This is an optimization exercise on Yosys and OpenROAD, whose aim is small area, a short achievable clock period and few clock cycles, not a production implementation.
At most, simulation tests tie the RTL to the original design; equivalence was not proved.
The series may have gaps, and a smaller design here may also do less where the tests do not look.
The RTL of runs 3 to 5 was laid out without a check of its function.

Figure 1. Signal wires by layer (run 1).
Two of the layers only.
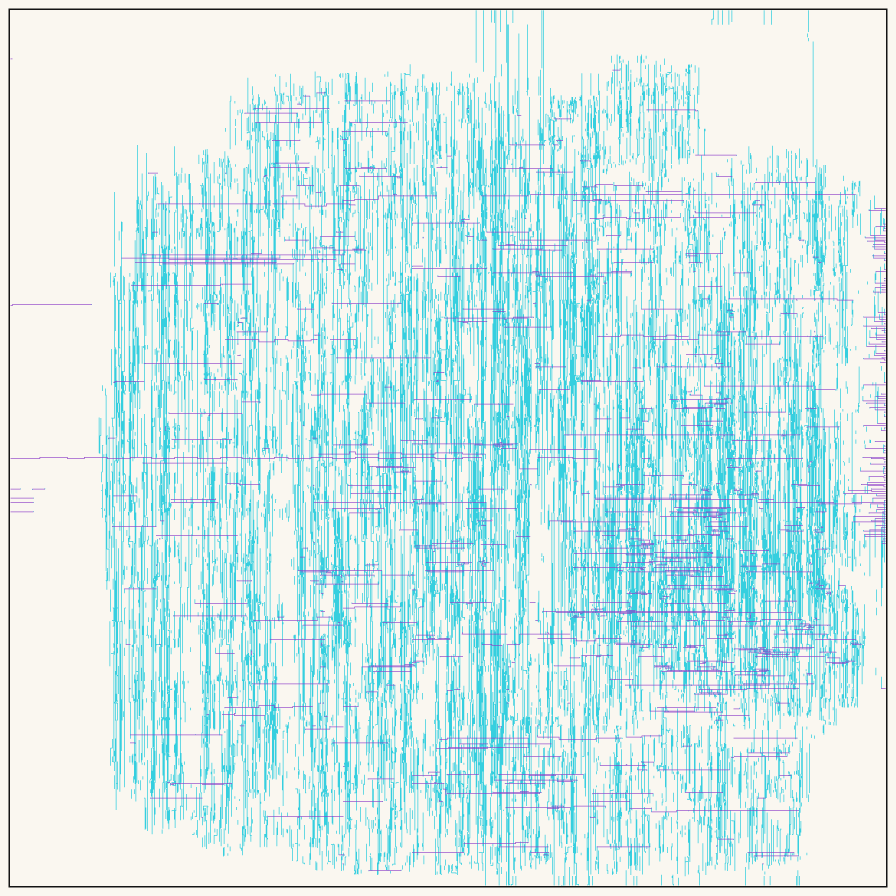
Figure 2. M4 wires (run 1).
Scale bar: 200 um.
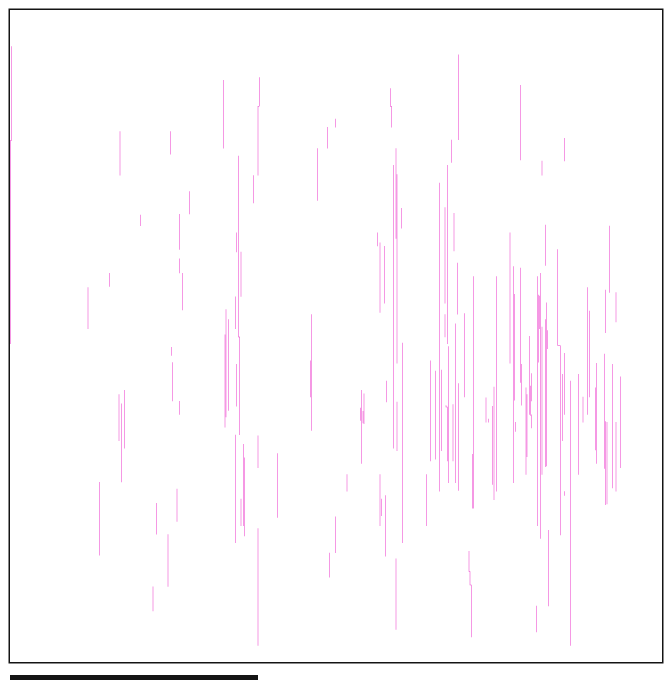
Figure 3. Wires after detailed routing (run 1).
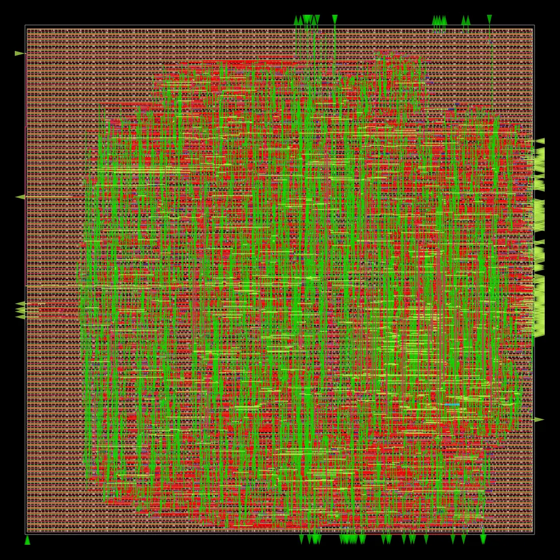
Figure 4. Port wiring (run 1).
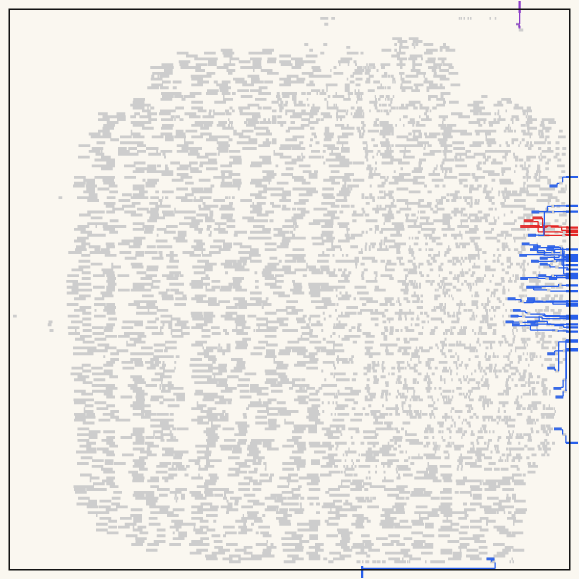
===== design/flow/run.sh =====
#!/bin/bash
# synth_recipe.tcl (not shown) runs the flow's synth.tcl, then flattens the netlist and writes it again
# the make line also repeats each setting of config.mk as NAME=value (left out here)
make -C /OpenROAD-flow-scripts/flow DESIGN_CONFIG=/design/flow/config.mk WORK_HOME=/design/flow/orfs CLKGATE_MAP_FILE= SYNTH_SCRIPT=/design/flow/synth_recipe.tcl finish

===== design/flow/config.mk =====
export PLATFORM = sky130hd
export DESIGN_NAME = cpu_pl
export DESIGN_NICKNAME = cpu_pl
export VERILOG_FILES = /design/flow/design.v
export SDC_FILE = /design/flow/constraint.sdc
export NUM_CORES = 8
export LEC_CHECK = 0
export CAP_MARGIN = 40
export CORE_MARGIN = 2
export CORE_UTILIZATION = 25
export PLACE_DENSITY = 0.35
export SLEW_MARGIN = 40

===== design/flow/constraint.sdc =====
create_clock -name core_clock -period 10.5 [get_ports {clk}]
set_input_delay 2.1000 -clock core_clock [delete_from_list [all_inputs] [get_ports {clk}]]
set_output_delay 2.1000 -clock core_clock [all_outputs]
set_load 0.01 [all_outputs]

===== design/flow/design.v =====
module cpu_pl(
    input clk,
    input rst,
    output [31:0] imem_addr,
    input [31:0] imem_rdata,
    output [31:0] dmem_addr,
    output [31:0] dmem_wdata,
    output [3:0] dmem_wstrb,
    input [31:0] dmem_rdata
);
reg [7:0] pc;
reg [7:0] ras;           
reg d_valid;
reg [31:0] d_inst;
reg [7:0] d_pc;
reg [7:0] d_alt;
reg e_we, e_ld, e_st, e_br, e_jalr;
reg [4:0] e_rd;
reg [31:0] e_a, e_b;
reg [11:0] e_i;
reg e_usei, e_fwda, e_fwdb;
reg [2:0] e_f3;          
reg [2:0] e_mf3;         
reg e_sub, e_arith, e_passb;
reg e_pred;
reg [7:0] e_alt;
reg w_we;
reg [4:0] w_rd;
reg [31:0] w_res;
reg [31:0] w_sdata;
reg [3:0] w_strb;
wire w_st = |w_strb;
wire stall;
wire redirect;
wire [7:0] redirect_pc;
wire [31:0] fi = imem_rdata;
wire f_jal = fi[6:2] == 5'b11011;
wire f_br = fi[6:2] == 5'b11000;
wire f_jalr = fi[6:2] == 5'b11001;
wire [7:0] f_off = f_jal ? fi[29:22] : {fi[29:25], fi[11:9]};
wire [7:0] f_tgt = pc + f_off;
wire [7:0] f_inc = pc + 8'd1;
wire [7:0] f_next = f_jalr ? ras : ((f_jal | (f_br & fi[31])) ? f_tgt : f_inc);
wire [7:0] f_alt = f_jalr ? ras : (fi[31] ? f_inc : f_tgt);
assign imem_addr = {18'b0, 2'b11, 2'b00, pc, 2'b00};
always @(posedge clk or posedge rst) begin
    if (rst) begin
        pc <= 8'd0;
        ras <= 8'd0;
    end else begin
        if (redirect) pc <= redirect_pc;
        else if (!stall) pc <= f_next;
        if (!redirect && !stall && (f_jal | f_jalr) && fi[11:7] == 5'd1) ras <= f_inc;
    end
end
always @(posedge clk or posedge rst) begin
    if (rst) d_valid <= 1'b0;
    else if (redirect) d_valid <= 1'b0;
    else if (!stall) d_valid <= 1'b1;
end
always @(posedge clk) begin
    if (!stall) begin
        d_inst <= fi;
        d_pc <= pc;
        d_alt <= f_alt;
    end
end
wire [4:0] op = d_inst[6:2];
wire [2:0] f3 = d_inst[14:12];
wire [4:0] rs1 = d_inst[19:15];
wire [4:0] rs2 = d_inst[24:20];
wire [4:0] rd = d_inst[11:7];
wire i_lui = op == 5'b01101;
wire i_auipc = op == 5'b00101;
wire i_jal = op == 5'b11011;
wire i_jalr = op == 5'b11001;
wire i_br = op == 5'b11000;
wire i_ld = op == 5'b00000;
wire i_st = op == 5'b01000;
wire i_opi = op == 5'b00100;
wire i_op = op == 5'b01100;
wire uses1 = ~(i_lui | i_auipc | i_jal);
wire uses2 = i_op | i_br | i_st;
wire writes = (i_lui | i_auipc | i_jal | i_jalr | i_ld | i_opi | i_op) && rd != 5'd0;
reg [31:0] rf [1:31];
reg [31:1] rf_v;
function [31:0] rf_init(input [4:0] a);
    rf_init = (a == 5'd2) ? 32'h00002ffc : (a == 5'd3) ? 32'h00001800 : 32'h0;
endfunction
wire [31:0] rf1 = rf[rs1];
wire [31:0] rf2 = rf[rs2];
wire v1 = rs1 != 5'd0 && rf_v[rs1];
wire v2 = rs2 != 5'd0 && rf_v[rs2];
wire [31:0] rv1 = (w_we && w_rd == rs1) ? w_res : (v1 ? rf1 : rf_init(rs1));
wire [31:0] rv2 = (w_we && w_rd == rs2) ? w_res : (v2 ? rf2 : rf_init(rs2));
always @(posedge clk or posedge rst) begin
    if (rst) rf_v <= 31'b0;
    else if (w_we) rf_v[w_rd] <= 1'b1;
end
always @(posedge clk) begin
    if (w_we) rf[w_rd] <= w_res;
end
wire [8:0] d_inc = {1'b0, d_pc} + 9'd1;
wire [31:0] link = {18'b0, 2'b11, 1'b0, d_inc, 2'b00};
wire [31:0] pcfull = {18'b0, 2'b11, 2'b00, d_pc, 2'b00};
always @(posedge clk or posedge rst) begin
    if (rst) begin
        e_we <= 1'b0; e_ld <= 1'b0; e_st <= 1'b0; e_br <= 1'b0; e_jalr <= 1'b0;
    end else if (redirect || (!stall && !d_valid)) begin
        e_we <= 1'b0; e_ld <= 1'b0; e_st <= 1'b0; e_br <= 1'b0; e_jalr <= 1'b0;
    end else if (!stall) begin
        e_we <= writes;
        e_ld <= i_ld;
        e_st <= i_st;
        e_br <= i_br;
        e_jalr <= i_jalr;
    end
end
always @(posedge clk) begin
    if (!stall) begin
        e_rd <= rd;
        e_a <= i_auipc ? pcfull : rv1;
        e_b <= (i_lui | i_auipc) ? {d_inst[31:12], 12'b0} : (i_jal | i_jalr) ? link : rv2;
        e_i <= i_st ? {d_inst[31:25], d_inst[11:7]} : d_inst[31:20];
        e_usei <= i_opi | i_ld | i_st | i_jalr;
        e_fwda <= uses1 && e_we && e_rd == rs1;
        e_fwdb <= uses2 && e_we && e_rd == rs2;
        e_f3 <= (i_opi | i_op | i_br) ? f3 : 3'b000;
        e_mf3 <= f3;
        e_sub <= i_br | ((i_op | i_opi) && (f3 == 3'b010 || f3 == 3'b011)) | (i_op && f3 == 3'b000 && d_inst[30]);
        e_arith <= d_inst[30];
        e_passb <= i_lui | i_jal | i_jalr;
        e_pred <= d_inst[31];
        e_alt <= d_alt;
    end
end
wire [31:0] a = e_fwda ? w_res : e_a;
wire [31:0] bf = e_fwdb ? w_res : e_b;
wire [31:0] isx = {{20{e_i[11]}}, e_i};
wire [31:0] b = e_usei ? isx : bf;
wire [9:0] agu = a[9:0] + e_i[9:0];
wire [32:0] sum = {1'b0, a} + {1'b0, e_sub ? ~b : b} + {32'b0, e_sub};
wire ltu = ~sum[32];
wire lt = (a[31] ^ b[31]) ? a[31] : sum[31];
wire eq = a == b;
wire left = ~e_f3[2];
wire [31:0] sh_in;
wire [31:0] sh_out;
genvar gi;
generate
    for (gi = 0; gi < 32; gi = gi + 1) begin : rev
        assign sh_in[gi] = left ? a[31 - gi] : a[gi];
    end
endgenerate
wire [63:0] sh_wide = {{32{e_arith & a[31] & ~left}}, sh_in} >> b[4:0];
wire [31:0] sh_r = sh_wide[31:0];
generate
    for (gi = 0; gi < 32; gi = gi + 1) begin : rev2
        assign sh_out[gi] = left ? sh_r[31 - gi] : sh_r[gi];
    end
endgenerate
reg [31:0] alu;
always @(*) begin
    if (e_passb) alu = bf;
    else case (e_f3)
        3'b000: alu = sum[31:0];
        3'b001: alu = sh_out;
        3'b010: alu = {31'b0, lt};
        3'b011: alu = {31'b0, ltu};
        3'b100: alu = a ^ b;
        3'b101: alu = sh_out;
        3'b110: alu = a | b;
        default: alu = a & b;
    endcase
end
wire cond = (e_f3[2] ? (e_f3[1] ? ltu : lt) : eq) ^ e_f3[0];
wire br_mis = e_br && (cond != e_pred);
wire jalr_mis = e_jalr && (agu[9:2] != e_alt);
assign redirect = br_mis | jalr_mis;
assign redirect_pc = e_jalr ? agu[9:2] : e_alt;
wire [31:0] ld_sh = dmem_rdata >> {agu[1:0], 3'b000};
reg [31:0] ld;
always @(*) begin
    case (e_mf3)
        3'b000: ld = {{24{ld_sh[7]}}, ld_sh[7:0]};
        3'b001: ld = {{16{ld_sh[15]}}, ld_sh[15:0]};
        3'b100: ld = {24'b0, ld_sh[7:0]};
        3'b101: ld = {16'b0, ld_sh[15:0]};
        default: ld = ld_sh;
    endcase
end
assign stall = w_st & e_ld;
wire [31:0] sdata = e_mf3[1] ? bf : e_mf3[0] ? {2{bf[15:0]}} : {4{bf[7:0]}};
wire [3:0] strb = e_mf3[1] ? 4'b1111 : e_mf3[0] ? (agu[1] ? 4'b1100 : 4'b0011) : (4'b0001 << agu[1:0]);
always @(posedge clk or posedge rst) begin
    if (rst) begin
        w_we <= 1'b0;
        w_strb <= 4'b0;
    end else begin
        w_we <= e_we & ~stall;
        w_strb <= e_st ? strb : 4'b0;
    end
end
always @(posedge clk) begin
    w_rd <= e_rd;
    w_res <= e_ld ? ld : alu;
    w_sdata <= sdata;
end
assign dmem_addr = {w_res[31:10], w_st ? w_res[9:2] : agu[9:2], w_res[1:0]};
assign dmem_wdata = w_sdata;
assign dmem_wstrb = w_strb;
endmodule

==> qor.csv, run 1 <==
metric,value,unit
final_area,0.0797,mm^2
grt_pass1_vias,45089,
final_common_cell,edfxtp_1,
min_period,7.26,ns
buffers,314,
synth_mux_area_share,25.4,%
hold_path_end,e_alt[7]$_DFFE_PN_,
setup_viol,0,
avgRoutedWirePerCell,32.9,um
drcViolationCount,0,
cts_buffers,157,
use_met3,2.64,%
wl_met1,127000,um
cp-end-kind,output pin,
grtUsageMet1,27.5,%
slowest_delay,0.76,ns
postCtsHoldBufs,0,
htree_levels,4,
crit_type,flop to output pin,
antenna_found_initial,14,
ioPinCount,166,
final_util,29.4,%
synth_compound_area_share,7.73,%
inv_count,112,
ys_seq_area_share,54.6,%
hp-class,flop to flop,
overflow,0,
synth-edff-count,1138,
synth_area_leaders,"edfxtp_1, mux4_2, mux2i_1",
critPathCapture,dmem_addr[9],
grt_pass1_wl,383000,um
gp_congestion,0.956,
yosys.area.top_type_share,50.1,%
async_reset_ff_share,4.55,%
fin_setup_tns,0,ns
synth-simple-area-share,5.03,%
slew_headroom,38.3,%
fin_hold_ws,0.419,ns
crit_start,e_fwda$_DFFE_PN_,
cts_tree,built,
period_share,69.2,%
cts_root_buf,clkbuf_16,
die_width,526,um
dr.pass1.iters,6,
grt_max_degree,120,
synthAdderAreaFrac,2.51,%
multi_input_gates,2863,
fp-row-count,191,
worstPathCellList,"mux2i_1, inv_1, ha_1, a211oi_1, o21ai_0, a31o_2, o21ai_1, xor2_1, a21oi_1, clkdlybuf4s50_1",
n_antenna_cell,9,
r2r_start,e_fwdb$_DFFE_PN_,
fmax,0.138,GHz
portBuffers,139,
regArea,0.0373,mm^2
post_cts_buffers,0,
yosysTopAreaCell,edfxtp_1,
crit_family,compound AO/OA/AOI/OAI gates,
core,0.271,mm^2
ff2ff_path_depth,16,
holdPathStages,0,
arrival,5.16,ns
dr_wl_met2,130000,um
worstMarginPinSlew,0.900,ns
clk_share,6.60,%
finalHoldViolations,0,
design.seq.count,1275,
r2r-end,ras[0]$_DFFE_PP0P_,
wl,277000,um
multiInputGateArea,0.0293,mm^2
synth.cell_area,0.0681,mm^2
reg2reg_slack,4.00,ns
clock_skew,0.0371,ns
grt.busiest_layer,met2,
drt_iter0_markers,4448,
nets,4924,
dp_hpwl,182000,um
taps,3570,
seq_share,46.7,%
post_cts_resized,0,
placed_cells,8131,
yosys.area_share.xor_xnor,1.69,%
rsz0062_at_grt,no,
postPlaceCellArea,0.0744,mm^2
biggestCellCategory,flip-flops and latches,
clk_pin_slew,0.06,ns
fillCellCount,27119,
syn_avg_cell_area,14.8,um^2
path_depth,10,
largest_reg_flops,992,
grt.met2_usage,31.4,%
instances_no_fill,8434,
outcome,"complete, no violations",
yosysMostFrequentCell,edfxtp_1,
synth-seq-cells,1275,
multi_input_area_share,36.8,%
fin_ws,3.24,ns
startpoint_type,flop,
path_max_fanout,7,
dp_slack,3.77,ns
min_from,d_alt[7]$_DFFE_PN_,
clock_buffers,194,
die-area,0.277,mm^2
netlist_instances,4607,
layout_common_cells,"edfxtp_1, mux4_2, mux2i_1",
initial_utilization,25.1,%
area_growth,17.0,%
Testbench counts for the RTL of run 1, summed over its fixed seeds: cycles 428,020.
Back to the opening pictures, Figure 1:
| layer | colour | wire length |
|---|---|---|
| metal 2 | cyan | 130 mm |
| metal 3 | purple | 12200 um |

Back to the opening pictures, Figure 2:
longest straight run: 249 um
share of all routed wire: 3.1%
nets with wire on the layer: 87
main direction: vertical

Back to the opening pictures, Figure 3:
GRT Util Overall: 19.7%
vias: 44210
metal3 WL: 12200 um
Top Metal Used: met5

Back to the opening pictures, Figure 4:
| port | colour | direction | edge | end cells | buffers | wire |
|---|---|---|---|---|---|---|
| `rst` | purple | input | top | 1 | 1 | 18.7 um |
| `dmem_wdata` | blue | output | 31 right, 1 bottom | 32 | 32 | 1160 um |
| `dmem_wstrb` | red | output | right | 4 | 4 | 150 um |

Figure 5. Clock network drawn from the DEF (run 1).
Scale bar: 200 um.
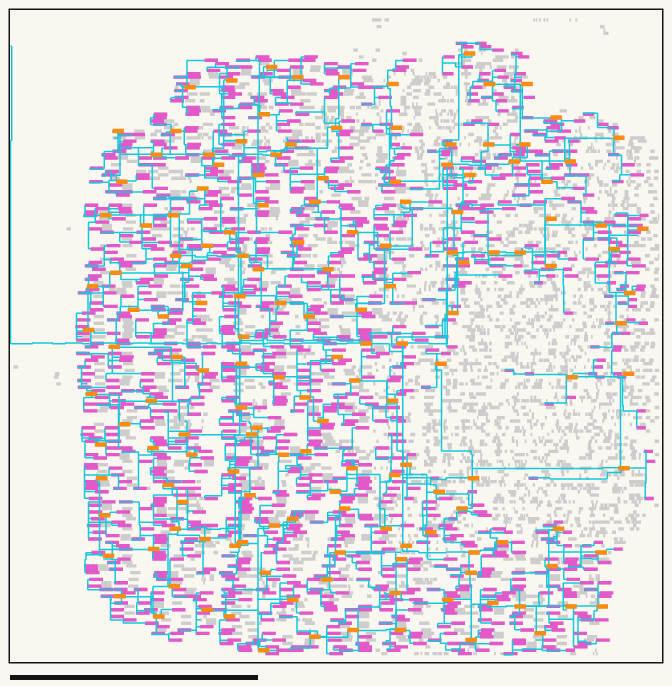

## Run 2: what changed since run 1
==> design/flow/config.mk (replaced) <==
export PLATFORM = sky130hd
export DESIGN_NAME = cpu_pl
export DESIGN_NICKNAME = cpu_pl
export VERILOG_FILES = /design/flow/design.v
export SDC_FILE = /design/flow/constraint.sdc
export NUM_CORES = 8
export LEC_CHECK = 0
export CAP_MARGIN = 20
export CORE_MARGIN = 2
export CORE_UTILIZATION = 50
export GPL_TIMING_DRIVEN = 1
export PLACE_DENSITY = 0.6
export SETUP_SLACK_MARGIN = 5
export SLEW_MARGIN = 20
Figure 6. Clock network drawn from the DEF (run 2).
Scale bar: 100 um.
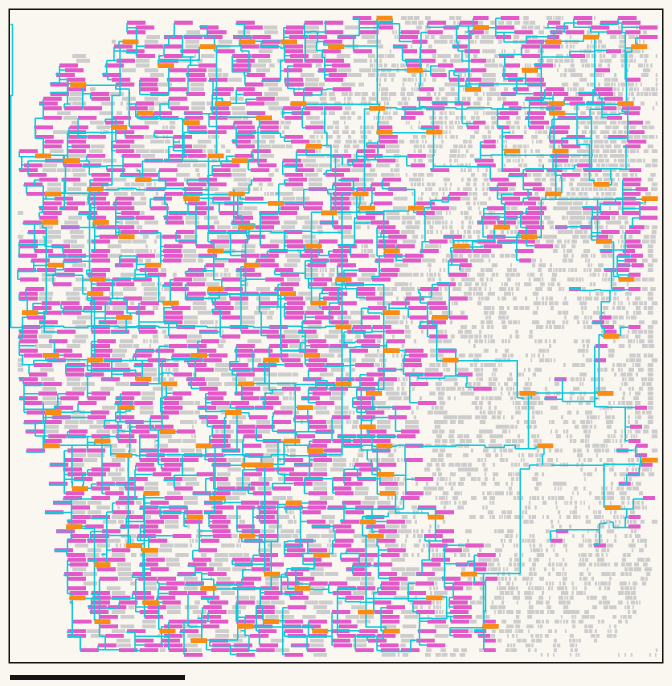
[flip-flops] magenta | count: 1275
[clock wires] cyan | length: 16100 um
[clock drivers] orange | count: 139
routed clock nets: 140
flops lie: widely spread

Figure 7. Signal wires by layer (run 2).
Two of the layers only.
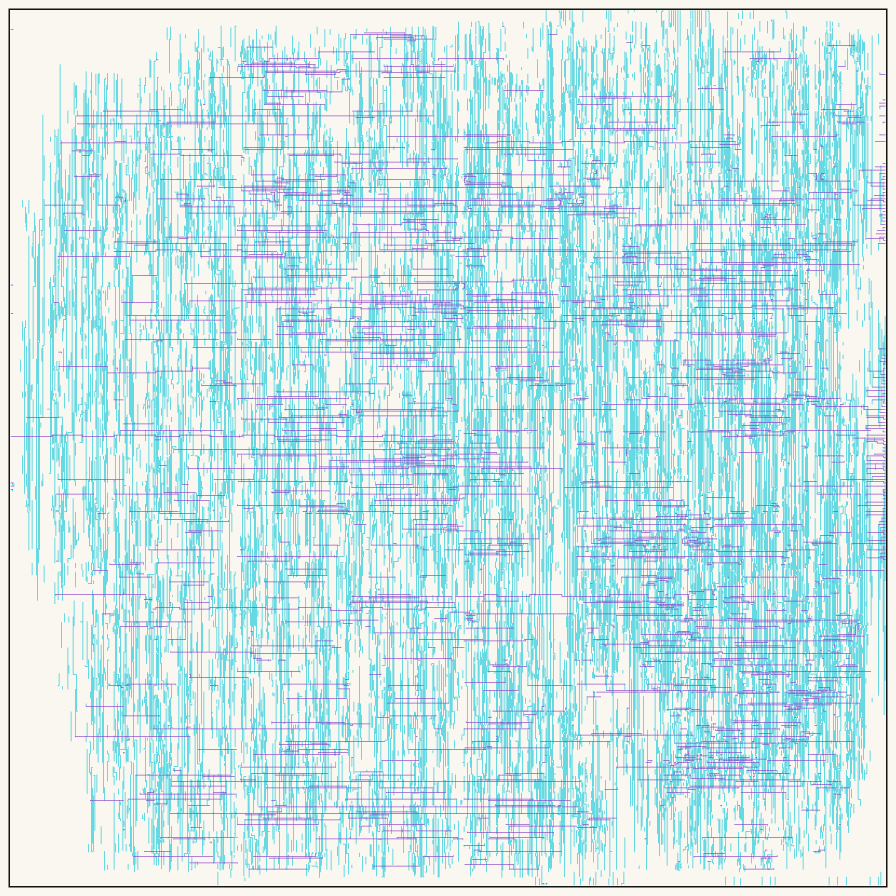
| layer | colour | wire length |
|---|---|---|
| metal 2 | cyan | 110 mm |
| metal 3 | purple | 21.0 mm |

Figure 8. M4 wires (run 2).
Scale bar: 100 um.
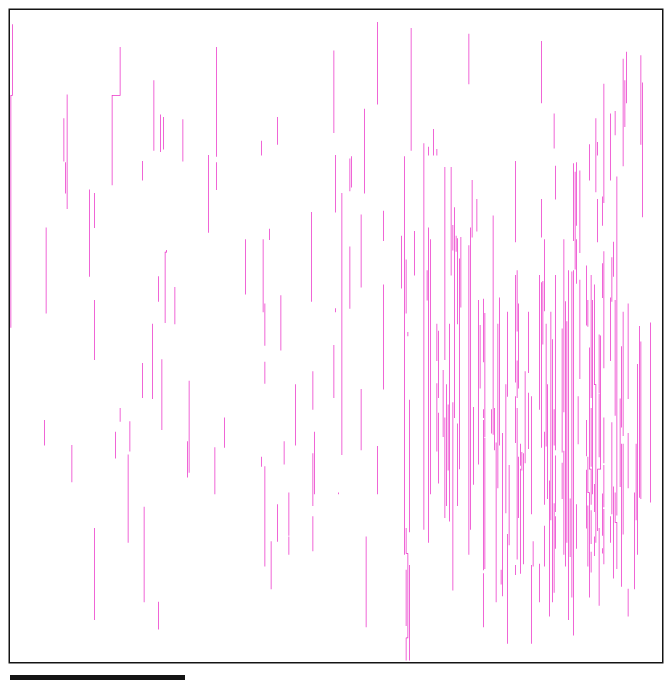
longest straight run: 228 um
main direction: vertical
wire length on this layer: 12900 um
nets with wire on the layer: 189

==> run 2 against run 1 <==
Final area is 3.2% lower. Setup slack improved by 1.6 ns. Critical path depth unchanged. Critical path type unchanged. Critical endpoint is now dmem_addr[7]. Largest cell class unchanged.
==> qor.csv, run 2 <==
metric,value,unit
holdPathStages,0,
dp_hpwl,144000,um
overflow,0,
grt.met2_usage,52.8,%
grt_pass1_vias,43892,
synth-seq-cells,1275,
htree_levels,4,
hold_path_end,e_alt[4]$_DFFE_PN_,
r2r_start,e_fwda$_DFFE_PN_,
buffers,345,
dr.pass1.iters,6,
clk_pin_slew,0.06,ns
rsz0062_at_grt,yes,
taps,1781,
startpoint_type,flop,
path_max_fanout,7,
ff2ff_path_depth,39,
finalHoldViolations,0,
initial_utilization,50.4,%
synth.cell_area,0.0681,mm^2
synth_area_leaders,"edfxtp_1, mux4_2, mux2i_1",
die-area,0.139,mm^2
crit_family,buffers and inverters,
drt_iter0_markers,5707,
core,0.135,mm^2
arrival,3.53,ns
yosysTopAreaCell,edfxtp_1,
min_from,d_alt[4]$_DFFE_PN_,
slowest_delay,0.50,ns
cts_root_buf,clkbuf_16,
wl,232000,um
drcViolationCount,0,
dp_slack,3.90,ns
slew_headroom,28.4,%
area_growth,13.3,%
worstPathCellList,"buf_4, buf_4, mux2_4, ha_4, nor3_1, o21ai_2, a31oi_2, xnor2_2, mux2_2, dlygate4sd2_1",
cp-end-kind,output pin,
yosys.area_share.xor_xnor,1.69,%
clk_share,5.75,%
grtUsageMet1,44.3,%
grt.busiest_layer,met2,
multiInputGateArea,0.0297,mm^2
setup_viol,0,
ioPinCount,166,
antenna_found_initial,12,
nets,4938,
final_util,57.0,%
hp-class,flop to flop,
worstMarginPinSlew,1.07,ns
ys_seq_area_share,54.6,%
instances_no_fill,6628,
die_width,373,um
synth_compound_area_share,7.73,%
async_reset_ff_share,4.55,%
synth_mux_area_share,25.4,%
clock_buffers,172,
synth-edff-count,1138,
period_share,53.6,%
dr_wl_met2,110000,um
outcome,"complete, no violations",
path_depth,10,
postPlaceCellArea,0.0717,mm^2
avgRoutedWirePerCell,35.0,um
yosys.area.top_type_share,50.1,%
post_cts_resized,88,
design.seq.count,1275,
fillCellCount,10570,
fmax,0.178,GHz
num_vias,45260,
r2r-end,pc[3]$_DFFE_PP0P_,
largest_reg_flops,992,
fp-row-count,135,
fin_setup_tns,0,ns
netlist_instances,4607,
crit_start,e_fwda$_DFFE_PN_,
grt_max_degree,128,
seq_share,48.3,%
multi_input_gates,2864,
wl_met1,88300,um
inv_count,112,
clock_skew,0.0463,ns
gr-usage-all-layers,33.1,%
synthAdderAreaFrac,2.51,%
multi_input_area_share,38.5,%
cts_buffers,139,
Figure 9. Wires after detailed routing (run 2).
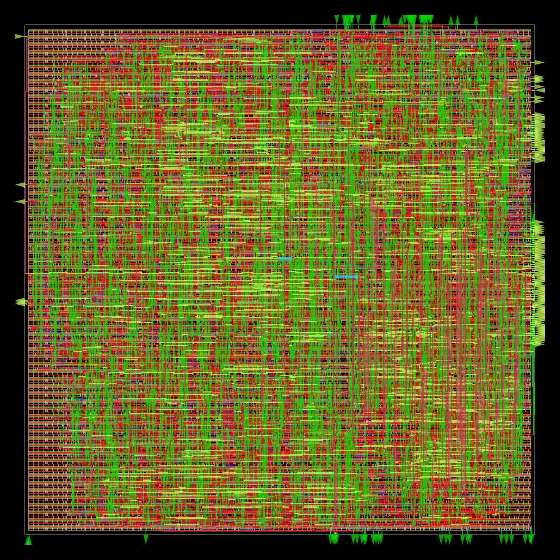

## Run 3: files that changed since run 2, shown whole
==> design/flow/design.v <==
module cpu_pl(
    input clk,
    input rst,
    output [31:0] imem_addr,
    input [31:0] imem_rdata,
    output [31:0] dmem_addr,
    output [31:0] dmem_wdata,
    output [3:0] dmem_wstrb,
    input [31:0] dmem_rdata
);
reg [7:0] pc;
reg [7:0] ras;           
reg d_valid;
reg [31:0] d_inst;
reg [7:0] d_pc;
reg [7:0] d_alt;         
reg e_we, e_ld, e_st, e_br, e_jalr;
reg [4:0] e_rd;
reg [9:0] e_agu;         
reg [2:0] e_mf3;         
reg [31:0] e_a, e_b;
reg [11:0] e_i;          
reg [2:0] e_f3;          
reg e_sub, e_arith, e_passb;
reg e_pred;
reg [7:0] e_alt;
reg w_we;
reg [4:0] w_rd;
reg [31:0] w_res;
reg [31:0] w_sdata;
reg [3:0] w_strb;
reg [31:0] m_addr;
wire w_st = |w_strb;
wire stall;              
wire dstall;             
wire stall_f = stall | dstall;
wire redirect;
wire [7:0] redirect_pc;
wire [31:0] ex_res;
wire [9:0] d_agu;
wire [31:0] st_addr;
wire [31:0] fi = imem_rdata;
wire f_jal = fi[6:2] == 5'b11011;
wire f_br = fi[6:2] == 5'b11000;
wire f_jalr = fi[6:2] == 5'b11001;
wire [7:0] f_tgt_j = pc + fi[29:22];
wire [7:0] f_tgt_b = pc + {fi[29:25], fi[11:9]};
wire [7:0] f_inc = pc + 8'd1;
wire [7:0] f_next = f_jal ? f_tgt_j : (f_br & fi[31]) ? f_tgt_b : f_jalr ? ras : f_inc;
wire [7:0] f_alt = f_br ? (fi[31] ? f_inc : f_tgt_b) : ras;
assign imem_addr = {18'b0, 2'b11, 2'b00, pc, 2'b00};
always @(posedge clk or posedge rst) begin
    if (rst) begin
        pc <= 8'd0;
        ras <= 8'd0;
        d_valid <= 1'b0;
    end else begin
        if (redirect) pc <= redirect_pc;
        else if (!stall_f) pc <= f_next;
        if (!stall_f && (f_jal | f_jalr) && fi[11:7] == 5'd1) ras <= f_inc;
        if (redirect) d_valid <= 1'b0;
        else if (!stall_f) d_valid <= 1'b1;
    end
end
always @(posedge clk) begin
    if (!stall_f) begin
        d_inst <= fi;
        d_pc <= pc;
        d_alt <= f_alt;
    end
end
wire [4:0] op = d_inst[6:2];
wire [2:0] f3 = d_inst[14:12];
wire [4:0] rs1 = d_inst[19:15];
wire [4:0] rs2 = d_inst[24:20];
wire [4:0] rd = d_inst[11:7];
wire i_lui = op == 5'b01101;
wire i_auipc = op == 5'b00101;
wire i_jal = op == 5'b11011;
wire i_jalr = op == 5'b11001;
wire i_br = op == 5'b11000;
wire i_ld = op == 5'b00000;
wire i_st = op == 5'b01000;
wire i_opi = op == 5'b00100;
wire i_op = op == 5'b01100;
wire uses1 = ~(i_lui | i_auipc | i_jal);
wire uses2 = i_op | i_br | i_st;
wire writes = (i_lui | i_auipc | i_jal | i_jalr | i_ld | i_opi | i_op) && rd != 5'd0;
reg [31:0] rf [1:31];
reg [31:1] rf_v;
wire byp1 = w_we && w_rd == rs1;
wire byp2 = w_we && w_rd == rs2;
wire [31:1] sel1, sel2;
genvar gr;
generate
    for (gr = 1; gr < 32; gr = gr + 1) begin : rsel
        assign sel1[gr] = rs1 == gr && rf_v[gr] && !byp1;
        assign sel2[gr] = rs2 == gr && rf_v[gr] && !byp2;
    end
endgenerate
reg [31:0] rf1, rf2;
integer ri;
always @(*) begin
    rf1 = byp1 ? w_res : 32'h0;
    rf2 = byp2 ? w_res : 32'h0;
    for (ri = 1; ri < 32; ri = ri + 1) begin
        rf1 = rf1 | (rf[ri] & {32{sel1[ri]}});
        rf2 = rf2 | (rf[ri] & {32{sel2[ri]}});
    end
end
wire [31:0] rv1 = rf1 | ((rs1 == 5'd2 && !rf_v[2] && !byp1) ? 32'h00002ffc : 32'h0)
                      | ((rs1 == 5'd3 && !rf_v[3] && !byp1) ? 32'h00001800 : 32'h0);
wire [31:0] rv2 = rf2 | ((rs2 == 5'd2 && !rf_v[2] && !byp2) ? 32'h00002ffc : 32'h0)
                      | ((rs2 == 5'd3 && !rf_v[3] && !byp2) ? 32'h00001800 : 32'h0);
always @(posedge clk or posedge rst) begin
    if (rst) rf_v <= 31'b0;
    else if (w_we) rf_v[w_rd] <= 1'b1;
end
always @(posedge clk) begin
    if (w_we) rf[w_rd] <= w_res;
end
assign d_agu = rv1[9:0] + d_inst[29:20];
assign dstall = d_valid && (i_ld | i_jalr) && e_we && e_rd == rs1;
wire fwd1 = uses1 && e_we && e_rd == rs1;
wire fwd2 = uses2 && e_we && e_rd == rs2;
wire [8:0] d_inc = {1'b0, d_pc} + 9'd1;
wire [31:0] link = {18'b0, 2'b11, 1'b0, d_inc, 2'b00};
wire [31:0] pcfull = {18'b0, 2'b11, 2'b00, d_pc, 2'b00};
wire [31:0] imm_i = {{20{d_inst[31]}}, d_inst[31:20]};
wire [31:0] imm_u = {d_inst[31:12], 12'b0};
always @(posedge clk or posedge rst) begin
    if (rst) begin
        e_we <= 1'b0; e_ld <= 1'b0; e_st <= 1'b0; e_br <= 1'b0; e_jalr <= 1'b0;
    end else if (stall) begin
    end else if (redirect || dstall || !d_valid) begin
        e_we <= 1'b0; e_ld <= 1'b0; e_st <= 1'b0; e_br <= 1'b0; e_jalr <= 1'b0;
    end else begin
        e_we <= writes;
        e_ld <= i_ld;
        e_st <= i_st;
        e_br <= i_br;
        e_jalr <= i_jalr;
    end
end
always @(posedge clk) begin
    if (!stall) begin
        e_rd <= rd;
        e_agu <= d_agu;
        e_mf3 <= f3;
    end
end
always @(posedge clk) begin
    e_a <= fwd1 ? ex_res : i_auipc ? pcfull : rv1;
    e_b <= fwd2 ? ex_res : (i_lui | i_auipc) ? imm_u : (i_jal | i_jalr) ? link : i_opi ? imm_i : rv2;
    e_i <= {d_inst[31:25], d_inst[11:7]};
    e_f3 <= (i_opi | i_op | i_br) ? f3 : 3'b000;
    e_sub <= i_op && f3 == 3'b000 && d_inst[30];
    e_arith <= d_inst[30];
    e_passb <= i_lui | i_jal | i_jalr;
    e_pred <= d_inst[31];
    e_alt <= d_alt;
end
wire [31:0] a = e_a;
wire [31:0] b = e_b;
wire [31:0] sum = a + (e_sub ? ~b : b) + {31'b0, e_sub};
wire c_eq = a == b;
wire c_ltu = a < b;
wire c_lt = (a[31] ^ b[31]) ? a[31] : c_ltu;
wire left = ~e_f3[2];
wire [31:0] sh_in;
wire [31:0] sh_out;
genvar gi;
generate
    for (gi = 0; gi < 32; gi = gi + 1) begin : rev
        assign sh_in[gi] = left ? a[31 - gi] : a[gi];
    end
endgenerate
wire [63:0] sh_wide = {{32{e_arith & a[31] & ~left}}, sh_in} >> b[4:0];
wire [31:0] sh_r = sh_wide[31:0];
generate
    for (gi = 0; gi < 32; gi = gi + 1) begin : rev2
        assign sh_out[gi] = left ? sh_r[31 - gi] : sh_r[gi];
    end
endgenerate
reg [31:0] alu;
always @(*) begin
    if (e_passb) alu = b;
    else case (e_f3)
        3'b000: alu = sum;
        3'b001: alu = sh_out;
        3'b010: alu = {31'b0, c_lt};
        3'b011: alu = {31'b0, c_ltu};
        3'b100: alu = a ^ b;
        3'b101: alu = sh_out;
        3'b110: alu = a | b;
        default: alu = a & b;
    endcase
end
wire cond = (e_f3[2] ? (e_f3[1] ? c_ltu : c_lt) : c_eq) ^ e_f3[0];
wire br_mis = e_br && (cond != e_pred);
wire jalr_mis = e_jalr && (e_agu[9:2] != e_alt);
assign redirect = br_mis | jalr_mis;
assign redirect_pc = e_jalr ? e_agu[9:2] : e_alt;
wire [31:0] ld_sh = dmem_rdata >> {e_agu[1:0], 3'b000};
reg [31:0] ld;
always @(*) begin
    case (e_mf3)
        3'b000: ld = {{24{ld_sh[7]}}, ld_sh[7:0]};
        3'b001: ld = {{16{ld_sh[15]}}, ld_sh[15:0]};
        3'b100: ld = {24'b0, ld_sh[7:0]};
        3'b101: ld = {16'b0, ld_sh[15:0]};
        default: ld = ld_sh;
    endcase
end
assign ex_res = e_ld ? ld : alu;
assign stall = w_st & e_ld;
assign st_addr = a + {{20{e_i[11]}}, e_i};
wire [31:0] sdata = e_mf3[1] ? b : e_mf3[0] ? {2{b[15:0]}} : {4{b[7:0]}};
wire [3:0] strb = e_mf3[1] ? 4'b1111 : e_mf3[0] ? (st_addr[1] ? 4'b1100 : 4'b0011) : (4'b0001 << st_addr[1:0]);
always @(posedge clk or posedge rst) begin
    if (rst) begin
        w_we <= 1'b0;
        w_strb <= 4'b0;
    end else begin
        w_we <= e_we & ~stall;
        w_strb <= e_st ? strb : 4'b0;
    end
end
always @(posedge clk) begin
    w_rd <= e_rd;
    w_res <= ex_res;
    w_sdata <= sdata;
    m_addr[31:10] <= st_addr[31:10];
    m_addr[1:0] <= st_addr[1:0];
    m_addr[9:2] <= e_st ? st_addr[9:2] : stall ? e_agu[9:2] : d_agu[9:2];
end
assign dmem_addr = m_addr;
assign dmem_wdata = w_sdata;
assign dmem_wstrb = w_strb;
endmodule
Figure 10. Wires after detailed routing (run 3).
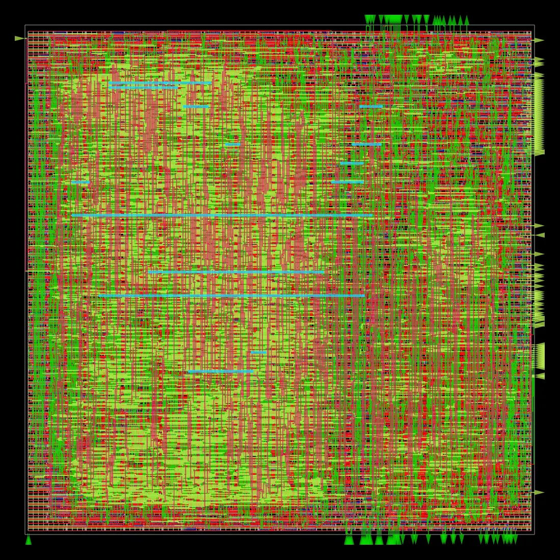
WL met2: 138000 um
drt wl/cell: 45.4 um
GRT Util Overall: 49.6%

Figure 11. M4 wires (run 3).
Scale bar: 100 um.
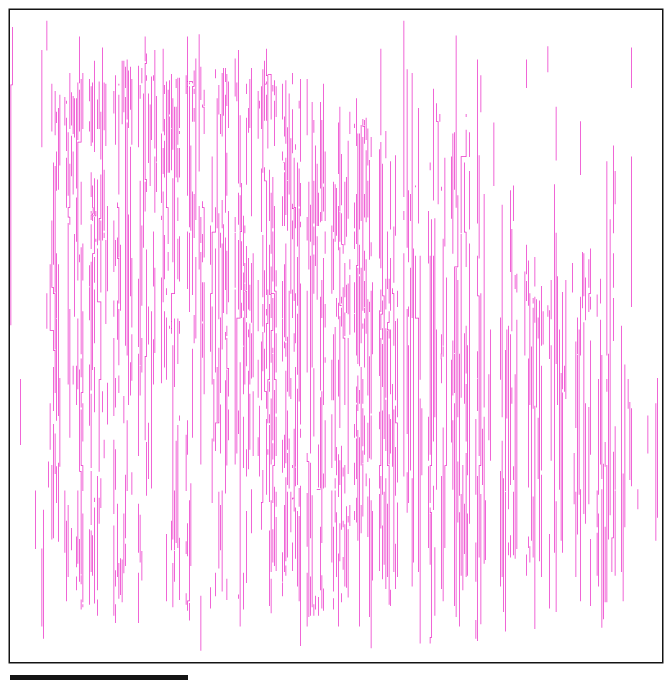
wire length on this layer: 35.5 mm
main direction: vertical
share of all routed wire: 10%
nets with wire on the layer: 394
longest straight run: 207 um

Figure 12. Clock network drawn from the DEF (run 3).
Scale bar: 100 um.
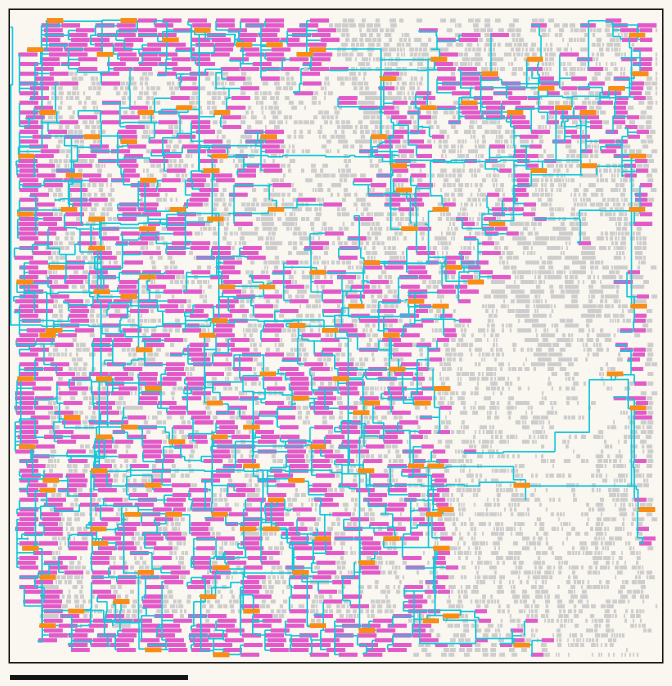
[clock drivers] orange | count: 140
[flip-flops] magenta | count: 1304
[clock wires] cyan | length: 16200 um
routed clock nets: 141
flops lie: widely spread

==> run 3 against run 2 <==
Still clean on timing, DRC and antenna. Count of clock-buffer cells in the layout grew 7. Synthesized cell count grew 20%. Clock skew shrank 0.0056 ns. Area after synthesis shrank 3.7%. Wire length grew 48%. Hold slack lost 0.085 ns. Global-route usage grew 16 points. Maximum frequency grew 2.7%.
==> qor.csv, run 3 <==
metric,value,unit
setup_viol,0,
synth_mux_area_share,3.99,%
ys_seq_area_share,56.3,%
post_cts_resized,20,
die-area,0.134,mm^2
clock_skew,0.0407,ns
netlist_instances,5507,
path_max_fanout,27,
drcViolationCount,0,
grtUsageMet1,58.0,%
cp-end-kind,flop,
synth-edff-count,1056,
reg2reg_slack,5.02,ns
fin_ws,5.02,ns
regArea,0.0370,mm^2
grt.busiest_layer,met2,
syn_avg_cell_area,11.9,um^2
use_met3,23.2,%
rsz0062_at_grt,no,
biggestCellCategory,flip-flops and latches,
taps,1742,
postCtsHoldBufs,0,
multiInputGateArea,0.0276,mm^2
fin_hold_ws,0.342,ns
design.seq.count,1304,
synth_compound_area_share,20.7,%
grt.met2_usage,69.1,%
period_share,52.2,%
fp-row-count,132,
crit_start,d_inst[18]$_DFFE_PP_,
area_growth,15.1,%
yosys.area_share.xor_xnor,1.95,%
synth_area_leaders,"edfxtp_1, dfxtp_1, a22oi_1",
buffers,399,
slew_headroom,8.64,%
outcome,"complete, no violations",
dp_hpwl,210000,um
min_from,d_alt[1]$_DFFE_PP_,
grt_pass1_vias,55799,
arrival,6.14,ns
worstMarginPinSlew,1.37,ns
r2r_start,d_inst[18]$_DFFE_PP_,
crit_family,compound AO/OA/AOI/OAI gates,
final_common_cell,edfxtp_1,
wl_met3,56100,um
synth-seq-cells,1304,
antenna_found_initial,27,
min_period,5.48,ns
n_antenna_cell,30,
dp_slack,3.74,ns
die_width,366,um
seq_share,49.0,%
hp-class,flop to flop,
worstPathCellList,"buf_4, xnor2_4, buf_4, and4_4, a211oi_4, buf_4, a22oi_1, nand4_1, or3_1, ha_1, nand2_1, o22ai_1, o41ai_2, o21a_2, nand2b_1, a21oi_1, a2111oi_2, a21oi_1",
portBuffers,139,
yosysMostFrequentCell,edfxtp_1,
synth.cell_area,0.0656,mm^2
fillCellCount,10843,
async_reset_ff_share,4.45,%
cts_root_buf,clkbuf_16,
dr.pass1.iters,15,
finalHoldViolations,0,
nets,5930,
Figure 13. Signal wires by layer (run 3).
Two of the layers only.
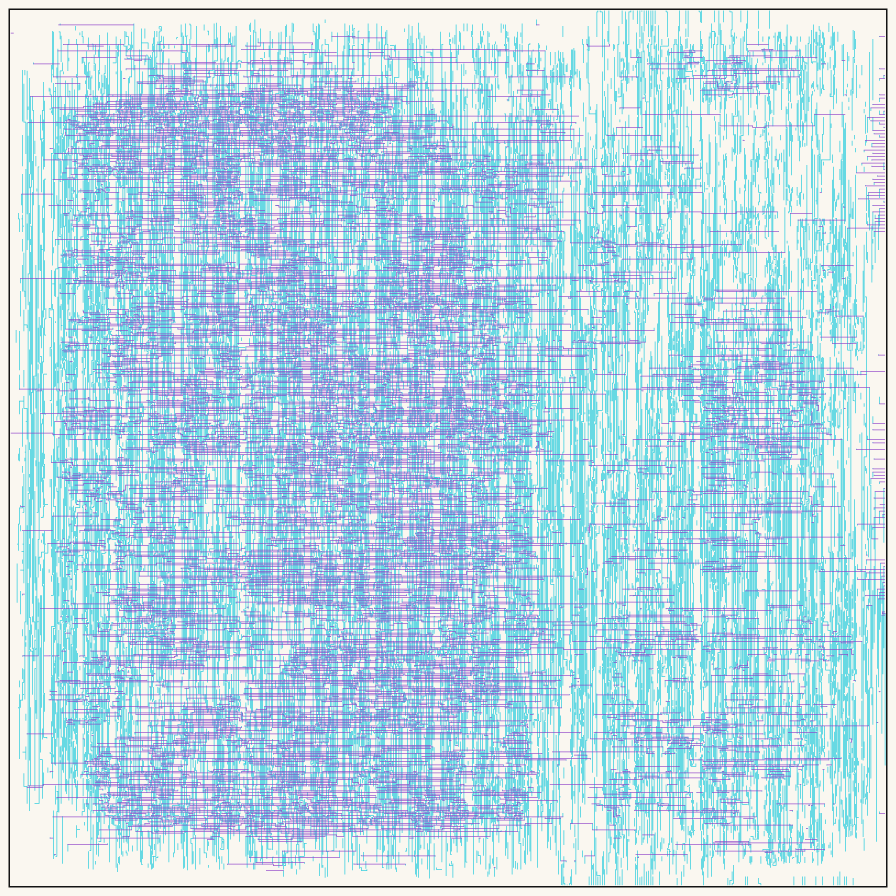

## Run 4: files that changed since run 3, shown whole
removed: design/flow/run.sh
==> design/flow/design.v <==
module cpu_pl(
    input clk,
    input rst,
    output [31:0] imem_addr,
    input [31:0] imem_rdata,
    output [31:0] dmem_addr,
    output [31:0] dmem_wdata,
    output [3:0] dmem_wstrb,
    input [31:0] dmem_rdata
);
reg [7:0] pc;
reg [7:0] ras;           
reg d_valid;
reg [31:0] d_inst;
reg [7:0] d_pc;
reg [7:0] d_alt;         
reg [31:1] d_sel1, d_sel2;   
reg d_x2i1, d_x3i1, d_x2i2, d_x3i2;   
reg d_byp1, d_byp2;      
reg e_we, e_ld, e_st, e_br, e_jalr;
reg [4:0] e_rd;
reg [9:0] e_agu;         
reg [2:0] e_mf3;         
reg [31:0] e_a, e_b;
reg [11:0] e_i;          
reg [2:0] e_f3;          
reg e_sub, e_arith, e_passb;
reg e_pred;
reg [7:0] e_alt;
reg w_we;
reg [4:0] w_rd;
reg [31:0] w_res;
reg [31:0] w_sdata;
reg [3:0] w_strb;
wire w_st = |w_strb;
reg [31:0] m_addr;       
reg [31:0] rf [1:31];
reg [31:1] rf_v;
wire stall;              
wire redirect;
wire [7:0] redirect_pc;
wire [31:0] alu;
wire [31:0] ld;
wire [31:0] fi = imem_rdata;
wire f_jal = fi[6:2] == 5'b11011;
wire f_br = fi[6:2] == 5'b11000;
wire f_jalr = fi[6:2] == 5'b11001;
wire [7:0] f_tgt_j = pc + fi[29:22];
wire [7:0] f_tgt_b = pc + {fi[29:25], fi[11:9]};
wire [7:0] f_inc = pc + 8'd1;
wire [7:0] f_next = f_jal ? f_tgt_j : (f_br & fi[31]) ? f_tgt_b : f_jalr ? ras : f_inc;
wire [7:0] f_alt = f_br ? (fi[31] ? f_inc : f_tgt_b) : ras;
assign imem_addr = {18'b0, 2'b11, 2'b00, pc, 2'b00};
always @(posedge clk or posedge rst) begin
    if (rst) begin
        pc <= 8'd0;
        ras <= 8'd0;
        d_valid <= 1'b0;
    end else begin
        if (redirect) pc <= redirect_pc;
        else if (!stall) pc <= f_next;
        if (!stall && (f_jal | f_jalr) && fi[11:7] == 5'd1) ras <= f_inc;
        if (redirect) d_valid <= 1'b0;
        else if (!stall) d_valid <= 1'b1;
    end
end
always @(posedge clk) begin
    if (!stall) begin
        d_inst <= fi;
        d_pc <= pc;
        d_alt <= f_alt;
    end
end
wire [4:0] n_rs1 = stall ? d_inst[19:15] : imem_rdata[19:15];
wire [4:0] n_rs2 = stall ? d_inst[24:20] : imem_rdata[24:20];
wire [31:1] g_e, g_v;
genvar gr;
generate
    for (gr = 1; gr < 32; gr = gr + 1) begin : rsel
        assign g_e[gr] = e_we && e_rd == gr;
        assign g_v[gr] = (rf_v[gr] | (w_we && w_rd == gr)) && !g_e[gr];
        always @(posedge clk) begin
            d_sel1[gr] <= n_rs1 == gr && g_v[gr];
            d_sel2[gr] <= n_rs2 == gr && g_v[gr];
        end
    end
endgenerate
always @(posedge clk) begin
    d_byp1 <= e_we && e_rd == n_rs1;
    d_byp2 <= e_we && e_rd == n_rs2;
    d_x2i1 <= n_rs1 == 5'd2 && !(rf_v[2] | (w_we && w_rd == 5'd2)) && !g_e[2];
    d_x3i1 <= n_rs1 == 5'd3 && !(rf_v[3] | (w_we && w_rd == 5'd3)) && !g_e[3];
    d_x2i2 <= n_rs2 == 5'd2 && !(rf_v[2] | (w_we && w_rd == 5'd2)) && !g_e[2];
    d_x3i2 <= n_rs2 == 5'd3 && !(rf_v[3] | (w_we && w_rd == 5'd3)) && !g_e[3];
end
wire [4:0] op = d_inst[6:2];
wire [2:0] f3 = d_inst[14:12];
wire [4:0] rs1 = d_inst[19:15];
wire [4:0] rs2 = d_inst[24:20];
wire [4:0] rd = d_inst[11:7];
wire i_lui = op == 5'b01101;
wire i_auipc = op == 5'b00101;
wire i_jal = op == 5'b11011;
wire i_jalr = op == 5'b11001;
wire i_br = op == 5'b11000;
wire i_ld = op == 5'b00000;
wire i_st = op == 5'b01000;
wire i_opi = op == 5'b00100;
wire i_op = op == 5'b01100;
wire uses1 = ~(i_lui | i_auipc | i_jal);
wire uses2 = i_op | i_br | i_st;
wire writes = (i_lui | i_auipc | i_jal | i_jalr | i_ld | i_opi | i_op) && rd != 5'd0;
reg [31:0] rv1, rv2;
integer ri;
always @(*) begin
    rv1 = ({32{d_byp1}} & w_res) | (d_x2i1 ? 32'h00002ffc : 32'h0) | (d_x3i1 ? 32'h00001800 : 32'h0);
    rv2 = ({32{d_byp2}} & w_res) | (d_x2i2 ? 32'h00002ffc : 32'h0) | (d_x3i2 ? 32'h00001800 : 32'h0);
    for (ri = 1; ri < 32; ri = ri + 1) begin
        rv1 = rv1 | (rf[ri] & {32{d_sel1[ri]}});
        rv2 = rv2 | (rf[ri] & {32{d_sel2[ri]}});
    end
end
always @(posedge clk or posedge rst) begin
    if (rst) rf_v <= 31'b0;
    else if (w_we) rf_v[w_rd] <= 1'b1;
end
always @(posedge clk) begin
    if (w_we) rf[w_rd] <= w_res;
end
wire [9:0] d_agu = rv1[9:0] + d_inst[29:20];
assign stall = d_valid && (((i_ld | i_jalr) && e_we && e_rd == rs1) || (i_ld && e_st));
wire fwd1 = uses1 && e_we && e_rd == rs1;
wire fwd2 = uses2 && e_we && e_rd == rs2;
wire [8:0] d_inc = {1'b0, d_pc} + 9'd1;
wire [31:0] link = {18'b0, 2'b11, 1'b0, d_inc, 2'b00};
wire [31:0] pcfull = {18'b0, 2'b11, 2'b00, d_pc, 2'b00};
wire [31:0] imm_i = {{20{d_inst[31]}}, d_inst[31:20]};
wire [31:0] imm_u = {d_inst[31:12], 12'b0};
wire [31:0] a_id = i_auipc ? pcfull : rv1;
wire [31:0] b_id = (i_lui | i_auipc) ? imm_u : (i_jal | i_jalr) ? link : i_opi ? imm_i : rv2;
always @(posedge clk or posedge rst) begin
    if (rst) begin
        e_we <= 1'b0; e_ld <= 1'b0; e_st <= 1'b0; e_br <= 1'b0; e_jalr <= 1'b0;
    end else if (redirect || stall || !d_valid) begin
        e_we <= 1'b0; e_ld <= 1'b0; e_st <= 1'b0; e_br <= 1'b0; e_jalr <= 1'b0;
    end else begin
        e_we <= writes;
        e_ld <= i_ld;
        e_st <= i_st;
        e_br <= i_br;
        e_jalr <= i_jalr;
    end
end
wire fa_ld = fwd1 & e_ld;
wire fa_alu = fwd1 & ~e_ld;
wire fb_ld = fwd2 & e_ld;
wire fb_alu = fwd2 & ~e_ld;
always @(posedge clk) begin
    e_rd <= rd;
    e_agu <= d_agu;
    e_mf3 <= f3;
    e_a <= ({32{fa_ld}} & ld) | ({32{fa_alu}} & alu) | ({32{~fwd1}} & a_id);
    e_b <= ({32{fb_ld}} & ld) | ({32{fb_alu}} & alu) | ({32{~fwd2}} & b_id);
    e_i <= {d_inst[31:25], d_inst[11:7]};
    e_f3 <= (i_opi | i_op | i_br) ? f3 : 3'b000;
    e_sub <= i_op && f3 == 3'b000 && d_inst[30];
    e_arith <= d_inst[30];
    e_passb <= i_lui | i_jal | i_jalr;
    e_pred <= d_inst[31];
    e_alt <= d_alt;
end
wire [31:0] a = e_a;
wire [31:0] b = e_b;
wire [31:0] sum = a + b;
wire [32:0] dif = {1'b0, a} - {1'b0, b};
wire c_eq = a == b;
wire c_ltu = dif[32];
wire c_lt = (a[31] ^ b[31]) ? a[31] : c_ltu;
wire left = ~e_f3[2];
wire [31:0] sh_in;
wire [31:0] sh_out;
genvar gi;
generate
    for (gi = 0; gi < 32; gi = gi + 1) begin : rev
        assign sh_in[gi] = left ? a[31 - gi] : a[gi];
    end
endgenerate
wire [63:0] sh_wide = {{32{e_arith & a[31] & ~left}}, sh_in} >> b[4:0];
wire [31:0] sh_r = sh_wide[31:0];
generate
    for (gi = 0; gi < 32; gi = gi + 1) begin : rev2
        assign sh_out[gi] = left ? sh_r[31 - gi] : sh_r[gi];
    end
endgenerate
reg [31:0] alu_r;
always @(*) begin
    if (e_passb) alu_r = b;
    else case (e_f3)
        3'b000: alu_r = e_sub ? dif[31:0] : sum;
        3'b001: alu_r = sh_out;
        3'b010: alu_r = {31'b0, c_lt};
        3'b011: alu_r = {31'b0, c_ltu};
        3'b100: alu_r = a ^ b;
        3'b101: alu_r = sh_out;
        3'b110: alu_r = a | b;
        default: alu_r = a & b;
    endcase
end
assign alu = alu_r;
wire cond = (e_f3[2] ? (e_f3[1] ? c_ltu : c_lt) : c_eq) ^ e_f3[0];
wire br_mis = e_br && (cond != e_pred);
wire jalr_mis = e_jalr && (e_agu[9:2] != e_alt);
assign redirect = br_mis | jalr_mis;
assign redirect_pc = e_jalr ? e_agu[9:2] : e_alt;
wire [7:0] ld_b0 = e_agu[1] ? (e_agu[0] ? dmem_rdata[31:24] : dmem_rdata[23:16])
                            : (e_agu[0] ? dmem_rdata[15:8] : dmem_rdata[7:0]);
wire [7:0] ld_b1 = e_agu[1] ? dmem_rdata[31:24] : dmem_rdata[15:8];
wire ld_word = e_mf3[1];
wire ld_half = e_mf3[0];
wire ld_sign = ~e_mf3[2] & (ld_half ? ld_b1[7] : ld_b0[7]);
assign ld[7:0] = ld_b0;
assign ld[15:8] = ld_word ? dmem_rdata[15:8] : ld_half ? ld_b1 : {8{ld_sign}};
assign ld[31:16] = ld_word ? dmem_rdata[31:16] : {16{ld_sign}};
wire [31:0] ex_res = e_ld ? ld : alu;
wire [31:0] st_addr = a + {{20{e_i[11]}}, e_i};
wire [31:0] sdata = e_mf3[1] ? b : e_mf3[0] ? {2{b[15:0]}} : {4{b[7:0]}};
wire [3:0] strb = e_mf3[1] ? 4'b1111 : e_mf3[0] ? (st_addr[1] ? 4'b1100 : 4'b0011) : (4'b0001 << st_addr[1:0]);
always @(posedge clk or posedge rst) begin
    if (rst) begin
        w_we <= 1'b0;
        w_strb <= 4'b0;
    end else begin
        w_we <= e_we;
        w_strb <= e_st ? strb : 4'b0;
    end
end
always @(posedge clk) begin
    w_rd <= e_rd;
    w_res <= ex_res;
    w_sdata <= sdata;
    m_addr <= st_addr;
end
assign dmem_addr = {m_addr[31:10], w_st ? m_addr[9:2] : e_agu[9:2], m_addr[1:0]};
assign dmem_wdata = w_sdata;
assign dmem_wstrb = w_strb;
endmodule
==> design/flow/flow/run.sh <==
#!/bin/bash
# Layout flow: the standard flow (standard.sh), with the port buffers made
# of a fast buffer cell and timing repair aimed below the clock period.
set -euo pipefail
bash standard.sh synth > flow_synth.log 2>&1
bash standard.sh \
    "BUFFER_PORTS_ARGS=-buffer_cell sky130_fd_sc_hd__buf_4" \
    "SETUP_SLACK_MARGIN=${MARGIN:-7}" \
    finish > flow_layout.log 2>&1
==> design/flow/standard.sh <==
#!/bin/bash
# synth_recipe.tcl (not shown) runs the flow's synth.tcl, then flattens the netlist and writes it again
# the make line also repeats each setting of config.mk as NAME=value (left out here)
make -C /OpenROAD-flow-scripts/flow DESIGN_CONFIG=/design/flow/config.mk WORK_HOME=/design/flow/orfs CLKGATE_MAP_FILE= SYNTH_SCRIPT=/design/flow/synth_recipe.tcl "${@:-finish}"
==> design/flow/config.mk <==
export PLATFORM = sky130hd
export DESIGN_NAME = cpu_pl
export DESIGN_NICKNAME = cpu_pl
export VERILOG_FILES = /design/flow/design.v
export SDC_FILE = /design/flow/constraint.sdc
export NUM_CORES = 8
export LEC_CHECK = 0
export CAP_MARGIN = 20
export CORE_MARGIN = 2
export CORE_UTILIZATION = 40
export GPL_TIMING_DRIVEN = 1
export PLACE_DENSITY = 0.5
export SLEW_MARGIN = 20
Figure 14. Signal wires by layer (run 4).
Two of the layers only.
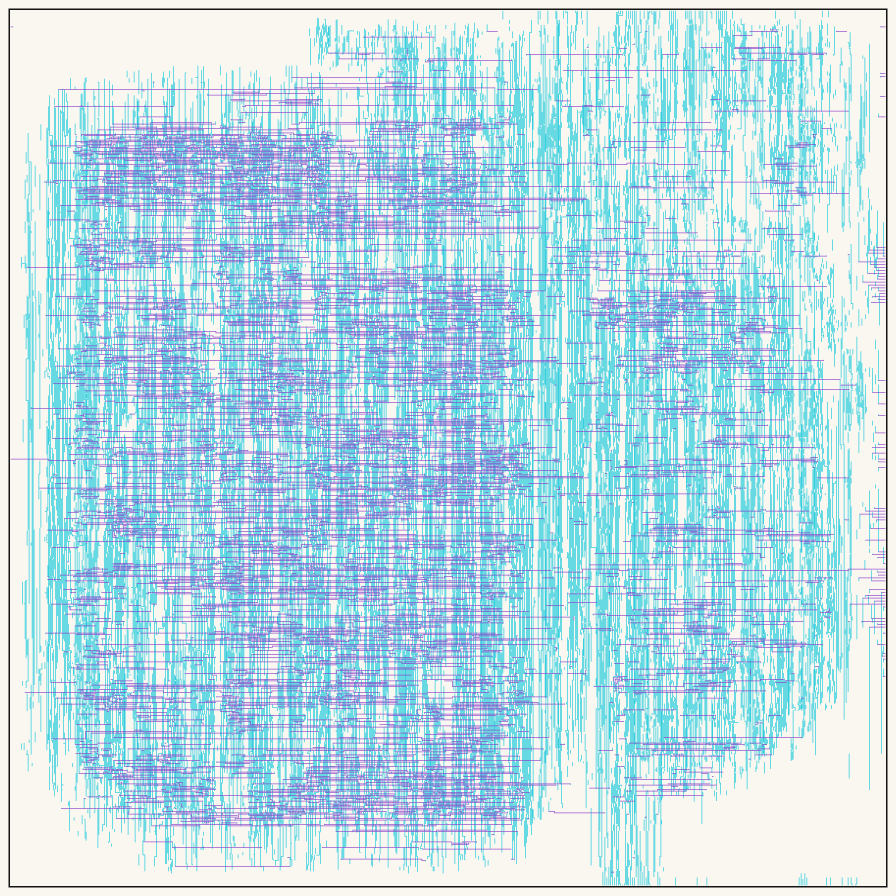
| layer | colour | wire length |
|---|---|---|
| metal 3 | purple | 51.9 mm |
| metal 2 | cyan | 152 mm |

Figure 15. M4 wires (run 4).
Scale bar: 100 um.
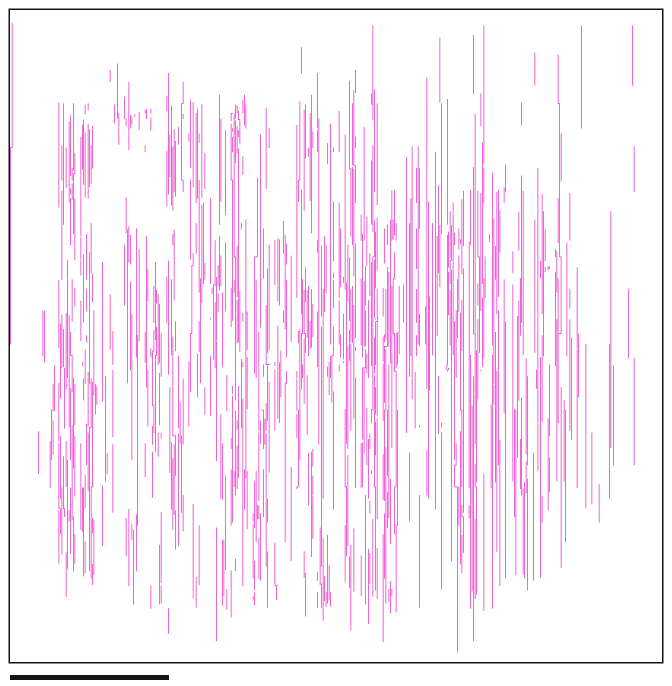
wire length on this layer: 30.2 mm
longest straight run: 225 um
main direction: vertical
share of all routed wire: 8.4%
nets with wire on the layer: 329

==> run 4 against run 3 <==
Still clean. Sequential share of layout area decreased by 1.5 points. Count of clock-buffer cells in the layout is 12 higher. Utilization decreased by 9.2 points. Flip-flop and latch count rose by 63. Critical path type is now flop to output pin.
==> qor.csv, run 4 <==
metric,value,unit
outcome,"complete, no violations",
via_per_inst,7.26,
dr.pass1.iters,10,
multi_input_gates,3617,
postRouteAntennaNets,0,
nets,6090,
clk_share,6.39,%
yosysMostFrequentCell,edfxtp_1,
postPlaceCellArea,0.0706,mm^2
holdPathStages,0,
fin_hold_ws,0.340,ns
reg2reg_slack,6.85,ns
regArea,0.0383,mm^2
placed_cells,7669,
hp-class,flop to flop,
postCtsHoldBufs,0,
die-area,0.169,mm^2
fp-row-count,149,
die_width,411,um
synth-simple-area-share,9.20,%
cts_tree,built,
layout_common_cells,"edfxtp_1, a22oi_1, buf_4",
design.seq.count,1367,
wl,361000,um
min_period,4.30,ns
yosysTopAreaCell,edfxtp_1,
path_max_fanout,8,
buffers,576,
syn_avg_cell_area,12.0,um^2
die_h,411,um
area_growth,21.9,%
htree_levels,4,
cap_viol_max_count,0,
initial_utilization,40.2,%
grt.busiest_layer,met2,
ff2ff_path_depth,17,
synthTopCellsByCount,"edfxtp_1, a22oi_1, nor2_1",
overflow,0,
crit_slowest_cell,dfrtp_1,
final_util,49.0,%
yosysWarnings,1,
synth_compound_area_share,21.1,%
cts_buffer_depth,3,
inv_count,145,
grtUsageMet1,51.1,%
multiInputGateArea,0.0284,mm^2
synth-seq-cells,1367,
dp_hpwl,209000,um
wl_met1,127000,um
crit_start,w_strb[1]$_DFF_PP0_,
clock_buffers,191,
antenna_found_initial,17,
largest_reg_flops,992,
use_met3,15.3,%
hold_path_end,e_alt[1]$_DFF_P_,
worstPathRequired,8.40,ns
gp_congestion,0.992,
grt_pass1_wl,477000,um
clk_pin_slew,0.06,ns
multi_input_area_share,35.1,%
dr_wl_met2,152000,um
final_area,0.0807,mm^2
setup_viol,0,
crit_buf_inv,2,
post_cts_resized,398,
finalHoldViolations,0,
crit_family,flip-flops,
n_antenna_cell,10,
netlist_instances,5518,
startpoint_type,flop,
synth-edff-count,1038,
core,0.165,mm^2
drive_above_1_share,23.0,%
crit_type,flop to output pin,
instances_no_fill,8184,
synth_mux_area_share,3.86,%
critPathCapture,dmem_addr[5],
max_flop_register,rf,
cts_buffers,150,
yosys.area.top_type_share,47.1,%
rsz0062_at_grt,yes,
gr-usage-all-layers,41.3,%
maxSlewViolCount,0,
worstPathCellList,"nor4_4, buf_12, mux2_4, buf_6",
path_depth,4,
yosys.area_share.xor_xnor,1.63,%
drcViolationCount,0,
taps,2189,
period_share,40.9,%
grt.met2_usage,60.4,%
arrival,2.20,ns
nonClkBufAreaFrac,6.83,%
synth_area_leaders,"edfxtp_1, dfxtp_1, a22oi_1",
r2r-end,e_st$_DFF_PP0_,
fin_ws,6.20,ns
dp_slack,5.26,ns
grt_pass1_vias,55220,
biggestCellCategory,flip-flops and latches,
synthFlopType,edfxtp_1,
async_reset_ff_share,4.24,%
num_vias,59428,
cp-end-kind,output pin,
clock_skew,0.0542,ns
cts.sinks,1367,
slowest_delay,0.41,ns
r2r_start,e_b[3]$_DFF_P_,
clkLatencyLatePin,0.83,ns
ys_seq_area_share,57.5,%
fin_setup_tns,0,ns
cts_root_buf,clkbuf_16,
avgRoutedWirePerCell,44.1,um
fillCellCount,14599,
synth_top_family_by_area,compound AO/OA/AOI/OAI gates,
drt_iter0_markers,11747,
synth.distinct_cells,94,
min_from,d_alt[1]$_DFFE_PN_,
seq_share,47.5,%
slew_headroom,7.91,%
grt_max_degree,59,
worstMarginPinSlew,1.37,ns
top_layer_used,met5,
post_cts_buffers,123,
wl_met3,51900,um
final_common_cell,edfxtp_1,
fmax,0.233,GHz
synthAdderAreaFrac,3.22,%
synth.cell_area,0.0662,mm^2
Figure 16. Port wiring (run 4).
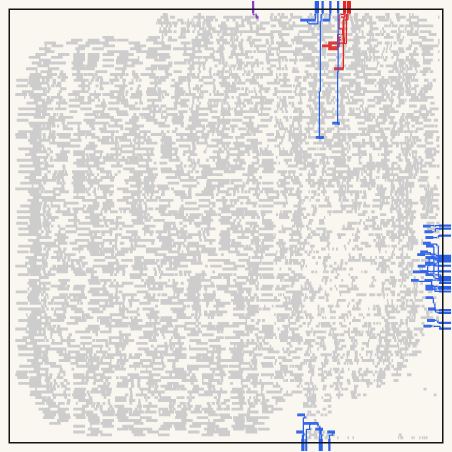
count of buffers from port buffering: 139
I/O Pins: 166

Figure 17. Clock network drawn from the DEF (run 4).
Scale bar: 100 um.
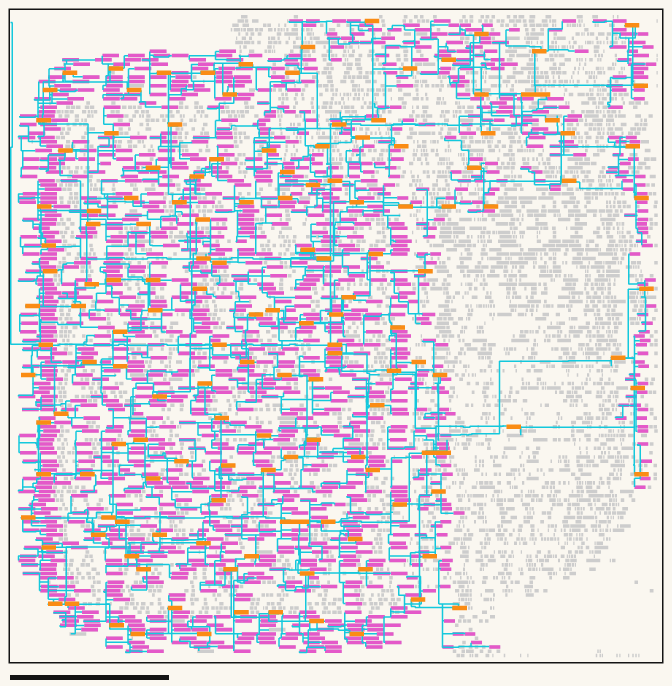

## Run 5: what changed since run 4
--- a/design/flow/design.v
+++ b/design/flow/design.v
@@ -32,8 +32,7 @@
 reg [31:0] w_res;
 reg [31:0] w_sdata;
 reg [3:0] w_strb;
-wire w_st = |w_strb;
-reg [31:0] m_addr;       
+reg [31:0] m_addr;
 reg [31:0] rf [1:31];
 reg [31:1] rf_v;
 wire stall;              
@@ -238,9 +237,11 @@
     w_rd <= e_rd;
     w_res <= ex_res;
     w_sdata <= sdata;
-    m_addr <= st_addr;
-end
-assign dmem_addr = {m_addr[31:10], w_st ? m_addr[9:2] : e_agu[9:2], m_addr[1:0]};
+    m_addr[31:10] <= st_addr[31:10];
+    m_addr[1:0] <= st_addr[1:0];
+    m_addr[9:2] <= e_st ? st_addr[9:2] : d_agu[9:2];
+end
+assign dmem_addr = m_addr;
 assign dmem_wdata = w_sdata;
 assign dmem_wstrb = w_strb;
 endmodule
Figure 18. Clock network drawn from the DEF (run 5).
Scale bar: 100 um.
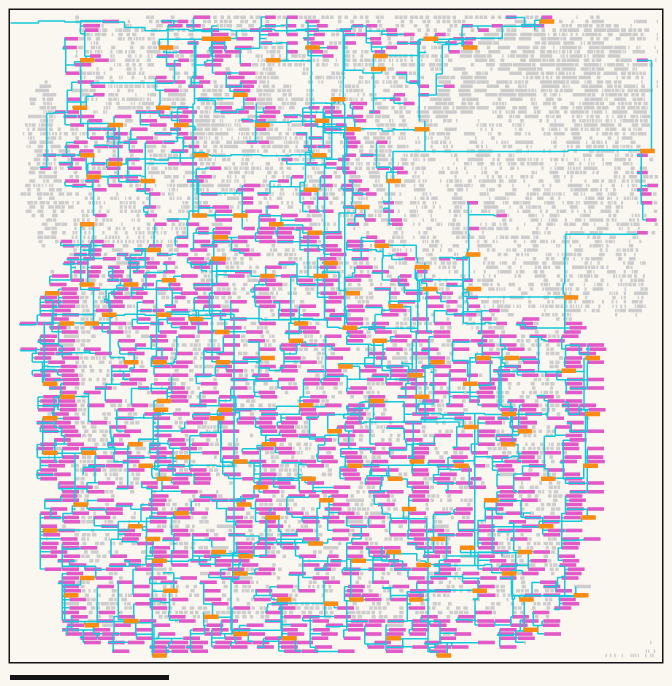
Clock Latency Late Sink: 0.83 ns
clock skew: 0.0525 ns

Figure 19. M4 wires (run 5).
Scale bar: 100 um.
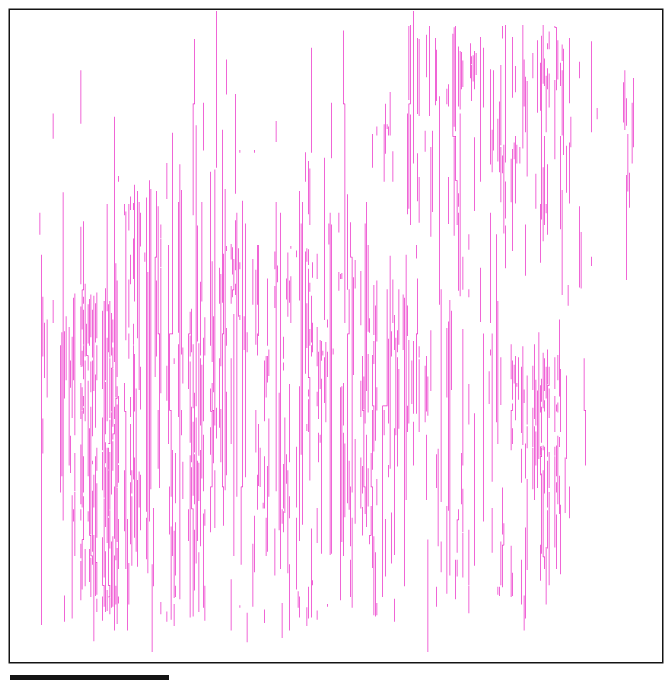
main direction: vertical
nets with wire on the layer: 378
longest straight run: 274 um

Figure 20. Wires after detailed routing (run 5).
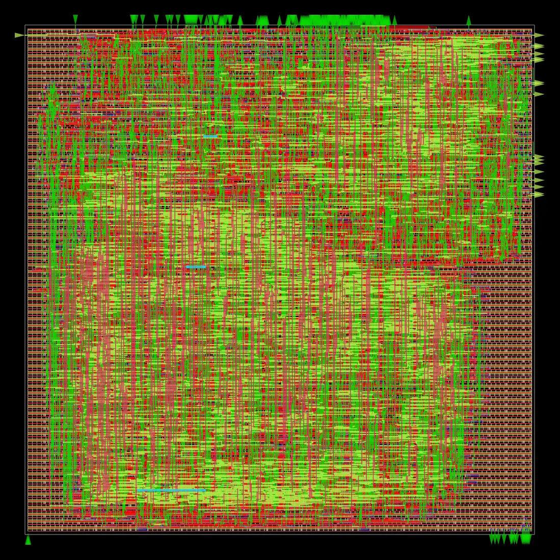
vias: 60738
metal3 WL: 53700 um

==> run 5 against run 4 <==
Final area increased by 0.90%. Register-to-register slack lost 0.08 ns. Flip-flop and latch count unchanged. Hold slack worse by 0.0091 ns. Critical path depth increased by 11. Maximum frequency rose by 15%. Clock skew is 0.0016 ns lower. Area after synthesis up 0.16%. Highest routed layer unchanged.
==> qor.csv, run 5 <==
metric,value,unit
final_common_cell,edfxtp_1,
wl,364000,um
synth_compound_area_share,21.4,%
startpoint_type,flop,
avgRoutedWirePerCell,44.5,um
fillCellCount,14511,
top_layer_used,met5,
die_width,411,um
fin_setup_tns,0,ns
syn_avg_cell_area,12.1,um^2
gr-usage-all-layers,41.6,%
drcViolationCount,0,
period_share,35.5,%
cts.sinks,1367,
synthFlopType,edfxtp_1,
die-area,0.169,mm^2
portBuffers,139,
grt_max_degree,59,
htree_levels,4,
synth-simple-area-share,8.79,%
hold_path_end,e_alt[0]$_DFF_P_,
ys_seq_area_share,57.4,%
design.seq.count,1367,
clk_pin_slew,0.06,ns
yosysMostFrequentCell,edfxtp_1,
core,0.165,mm^2
gp_congestion,0.995,
die_h,411,um
grt_pass1_wl,482000,um
buffers,588,
biggestCellCategory,flip-flops and latches,
via_per_inst,7.43,
fin_hold_ws,0.330,ns
worstPathRequired,11.19,ns
cts_buffer_depth,3,
n_antenna_cell,14,
r2r-end,m_addr[8]$_DFF_P_,
synth.cell_area,0.0663,mm^2
async_reset_ff_share,4.24,%
grt.met2_usage,58.5,%
multi_input_gates,3578,
synth.distinct_cells,90,
clock_buffers,206,
yosys.area.top_type_share,47.0,%
cts_buffers,151,
synth_mux_area_share,4.28,%
min_period,3.73,ns
synth-seq-cells,1367,
netlist_instances,5475,
reg2reg_slack,6.77,ns
antenna_found_initial,19,
crit_buf_inv,1,
fp-row-count,149,
multi_input_area_share,35.4,%
postCtsHoldBufs,0,
arrival,4.42,ns
final_util,49.4,%
r2r_start,d_sel1[8]$_DFF_P_,
finalHoldViolations,0,
rsz0062_at_grt,yes,
fmax,0.268,GHz
ff2ff_path_depth,15,
path_depth,15,
grt.busiest_layer,met2,
overflow,0,
crit_type,flop to flop,
instances_no_fill,8174,
seq_share,47.0,%
crit_family,compound AO/OA/AOI/OAI gates,
holdPathStages,0,
multiInputGateArea,0.0288,mm^2
synth-edff-count,1038,
area_growth,22.8,%
wl_met1,133000,um
use_met3,15.1,%
regArea,0.0382,mm^2
post_cts_buffers,139,
dr_wl_met2,148000,um
drive_above_1_share,23.7,%
min_from,d_alt[0]$_DFFE_PN_,
taps,2189,
nonClkBufAreaFrac,7.21,%
synthAdderAreaFrac,3.22,%
nets,6074,
placed_cells,7656,
yosysTopAreaCell,edfxtp_1,
initial_utilization,40.2,%
synth_area_leaders,"edfxtp_1, dfxtp_1, a22oi_1",
path_max_fanout,24,
outcome,"complete, no violations",
slew_headroom,10.3,%
drt_iter0_markers,12486,
dp_hpwl,213000,um
max_flop_register,rf,
yosys.area_share.xor_xnor,1.47,%
critPathCapture,m_addr[8]$_DFF_P_,
synth_top_family_by_area,compound AO/OA/AOI/OAI gates,
worstPathCellList,"buf_6, a22oi_1, nand3_1, or4_4, ha_4, fa_2, a21oi_2, nor2_1, nor2_1, o21bai_1, a21oi_2, o21bai_1, a21oi_2, xnor2_2, mux2_2",
inv_count,155,
cp-end-kind,flop,
postRouteAntennaNets,0,
fin_ws,6.77,ns
grt_pass1_vias,55760,
yosysWarnings,1,
crit_start,d_sel1[8]$_DFF_P_,
grtUsageMet1,54.3,%
clk_share,6.27,%
setup_viol,0,
final_area,0.0814,mm^2
post_cts_resized,475,
hp-class,flop to flop,
layout_common_cells,"edfxtp_1, a22oi_1, buf_4",
dp_slack,5.16,ns
crit_slowest_cell,or4_4,
ioPinCount,166,
postPlaceCellArea,0.0709,mm^2
cap_viol_max_count,0,
cts_root_buf,clkbuf_16,
worstMarginPinSlew,1.34,ns
synthTopCellsByCount,"edfxtp_1, a22oi_1, a221oi_1",
dr.pass1.iters,9,
Figure 21. Signal wires by layer (run 5).
Two of the layers only.
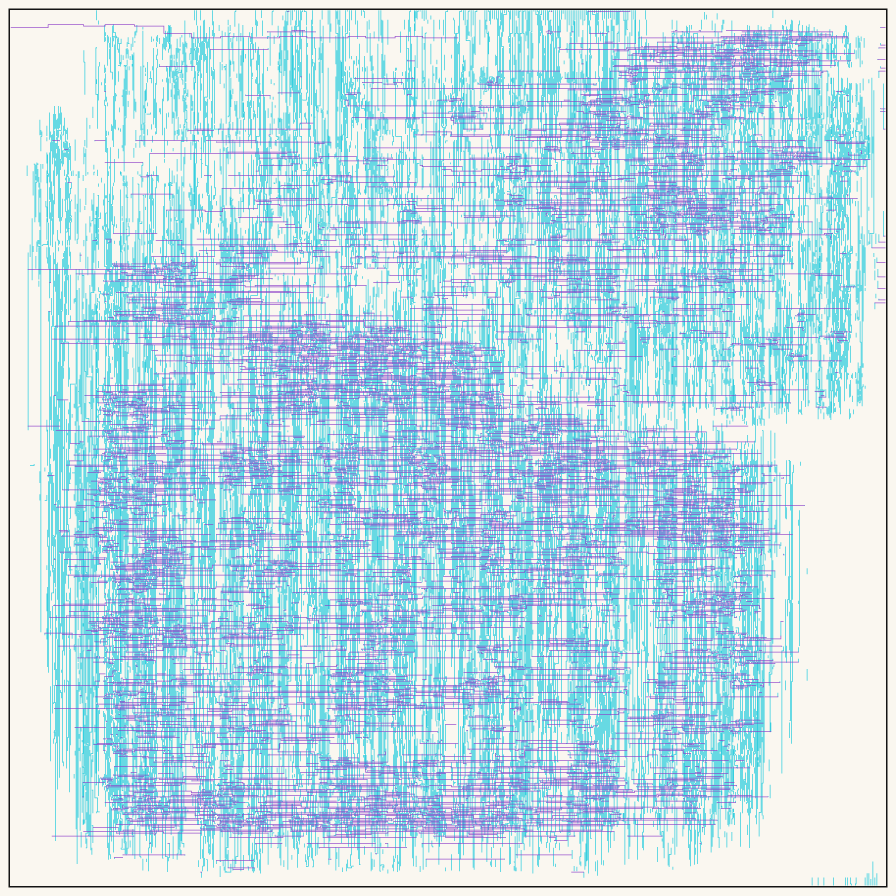

## Run 6: what changed since run 5
--- a/design/flow/design.v
+++ b/design/flow/design.v
@@ -16,7 +16,6 @@
 reg [7:0] d_alt;         
 reg [31:1] d_sel1, d_sel2;   
 reg d_x2i1, d_x3i1, d_x2i2, d_x3i2;   
-reg d_byp1, d_byp2;      
 reg e_we, e_ld, e_st, e_br, e_jalr;
 reg [4:0] e_rd;
 reg [9:0] e_agu;         
@@ -70,27 +69,24 @@
         d_alt <= f_alt;
     end
 end
-wire [4:0] n_rs1 = stall ? d_inst[19:15] : imem_rdata[19:15];
-wire [4:0] n_rs2 = stall ? d_inst[24:20] : imem_rdata[24:20];
-wire [31:1] g_e, g_v;
+wire [4:0] n_rs1 = stall ? d_inst[19:15] : fi[19:15];
+wire [4:0] n_rs2 = stall ? d_inst[24:20] : fi[24:20];
+wire [31:1] n_v;
 genvar gr;
 generate
     for (gr = 1; gr < 32; gr = gr + 1) begin : rsel
-        assign g_e[gr] = e_we && e_rd == gr;
-        assign g_v[gr] = (rf_v[gr] | (w_we && w_rd == gr)) && !g_e[gr];
+        assign n_v[gr] = rf_v[gr] | (w_we && w_rd == gr);
         always @(posedge clk) begin
-            d_sel1[gr] <= n_rs1 == gr && g_v[gr];
-            d_sel2[gr] <= n_rs2 == gr && g_v[gr];
+            d_sel1[gr] <= n_rs1 == gr && n_v[gr];
+            d_sel2[gr] <= n_rs2 == gr && n_v[gr];
         end
     end
 endgenerate
 always @(posedge clk) begin
-    d_byp1 <= e_we && e_rd == n_rs1;
-    d_byp2 <= e_we && e_rd == n_rs2;
-    d_x2i1 <= n_rs1 == 5'd2 && !(rf_v[2] | (w_we && w_rd == 5'd2)) && !g_e[2];
-    d_x3i1 <= n_rs1 == 5'd3 && !(rf_v[3] | (w_we && w_rd == 5'd3)) && !g_e[3];
-    d_x2i2 <= n_rs2 == 5'd2 && !(rf_v[2] | (w_we && w_rd == 5'd2)) && !g_e[2];
-    d_x3i2 <= n_rs2 == 5'd3 && !(rf_v[3] | (w_we && w_rd == 5'd3)) && !g_e[3];
+    d_x2i1 <= n_rs1 == 5'd2 && !n_v[2];
+    d_x3i1 <= n_rs1 == 5'd3 && !n_v[3];
+    d_x2i2 <= n_rs2 == 5'd2 && !n_v[2];
+    d_x3i2 <= n_rs2 == 5'd3 && !n_v[3];
 end
 wire [4:0] op = d_inst[6:2];
 wire [2:0] f3 = d_inst[14:12];
@@ -109,16 +105,18 @@
 wire uses1 = ~(i_lui | i_auipc | i_jal);
 wire uses2 = i_op | i_br | i_st;
 wire writes = (i_lui | i_auipc | i_jal | i_jalr | i_ld | i_opi | i_op) && rd != 5'd0;
-reg [31:0] rv1, rv2;
+reg [31:0] rf1, rf2;
 integer ri;
 always @(*) begin
-    rv1 = ({32{d_byp1}} & w_res) | (d_x2i1 ? 32'h00002ffc : 32'h0) | (d_x3i1 ? 32'h00001800 : 32'h0);
-    rv2 = ({32{d_byp2}} & w_res) | (d_x2i2 ? 32'h00002ffc : 32'h0) | (d_x3i2 ? 32'h00001800 : 32'h0);
+    rf1 = (d_x2i1 ? 32'h00002ffc : 32'h0) | (d_x3i1 ? 32'h00001800 : 32'h0);
+    rf2 = (d_x2i2 ? 32'h00002ffc : 32'h0) | (d_x3i2 ? 32'h00001800 : 32'h0);
     for (ri = 1; ri < 32; ri = ri + 1) begin
-        rv1 = rv1 | (rf[ri] & {32{d_sel1[ri]}});
-        rv2 = rv2 | (rf[ri] & {32{d_sel2[ri]}});
-    end
-end
+        rf1 = rf1 | (rf[ri] & {32{d_sel1[ri]}});
+        rf2 = rf2 | (rf[ri] & {32{d_sel2[ri]}});
+    end
+end
+wire [31:0] rv1 = (w_we && w_rd == rs1) ? w_res : rf1;
+wire [31:0] rv2 = (w_we && w_rd == rs2) ? w_res : rf2;
 always @(posedge clk or posedge rst) begin
     if (rst) rf_v <= 31'b0;
     else if (w_we) rf_v[w_rd] <= 1'b1;
@@ -170,10 +168,9 @@
 end
 wire [31:0] a = e_a;
 wire [31:0] b = e_b;
-wire [31:0] sum = a + b;
-wire [32:0] dif = {1'b0, a} - {1'b0, b};
+wire [31:0] sum = a + (e_sub ? ~b : b) + {31'b0, e_sub};
 wire c_eq = a == b;
-wire c_ltu = dif[32];
+wire c_ltu = a < b;
 wire c_lt = (a[31] ^ b[31]) ? a[31] : c_ltu;
 wire left = ~e_f3[2];
 wire [31:0] sh_in;
@@ -195,7 +192,7 @@
 always @(*) begin
     if (e_passb) alu_r = b;
     else case (e_f3)
-        3'b000: alu_r = e_sub ? dif[31:0] : sum;
+        3'b000: alu_r = sum;
         3'b001: alu_r = sh_out;
         3'b010: alu_r = {31'b0, c_lt};
         3'b011: alu_r = {31'b0, c_ltu};
--- a/design/flow/flow/run.sh
+++ b/design/flow/flow/run.sh
@@ -5,5 +5,5 @@
 bash standard.sh synth > flow_synth.log 2>&1
 bash standard.sh \
     "BUFFER_PORTS_ARGS=-buffer_cell sky130_fd_sc_hd__buf_4" \
-    "SETUP_SLACK_MARGIN=${MARGIN:-7}" \
+    "SETUP_SLACK_MARGIN=6.5" \
     finish > flow_layout.log 2>&1
--- a/design/flow/config.mk
+++ b/design/flow/config.mk
@@ -8,6 +8,8 @@
 export CAP_MARGIN = 20
 export CORE_MARGIN = 2
 export CORE_UTILIZATION = 40
+export CTS_CLUSTER_DIAMETER = 120
+export CTS_CLUSTER_SIZE = 22
 export GPL_TIMING_DRIVEN = 1
 export PLACE_DENSITY = 0.5
 export SLEW_MARGIN = 20
Figure 22. Signal wires by layer (run 6).
Two of the layers only.
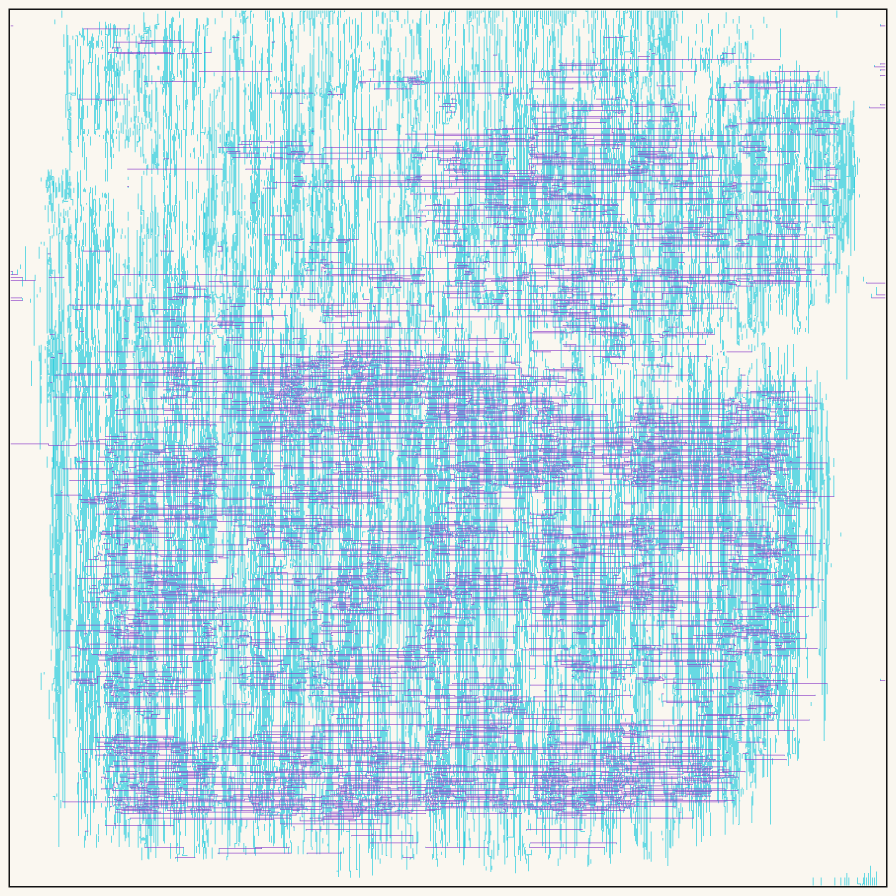
GRT Util Overall: 38.6%
drt wl/cell: 43.5 um

Figure 23. Port wiring (run 6).
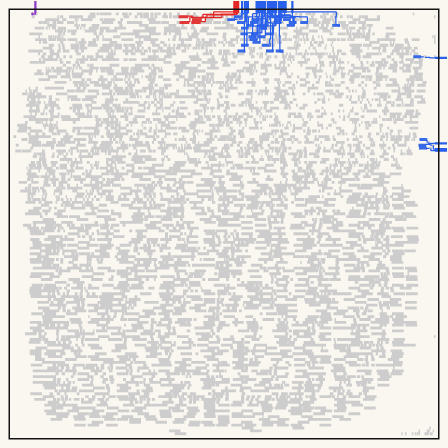
| port | colour | direction | edge | end cells | buffers | wire |
|---|---|---|---|---|---|---|
| `rst` | purple | input | top | 1 | 1 | 7.80 um |
| `dmem_wdata` | blue | output | 28 top, 4 right | 32 | 32 | 873 um |
| `dmem_wstrb` | red | output | top | 4 | 4 | 191 um |

==> run 6 against run 5 <==
Non-clock buffer count is 202 lower. Critical endpoint is now e_b[16]$_DFF_P_. Synthesized cell count fell by 2.3%. Highest routed layer unchanged. Final cell count decreased by 5.9%. Hold slack better by 0.015 ns. Register-to-register slack worse by 0.31 ns. Largest cell class unchanged. Flip-flop and latch count fell by 2. Still clean on timing, DRC and antenna.
==> qor.csv, run 6 <==
metric,value,unit
nonClkBufAreaFrac,4.37,%
largest_reg_flops,992,
dp_hpwl,200000,um
cts_buffer_depth,3,
portBuffers,139,
path_max_fanout,35,
rsz0062_at_grt,yes,
grtUsageMet1,53.0,%
synth-simple-area-share,8.31,%
synth_area_leaders,"edfxtp_1, dfxtp_1, a221oi_1",
worstMarginPinSlew,1.29,ns
num_vias,56124,
cp-end-kind,flop,
synthFlopType,edfxtp_1,
antenna_found_initial,14,
crit_start,e_f3[2]$_SDFF_PN0_,
top_layer_used,met5,
buffers,386,
ff2ff_path_depth,10,
post_cts_buffers,13,
grt.busiest_layer,met2,
worstPathRequired,11.11,ns
async_reset_ff_share,4.25,%
dp_slack,5.50,ns
overflow,0,
arrival,4.65,ns
die-area,0.166,mm^2
initial_utilization,40.2,%
reg2reg_slack,6.46,ns
cts_tree,built,
grt_pass1_wl,444000,um
die_width,408,um
synth.cell_area,0.0652,mm^2
postCtsHoldBufs,0,
finalHoldViolations,0,
slowest_delay,0.57,ns
drive_above_1_share,14.0,%
via_per_inst,7.30,
taps,2175,
crit_buf_inv,2,
r2r-end,e_b[16]$_DFF_P_,
synth-seq-cells,1365,
synth_compound_area_share,20.7,%
seq_share,52.6,%
max_flop_register,rf,
dr.pass1.iters,12,
final_util,44.7,%
crit_slowest_cell,mux4_2,
final_common_cell,edfxtp_1,
synth_mux_area_share,3.50,%
clock_skew,0.0486,ns
htree_levels,3,
critPathCapture,e_b[16]$_DFF_P_,
slew_headroom,13.1,%
fin_hold_ws,0.346,ns
clk_share,2.98,%
path_depth,10,
placed_cells,7511,
ioPinCount,166,
holdPathStages,0,
crit_family,compound AO/OA/AOI/OAI gates,
grt_max_degree,59,
cap_viol_max_count,0,
design.seq.count,1365,
multiInputGateArea,0.0257,mm^2
ys_seq_area_share,58.3,%
startpoint_type,flop,
multi_input_area_share,35.4,%
inv_count,146,
postRouteAntennaNets,0,
crit_type,flop to flop,
hp-class,flop to flop,
nets,5710,
grt.met2_usage,54.8,%
drcViolationCount,0,
multi_input_gates,3476,
die_h,408,um
synthTopCellsByCount,"edfxtp_1, a22oi_1, a221oi_1",
maxSlewViolCount,0,
yosys.area_share.xor_xnor,1.98,%
drt_iter0_markers,12104,
r2r_start,e_f3[2]$_SDFF_PN0_,
postPlaceCellArea,0.0694,mm^2
synth.distinct_cells,86,
clock_buffers,117,
min_period,4.04,ns
synth_top_family_by_area,compound AO/OA/AOI/OAI gates,
post_cts_resized,85,
worstPathCellList,"buf_4, buf_12, mux4_2, mux2_2, a21oi_1, mux2i_1, o311ai_2, o221ai_1, a21o_1, a21bo_2",
cts_root_buf,clkbuf_16,
fin_setup_tns,0,ns
clk_pin_slew,0.09,ns
hold_path_end,e_alt[2]$_DFF_P_,
gp_congestion,1.00,
outcome,"complete, no violations",
syn_avg_cell_area,12.2,um^2
core,0.162,mm^2
fillCellCount,15103,
yosysMostFrequentCell,edfxtp_1,
regArea,0.0382,mm^2
n_antenna_cell,15,
netlist_instances,5350,
fmax,0.248,GHz
area_growth,11.2,%
fin_ws,6.46,ns
setup_viol,0,
yosysWarnings,1,
biggestCellCategory,flip-flops and latches,
use_met3,11.2,%
final_area,0.0725,mm^2
cts_buffers,73,
clkLatencyLatePin,0.75,ns
grt_pass1_vias,51890,
yosysTopAreaCell,edfxtp_1,
min_from,d_alt[2]$_DFFE_PN_,
synthAdderAreaFrac,3.82,%
yosys.area.top_type_share,47.8,%
dr_wl_met2,136000,um
period_share,38.5,%
fp-row-count,148,
instances_no_fill,7688,
cts.sinks,1365,
layout_common_cells,"edfxtp_1, buf_4, a22oi_1",
synth-edff-count,1038,
Testbench counts for the RTL of run 6, summed over its fixed seeds: cycles 446,765.
Figure 24. Wires after detailed routing (run 6).
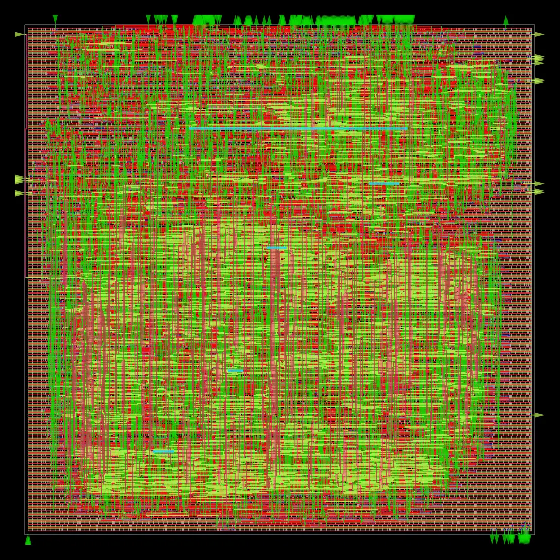
metal3 WL: 48500 um
drt total wl: 335000 um
Met1 Wirelength: 127000 um

Figure 25. M4 wires (run 6).
Scale bar: 100 um.
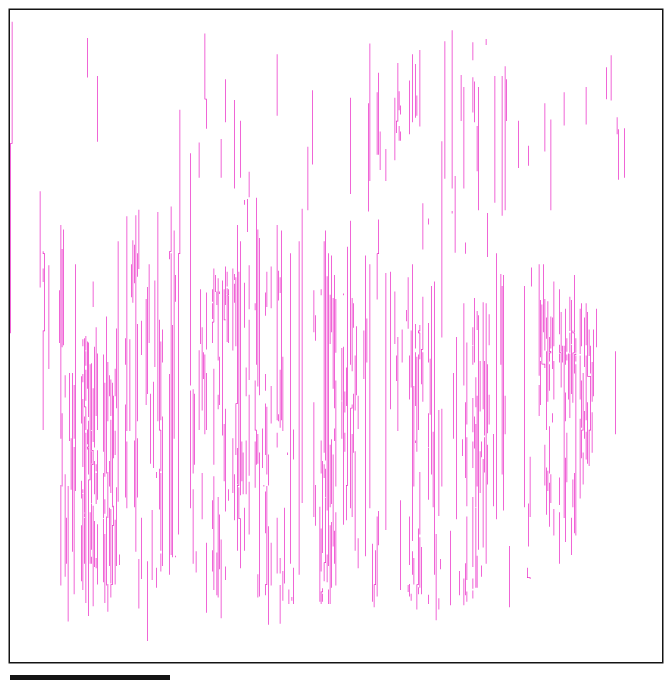

## Run 7: what changed since run 6
--- a/design/flow/flow/run.sh
+++ b/design/flow/flow/run.sh
@@ -5,5 +5,5 @@
 bash standard.sh synth > flow_synth.log 2>&1
 bash standard.sh \
     "BUFFER_PORTS_ARGS=-buffer_cell sky130_fd_sc_hd__buf_4" \
-    "SETUP_SLACK_MARGIN=6.5" \
+    "SETUP_SLACK_MARGIN=7" \
     finish > flow_layout.log 2>&1
Figure 26. M4 wires (run 7).
Scale bar: 100 um.
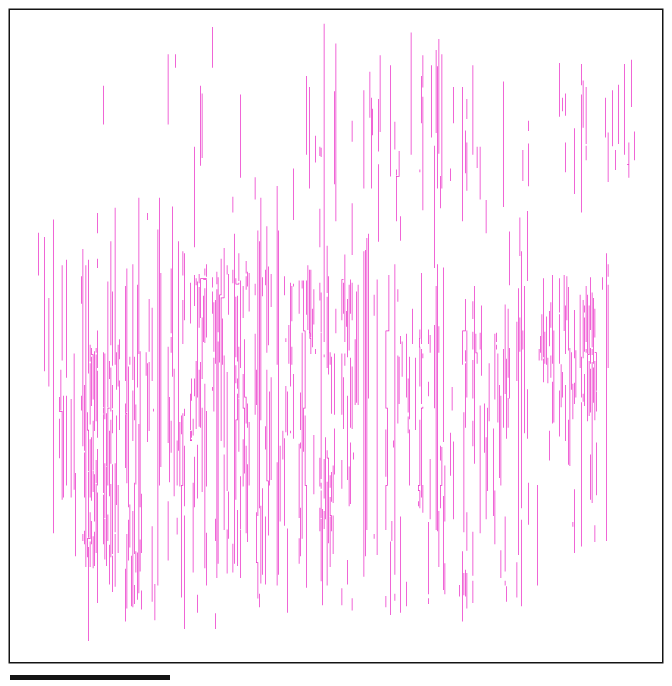
drt total wl: 341000 um
vias: 57280

Figure 27. Port wiring (run 7).
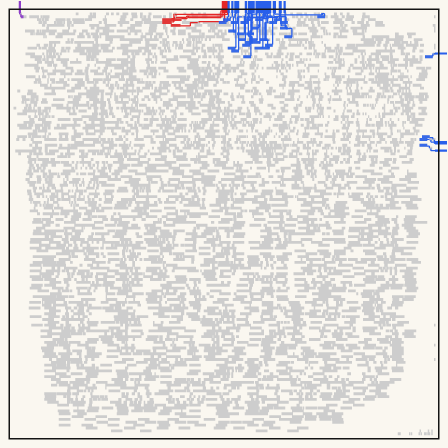
| port | colour | direction | edge | end cells | buffers | wire |
|---|---|---|---|---|---|---|
| `dmem_wstrb` | red | output | top | 4 | 4 | 226 um |
| `rst` | purple | input | top | 1 | 1 | 6.50 um |
| `dmem_wdata` | blue | output | 28 top, 4 right | 32 | 32 | 841 um |

Figure 28. Signal wires by layer (run 7).
Two of the layers only.
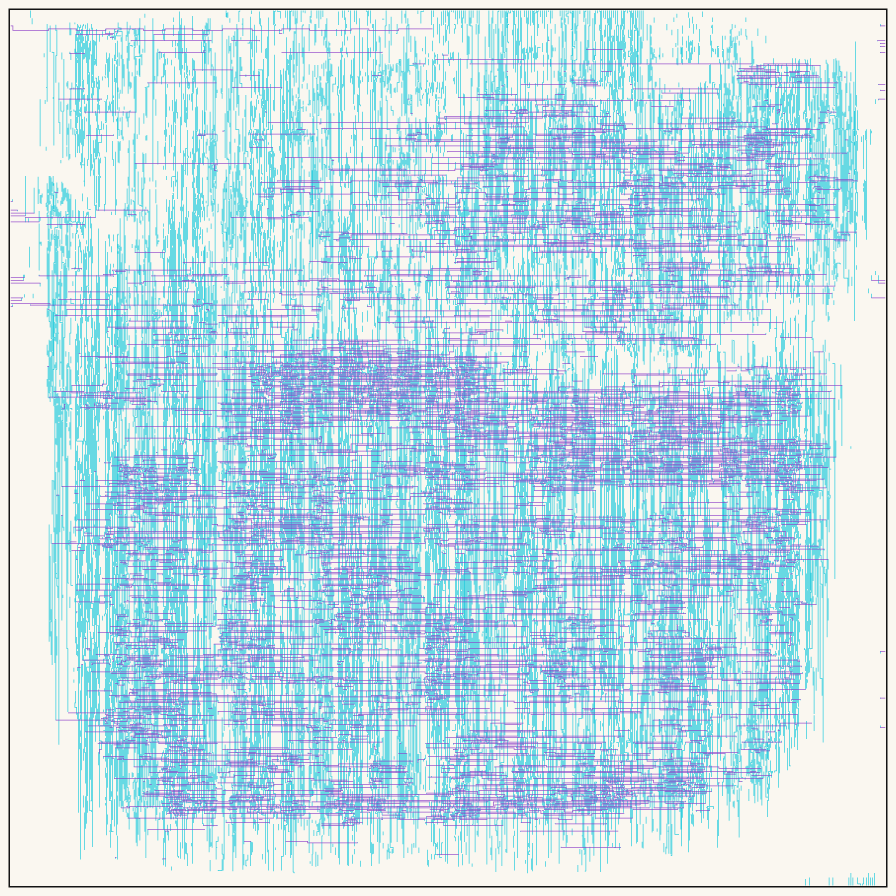
| layer | colour | wire length |
|---|---|---|
| metal 3 | purple | 51.1 mm |
| metal 2 | cyan | 137 mm |

==> run 7 against run 6 <==
Still clean on timing, DRC and antenna. Count of clock-buffer cells in the layout up 3. Sequential share of layout area fell by 1.9 points. Non-clock buffer count up 147. Utilization is 1.7 points higher. Flip-flop and latch count stayed put. Wire length is 1.8% higher. Final cell count up 2.0%. Clock skew grew 0.0098 ns. Via count up 2.1%. Maximum frequency rose by 7.2%. Highest routed layer unchanged.
==> qor.csv, run 7 <==
metric,value,unit
synthTopCellsByCount,"edfxtp_1, a22oi_1, a221oi_1",
drcViolationCount,0,
finalHoldViolations,0,
yosysWarnings,1,
buffers,533,
synth_mux_area_share,3.50,%
synth-seq-cells,1365,
outcome,"complete, no violations",
grt_pass1_wl,452000,um
crit_buf_inv,3,
min_from,d_alt[3]$_DFFE_PN_,
slowest_delay,0.49,ns
critPathCapture,m_addr[8]$_DFF_P_,
crit_type,flop to flop,
placed_cells,7507,
htree_levels,3,
grt_pass1_vias,53051,
rsz0062_at_grt,yes,
maxSlewViolCount,0,
final_area,0.0753,mm^2
clock_skew,0.0584,ns
grt.met2_usage,54.8,%
nonClkBufAreaFrac,6.55,%
yosys.area_share.xor_xnor,1.98,%
dp_hpwl,199000,um
grt.busiest_layer,met2,
dr_wl_met2,137000,um
holdPathStages,0,
inv_count,146,
worstMarginPinSlew,1.24,ns
multi_input_gates,3476,
final_util,46.4,%
synth_compound_area_share,20.7,%
post_cts_buffers,100,
ys_seq_area_share,58.3,%
clkLatencyLatePin,0.77,ns
regArea,0.0382,mm^2
avgRoutedWirePerCell,43.5,um
synthAdderAreaFrac,3.82,%
arrival,4.44,ns
cts_buffers,73,
fmax,0.266,GHz
nets,5857,
path_depth,19,
layout_common_cells,"edfxtp_1, buf_4, a22oi_1",
synth.distinct_cells,86,
gr-usage-all-layers,39.3,%
hp-class,flop to flop,
die_h,408,um
crit_start,d_sel1[16]$_DFF_P_,
wl_met3,51100,um
cap_viol_max_count,0,
clk_pin_slew,0.10,ns
die_width,408,um
reg2reg_slack,6.73,ns
multiInputGateArea,0.0266,mm^2
die-area,0.166,mm^2
ff2ff_path_depth,19,
cts_tree,built,
fin_ws,6.73,ns
period_share,35.9,%
drive_above_1_share,19.1,%
setup_viol,0,
multi_input_area_share,35.4,%
fin_hold_ws,0.345,ns
r2r_start,d_sel1[16]$_DFF_P_,
crit_family,compound AO/OA/AOI/OAI gates,
postPlaceCellArea,0.0694,mm^2
worstPathRequired,11.17,ns
yosysMostFrequentCell,edfxtp_1,
hold_path_end,e_alt[3]$_DFF_P_,
synth_area_leaders,"edfxtp_1, dfxtp_1, a221oi_1",
portBuffers,139,
synth_top_family_by_area,compound AO/OA/AOI/OAI gates,
postCtsHoldBufs,0,
use_met3,12.7,%
startpoint_type,flop,
drt_iter0_markers,12144,
fin_setup_tns,0,ns
cts_buffer_depth,3,
cts.sinks,1365,
netlist_instances,5350,
worstPathCellList,"buf_8, a22o_1, a221oi_1, nand4_1, nor3_4, a21oi_4, ha_4, inv_2, fa_2, inv_2, a21oi_2, o21bai_1, a21o_1, a21o_1, a21o_1, a21oi_2, xnor2_2, nor2_1, a21oi_1",
postRouteAntennaNets,0,
synth-simple-area-share,8.31,%
grtUsageMet1,53.8,%
antenna_found_initial,18,
path_max_fanout,15,
instances_no_fill,7840,
biggestCellCategory,flip-flops and latches,
dp_slack,5.58,ns
synthFlopType,edfxtp_1,
fp-row-count,148,
max_flop_register,rf,
async_reset_ff_share,4.25,%
yosysTopAreaCell,edfxtp_1,
syn_avg_cell_area,12.2,um^2
synth.cell_area,0.0652,mm^2
dr.pass1.iters,19,
largest_reg_flops,992,
r2r-end,m_addr[8]$_DFF_P_,
gp_congestion,0.986,
crit_slowest_cell,nor3_4,
design.seq.count,1365,
ioPinCount,166,
n_antenna_cell,13,
fillCellCount,14806,
wl_met1,128000,um
clk_share,2.89,%
top_layer_used,met5,
area_growth,15.5,%
clock_buffers,120,
Figure 29. Wires after detailed routing (run 7).
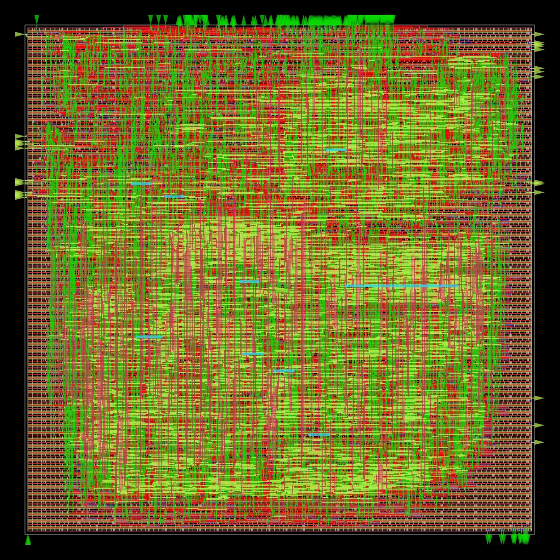

## Run 8: what changed since run 7
--- a/design/flow/flow/run.sh
+++ b/design/flow/flow/run.sh
@@ -5,5 +5,5 @@
 bash standard.sh synth > flow_synth.log 2>&1
 bash standard.sh \
     "BUFFER_PORTS_ARGS=-buffer_cell sky130_fd_sc_hd__buf_4" \
-    "SETUP_SLACK_MARGIN=7" \
+    "SETUP_SLACK_MARGIN=${MARGIN:-7}" \
     finish > flow_layout.log 2>&1
--- a/design/flow/config.mk
+++ b/design/flow/config.mk
@@ -8,8 +8,6 @@
 export CAP_MARGIN = 20
 export CORE_MARGIN = 2
 export CORE_UTILIZATION = 40
-export CTS_CLUSTER_DIAMETER = 120
-export CTS_CLUSTER_SIZE = 22
 export GPL_TIMING_DRIVEN = 1
 export PLACE_DENSITY = 0.5
 export SLEW_MARGIN = 20
Figure 30. Wires after detailed routing (run 8).
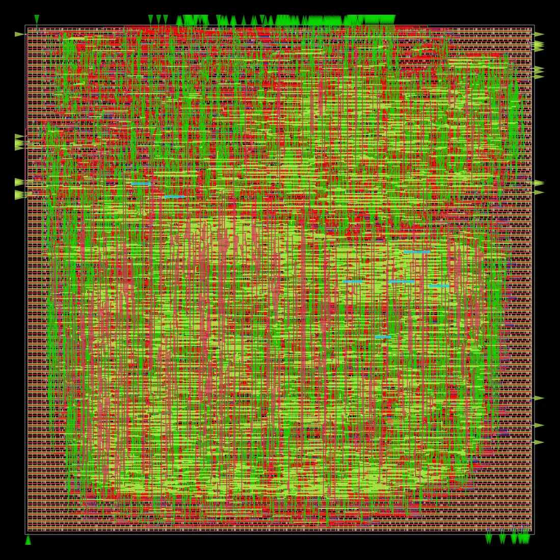
Met1 Wirelength: 131000 um
WL met2: 138000 um
GRT Util Overall: 39.6%
drt total wl: 342000 um
metal3 WL: 48900 um

Figure 31. Signal wires by layer (run 8).
Two of the layers only.
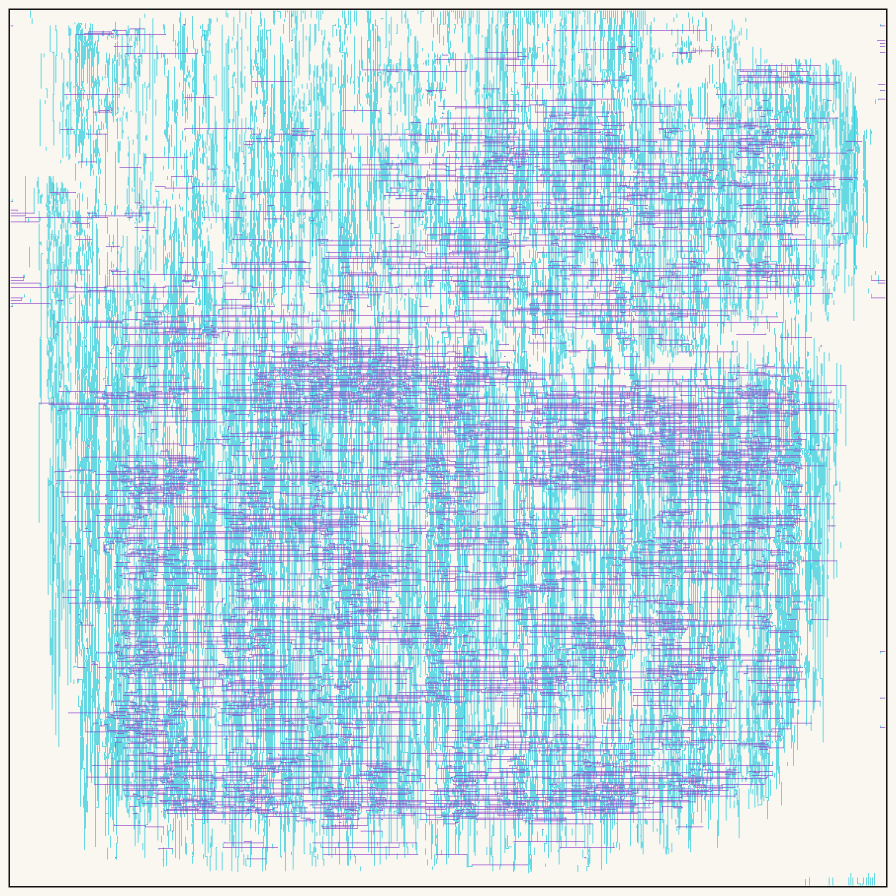
| layer | colour | wire length |
|---|---|---|
| metal 3 | purple | 48.9 mm |
| metal 2 | cyan | 138 mm |

==> run 8 against run 7 <==
Synthesized cell count is the same. Final area is 3.5% higher. First-iteration DRC count fell by 3.5%. Critical path type unchanged. Critical endpoint is now m_addr[6]$_DFF_P_.
==> qor.csv, run 8 <==
metric,value,unit
outcome,"complete, no violations",
final_util,48.0,%
period_share,36.2,%
via_per_inst,7.23,
synth.distinct_cells,86,
fp-row-count,148,
cts_buffers,149,
worstPathCellList,"buf_12, buf_16, a22o_1, a221oi_2, nand4_1, nor3_4, a21oi_2, ha_4, inv_2, fa_2, inv_2, a21oi_2, o21bai_1, a21o_1, a21o_1, buf_4, buf_6, xor2_4, mux2_4",
slew_headroom,16.0,%
area_growth,19.6,%
dp_slack,5.58,ns
yosys.area_share.xor_xnor,1.98,%
critPathCapture,m_addr[6]$_DFF_P_,
synth_area_leaders,"edfxtp_1, dfxtp_1, a221oi_1",
synth_mux_area_share,3.50,%
drive_above_1_share,20.9,%
path_depth,19,
worstPathRequired,11.20,ns
synth-seq-cells,1365,
cts_root_buf,clkbuf_16,
reg2reg_slack,6.70,ns
rsz0062_at_grt,yes,
synth.cell_area,0.0652,mm^2
synth-edff-count,1038,
clk_share,6.25,%
htree_levels,4,
synth_top_family_by_area,compound AO/OA/AOI/OAI gates,
post_cts_buffers,102,
setup_viol,0,
design.seq.count,1365,
multi_input_gates,3476,
crit_family,compound AO/OA/AOI/OAI gates,
fin_hold_ws,0.323,ns
grt_max_degree,63,
async_reset_ff_share,4.25,%
r2r-end,m_addr[6]$_DFF_P_,
taps,2175,
dr.pass1.iters,9,
synth-simple-area-share,8.31,%
max_flop_register,rf,
crit_type,flop to flop,
yosysTopAreaCell,edfxtp_1,
startpoint_type,flop,
fin_setup_tns,0,ns
worstMarginPinSlew,1.26,ns
fmax,0.263,GHz
crit_buf_inv,6,
final_common_cell,edfxtp_1,
r2r_start,d_sel1[2]$_DFF_P_,
antenna_found_initial,17,
top_layer_used,met5,
post_cts_resized,310,
num_vias,57680,
clock_skew,0.0424,ns
yosysMostFrequentCell,edfxtp_1,
initial_utilization,40.2,%
ioPinCount,166,
nets,5926,
drt_iter0_markers,11721,
drcViolationCount,0,
path_max_fanout,4,
placed_cells,7507,
clock_buffers,210,
multi_input_area_share,34.1,%
biggestCellCategory,flip-flops and latches,
Figure 32. Clock network drawn from the DEF (run 8).
Scale bar: 100 um.
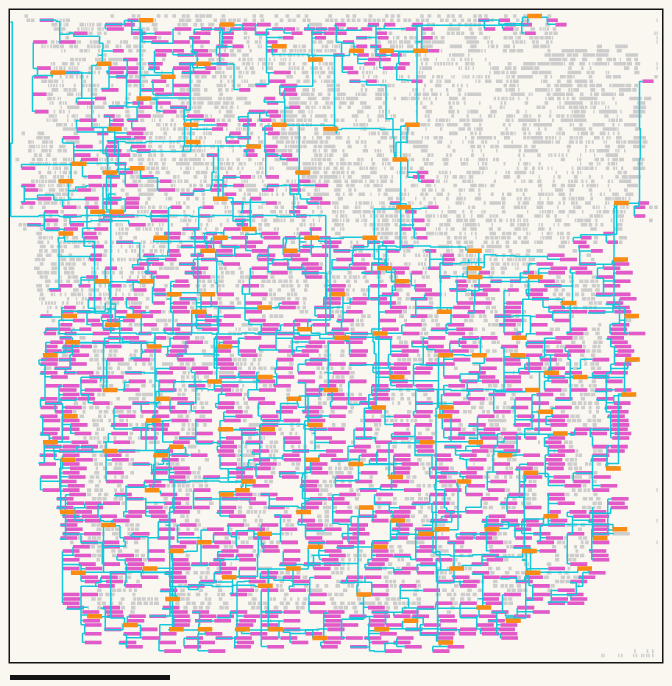
Clock Latency Late Sink: 0.82 ns

Figure 33. Port wiring (run 8).
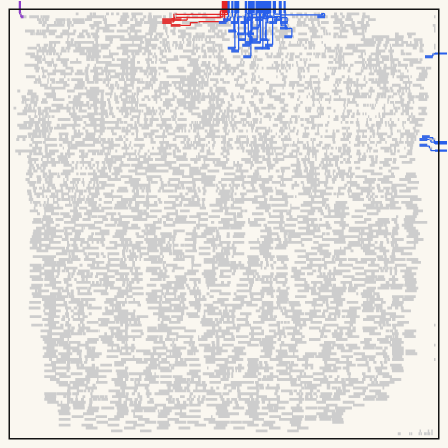

## Run 9: what changed since run 8
--- a/design/flow/flow/run.sh
+++ b/design/flow/flow/run.sh
@@ -5,5 +5,5 @@
 bash standard.sh synth > flow_synth.log 2>&1
 bash standard.sh \
     "BUFFER_PORTS_ARGS=-buffer_cell sky130_fd_sc_hd__buf_4" \
-    "SETUP_SLACK_MARGIN=${MARGIN:-7}" \
+    "SETUP_SLACK_MARGIN=7.5" \
     finish > flow_layout.log 2>&1
--- a/design/flow/config.mk
+++ b/design/flow/config.mk
@@ -8,6 +8,8 @@
 export CAP_MARGIN = 20
 export CORE_MARGIN = 2
 export CORE_UTILIZATION = 40
+export CTS_CLUSTER_DIAMETER = 130
+export CTS_CLUSTER_SIZE = 26
 export GPL_TIMING_DRIVEN = 1
 export PLACE_DENSITY = 0.5
 export SLEW_MARGIN = 20
Figure 34. Port wiring (run 9).
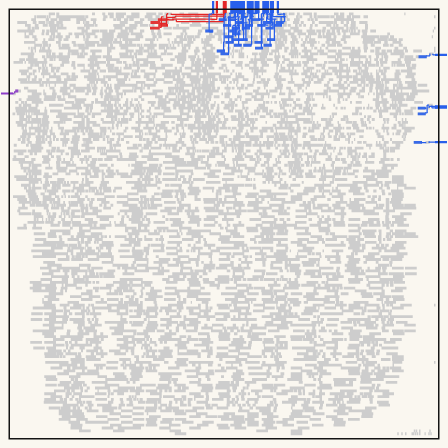

Figure 35. Clock network drawn from the DEF (run 9).
Scale bar: 100 um.
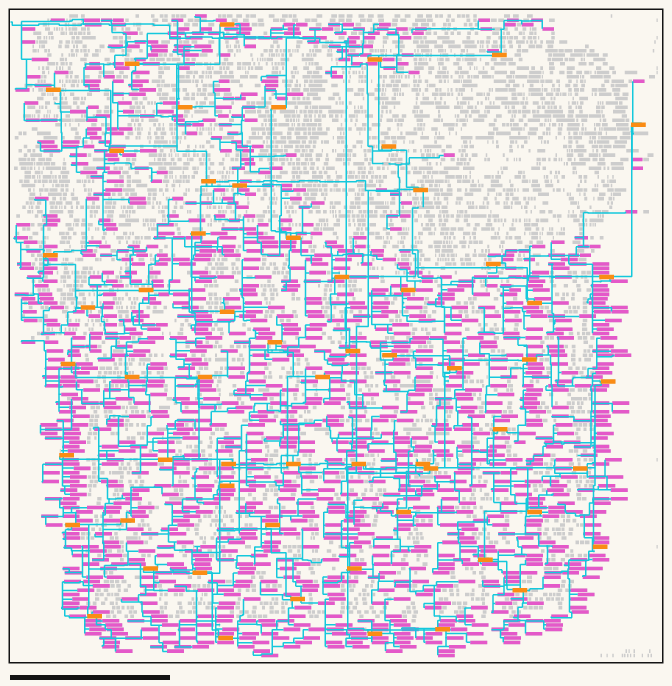
clock skew: 0.0904 ns
Clock Latency Late Sink: 0.79 ns

Figure 36. M4 wires (run 9).
Scale bar: 100 um.
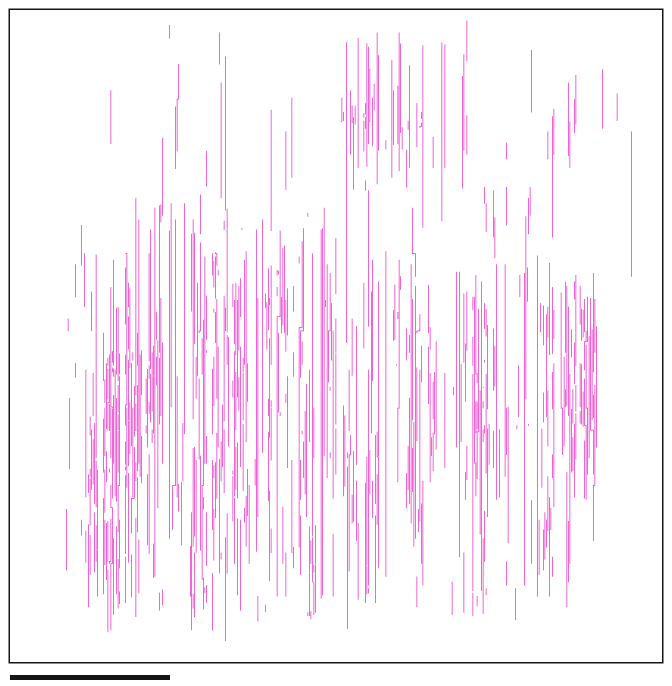
main direction: vertical
nets with wire on the layer: 283
wire length on this layer: 24.4 mm
share of all routed wire: 7.0%

==> run 9 against run 8 <==
Largest cell class unchanged. Register-to-register slack improved by 0.18 ns. Non-clock buffer count up 120. Flip-flop and latch count stayed put. Setup slack improved by 0.18 ns. Global-route usage is 0.084 points higher. Still clean on timing, DRC and antenna. Critical path depth shrank 4. Final cell count down 0.46%. Wire length up 1.3%.
==> qor.csv, run 9 <==
metric,value,unit
fin_hold_ws,0.358,ns
drcViolationCount,0,
ys_seq_area_share,58.3,%
postRouteAntennaNets,0,
dp_hpwl,197000,um
grtUsageMet1,53.4,%
finalHoldViolations,0,
instances_no_fill,7936,
design.seq.count,1365,
grt_max_degree,65,
area_growth,20.5,%
startpoint_type,flop,
multi_input_area_share,36.2,%
synth-edff-count,1038,
layout_common_cells,"edfxtp_1, buf_4, a22oi_1",
reg2reg_slack,6.87,ns
yosysTopAreaCell,edfxtp_1,
biggestCellCategory,flip-flops and latches,
drive_above_1_share,25.9,%
fillCellCount,14613,
nonClkBufAreaFrac,8.28,%
gp_congestion,1.03,
multi_input_gates,3478,
clock_buffers,107,
worstPathRequired,11.19,ns
cap_viol_max_count,0,
grt_pass1_vias,53511,
overflow,0,
hp-class,flop to flop,
synth_compound_area_share,20.7,%
final_util,48.4,%
die_width,408,um
synth_area_leaders,"edfxtp_1, dfxtp_1, a221oi_1",
max_flop_register,rf,
ioPinCount,166,
wl,346000,um
synth_mux_area_share,3.50,%
portBuffers,139,
crit_buf_inv,2,
top_layer_used,met5,
path_depth,15,
maxSlewViolCount,0,
cts_buffers,60,
r2r-end,m_addr[8]$_DFF_P_,
inv_count,147,
htree_levels,2,
synthAdderAreaFrac,3.82,%
crit_start,d_sel1[31]$_DFF_P_,
wl_met3,50800,um
rsz0062_at_grt,yes,
async_reset_ff_share,4.25,%
arrival,4.32,ns
setup_viol,0,
post_cts_resized,749,
grt_pass1_wl,457000,um
postPlaceCellArea,0.0696,mm^2
min_from,d_alt[3]$_DFFE_PN_,
use_met3,13.3,%
worstPathCellList,"buf_12, buf_4, a22o_1, a221oi_1, nand3_1, nor4_4, a21oi_2, ha_4, a21o_1, a21o_1, a21o_1, a21oi_2, xnor2_2, nor2_1, a21oi_1",
netlist_instances,5350,
holdPathStages,0,
slew_headroom,19.8,%
core,0.162,mm^2
cts.sinks,1365,
outcome,"complete, no violations",
die-area,0.166,mm^2
multiInputGateArea,0.0284,mm^2
regArea,0.0384,mm^2
seq_share,48.9,%
yosysWarnings,1,
cts_root_buf,clkbuf_16,
yosys.area.top_type_share,47.8,%
synth.distinct_cells,86,
via_per_inst,7.28,
final_area,0.0785,mm^2
synth.cell_area,0.0652,mm^2
ff2ff_path_depth,15,
dp_slack,5.68,ns
largest_reg_flops,992,
yosys.area_share.xor_xnor,1.98,%
synth_top_family_by_area,compound AO/OA/AOI/OAI gates,
synthTopCellsByCount,"edfxtp_1, a22oi_1, a221oi_1",
fp-row-count,148,
fin_ws,6.87,ns
period_share,34.5,%
dr.pass1.iters,8,
crit_slowest_cell,nor4_4,
post_cts_buffers,220,
cts_buffer_depth,3,
min_period,3.63,ns
buffers,646,
avgRoutedWirePerCell,43.6,um
grt.met2_usage,55.7,%
final_common_cell,edfxtp_1,
fin_setup_tns,0,ns
die_h,408,um
wl_met1,130000,um
slowest_delay,0.61,ns
initial_utilization,40.2,%
synth-seq-cells,1365,
path_max_fanout,4,
critPathCapture,m_addr[8]$_DFF_P_,
fmax,0.276,GHz
cp-end-kind,flop,
dr_wl_met2,141000,um
yosysMostFrequentCell,edfxtp_1,
placed_cells,7501,
r2r_start,d_sel1[31]$_DFF_P_,
synth-simple-area-share,8.31,%
syn_avg_cell_area,12.2,um^2
cts_tree,built,
synthFlopType,edfxtp_1,
gr-usage-all-layers,39.7,%
hold_path_end,e_alt[3]$_DFF_P_,
taps,2175,
drt_iter0_markers,11272,
nets,5960,
num_vias,57776,
n_antenna_cell,11,
worstMarginPinSlew,1.20,ns
postCtsHoldBufs,0,
crit_family,compound AO/OA/AOI/OAI gates,
antenna_found_initial,21,
crit_type,flop to flop,
Figure 37. Wires after detailed routing (run 9).
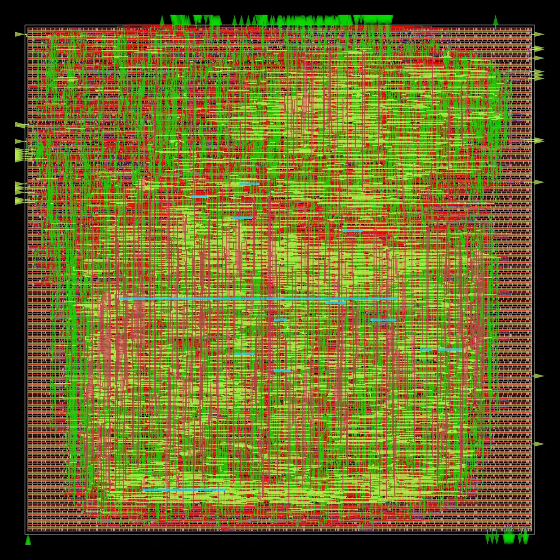

## Run 10: what changed since run 9
--- a/design/flow/flow/run.sh
+++ b/design/flow/flow/run.sh
@@ -5,5 +5,5 @@
 bash standard.sh synth > flow_synth.log 2>&1
 bash standard.sh \
     "BUFFER_PORTS_ARGS=-buffer_cell sky130_fd_sc_hd__buf_4" \
-    "SETUP_SLACK_MARGIN=7.5" \
+    "SETUP_SLACK_MARGIN=7" \
     finish > flow_layout.log 2>&1
Figure 38. Wires after detailed routing (run 10).
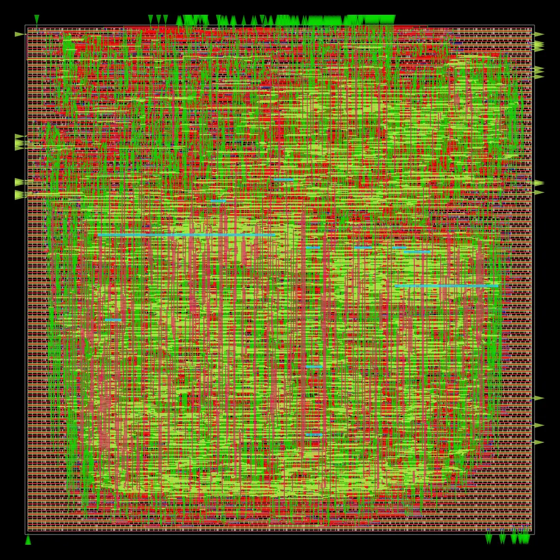
Met1 Wirelength: 129000 um
drt total wl: 340000 um
metal3 WL: 50000 um
drt wl/cell: 43.6 um

Figure 39. M4 wires (run 10).
Scale bar: 100 um.
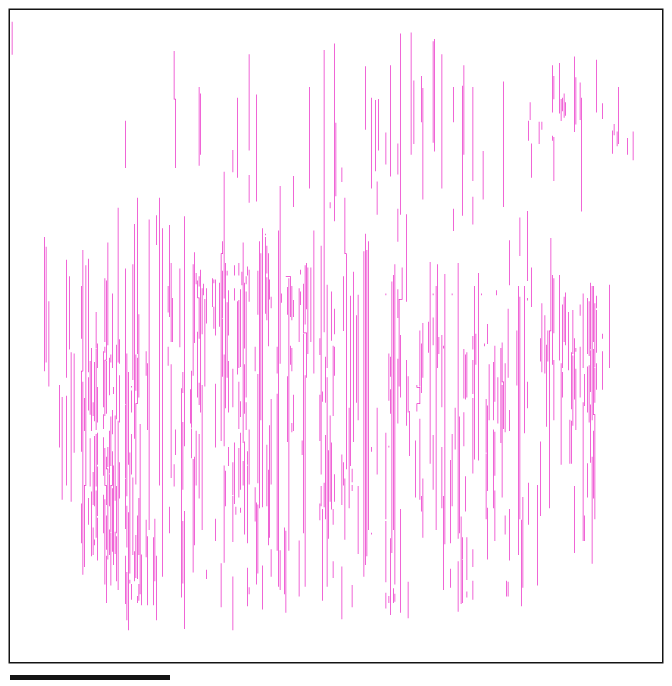
nets with wire on the layer: 263
main direction: vertical
longest straight run: 222 um
share of all routed wire: 6.8%

Figure 40. Clock network drawn from the DEF (run 10).
Scale bar: 100 um.
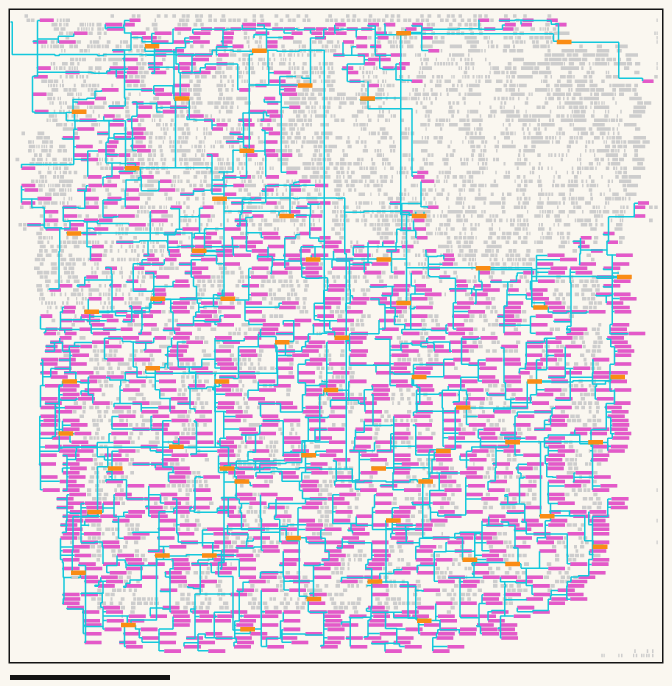
Clock Latency Late Sink: 0.82 ns
clock skew: 0.110 ns

==> run 10 against run 9 <==
Utilization shrank 2.2 points. Maximum frequency shrank 2.4%. Count of clock-buffer cells in the layout shrank 6. Sequential share of layout area grew 2.1 points. Register-to-register slack got worse by 0.09 ns. Still clean. Global-route usage decreased by 0.58 points. Hold slack got worse by 0.0061 ns. Final area shrank 4.5%. Highest routed layer unchanged. Largest cell class unchanged.
==> qor.csv, run 10 <==
metric,value,unit
final_common_cell,edfxtp_1,
yosysWarnings,1,
period_share,35.4,%
n_antenna_cell,12,
dp_slack,5.58,ns
clk_pin_slew,0.11,ns
nonClkBufAreaFrac,6.61,%
netlist_instances,5350,
min_from,d_alt[7]$_DFFE_PN_,
dp_hpwl,199000,um
dr_wl_met2,138000,um
fillCellCount,14851,
die-area,0.166,mm^2
slew_headroom,16.6,%
cts.sinks,1365,
drt_iter0_markers,12129,
hold_path_end,e_alt[7]$_DFF_P_,
finalHoldViolations,0,
synth-seq-cells,1365,
taps,2175,
buffers,533,
yosysMostFrequentCell,edfxtp_1,
placed_cells,7507,
crit_slowest_cell,nor3_4,
portBuffers,139,
ioPinCount,166,
antenna_found_initial,19,
design.seq.count,1365,
outcome,"complete, no violations",
gr-usage-all-layers,39.1,%
maxSlewViolCount,0,
holdPathStages,0,
arrival,4.41,ns
r2r-end,m_addr[8]$_DFF_P_,
die_width,408,um
synth.cell_area,0.0652,mm^2
synth_area_leaders,"edfxtp_1, dfxtp_1, a221oi_1",
worstPathCellList,"buf_6, buf_8, a22oi_1, nand4_1, nor3_4, a21oi_4, ha_4, inv_2, fa_2, inv_2, a21oi_2, o21bai_1, a21o_1, a21o_1, a21o_1, a21oi_2, xnor2_2, nor2_1, a21oi_1",
crit_buf_inv,4,
cts_buffers,60,
layout_common_cells,"edfxtp_1, buf_4, a22oi_1",
rsz0062_at_grt,yes,
multi_input_area_share,35.5,%
synth_mux_area_share,3.50,%
max_flop_register,rf,
die_h,408,um
synth_compound_area_share,20.7,%
biggestCellCategory,flip-flops and latches,
multi_input_gates,3476,
crit_family,compound AO/OA/AOI/OAI gates,
core,0.162,mm^2
postPlaceCellArea,0.0694,mm^2
cp-end-kind,flop,
fin_ws,6.79,ns
dr.pass1.iters,10,
setup_viol,0,
nets,5844,
largest_reg_flops,992,
clock_buffers,101,
cts_tree,built,
crit_type,flop to flop,
drive_above_1_share,18.8,%
postRouteAntennaNets,0,
yosys.area_share.xor_xnor,1.98,%
async_reset_ff_share,4.25,%
via_per_inst,7.26,
synth_top_family_by_area,compound AO/OA/AOI/OAI gates,
drcViolationCount,0,
yosysTopAreaCell,edfxtp_1,

[afterwards: timing with drivers on the ports]
The results above use ideal ports. As a check the final layouts listed here were re-extracted and re-timed, cells and wires unchanged.
Step 1 (the two cells are an assumption about what drives the block):
set clk [get_ports {clk}]
set_driving_cell -lib_cell sky130_fd_sc_hd__clkbuf_16 $clk
set_driving_cell -lib_cell sky130_fd_sc_hd__buf_2 [delete_from_list [all_inputs] $clk]
Step 2, shift: input delay + t, output delay - t, t = (earliest + latest rising clock arrival at the registers) / 2. This alone moves slack from input paths to output paths.
Three values: no drivers, after step 1, after step 2; two values: the first two.
run	shift t [ns]	slack for setup (ns)	latest minus earliest clock arrival (ns)	cell pins on the clock port's net
run 1	0.900	3.238 / 3.147 / 3.996	0.037 / 0.038	1
run 2	0.849	4.868 / 4.795 / 4.868	0.047 / 0.046	1
run 3	0.875	5.018 / 5.018 / 5.018	0.053 / 0.054	1
run 4	0.876	6.202 / 6.121 / 6.025	0.074 / 0.074	1
run 5	0.902	6.775 / 6.775 / 6.111	0.058 / 0.058	1
run 6	0.801	6.463 / 6.463 / 5.870	0.065 / 0.065	1
run 7	0.836	6.735 / 6.735 / 6.272	0.074 / 0.074	1
run 8	0.887	6.695 / 6.695 / 6.184	0.042 / 0.042	1
run 9	0.844	6.873 / 6.873 / 6.241	0.114 / 0.114	1
run 10	0.850	6.786 / 6.786 / 6.261	0.125 / 0.124	1
After both steps every run listed still meets setup and hold. For run 5, which loses most, drivers alone change the setup slack by 0.000 ns; drivers and shift together by -0.664 ns.
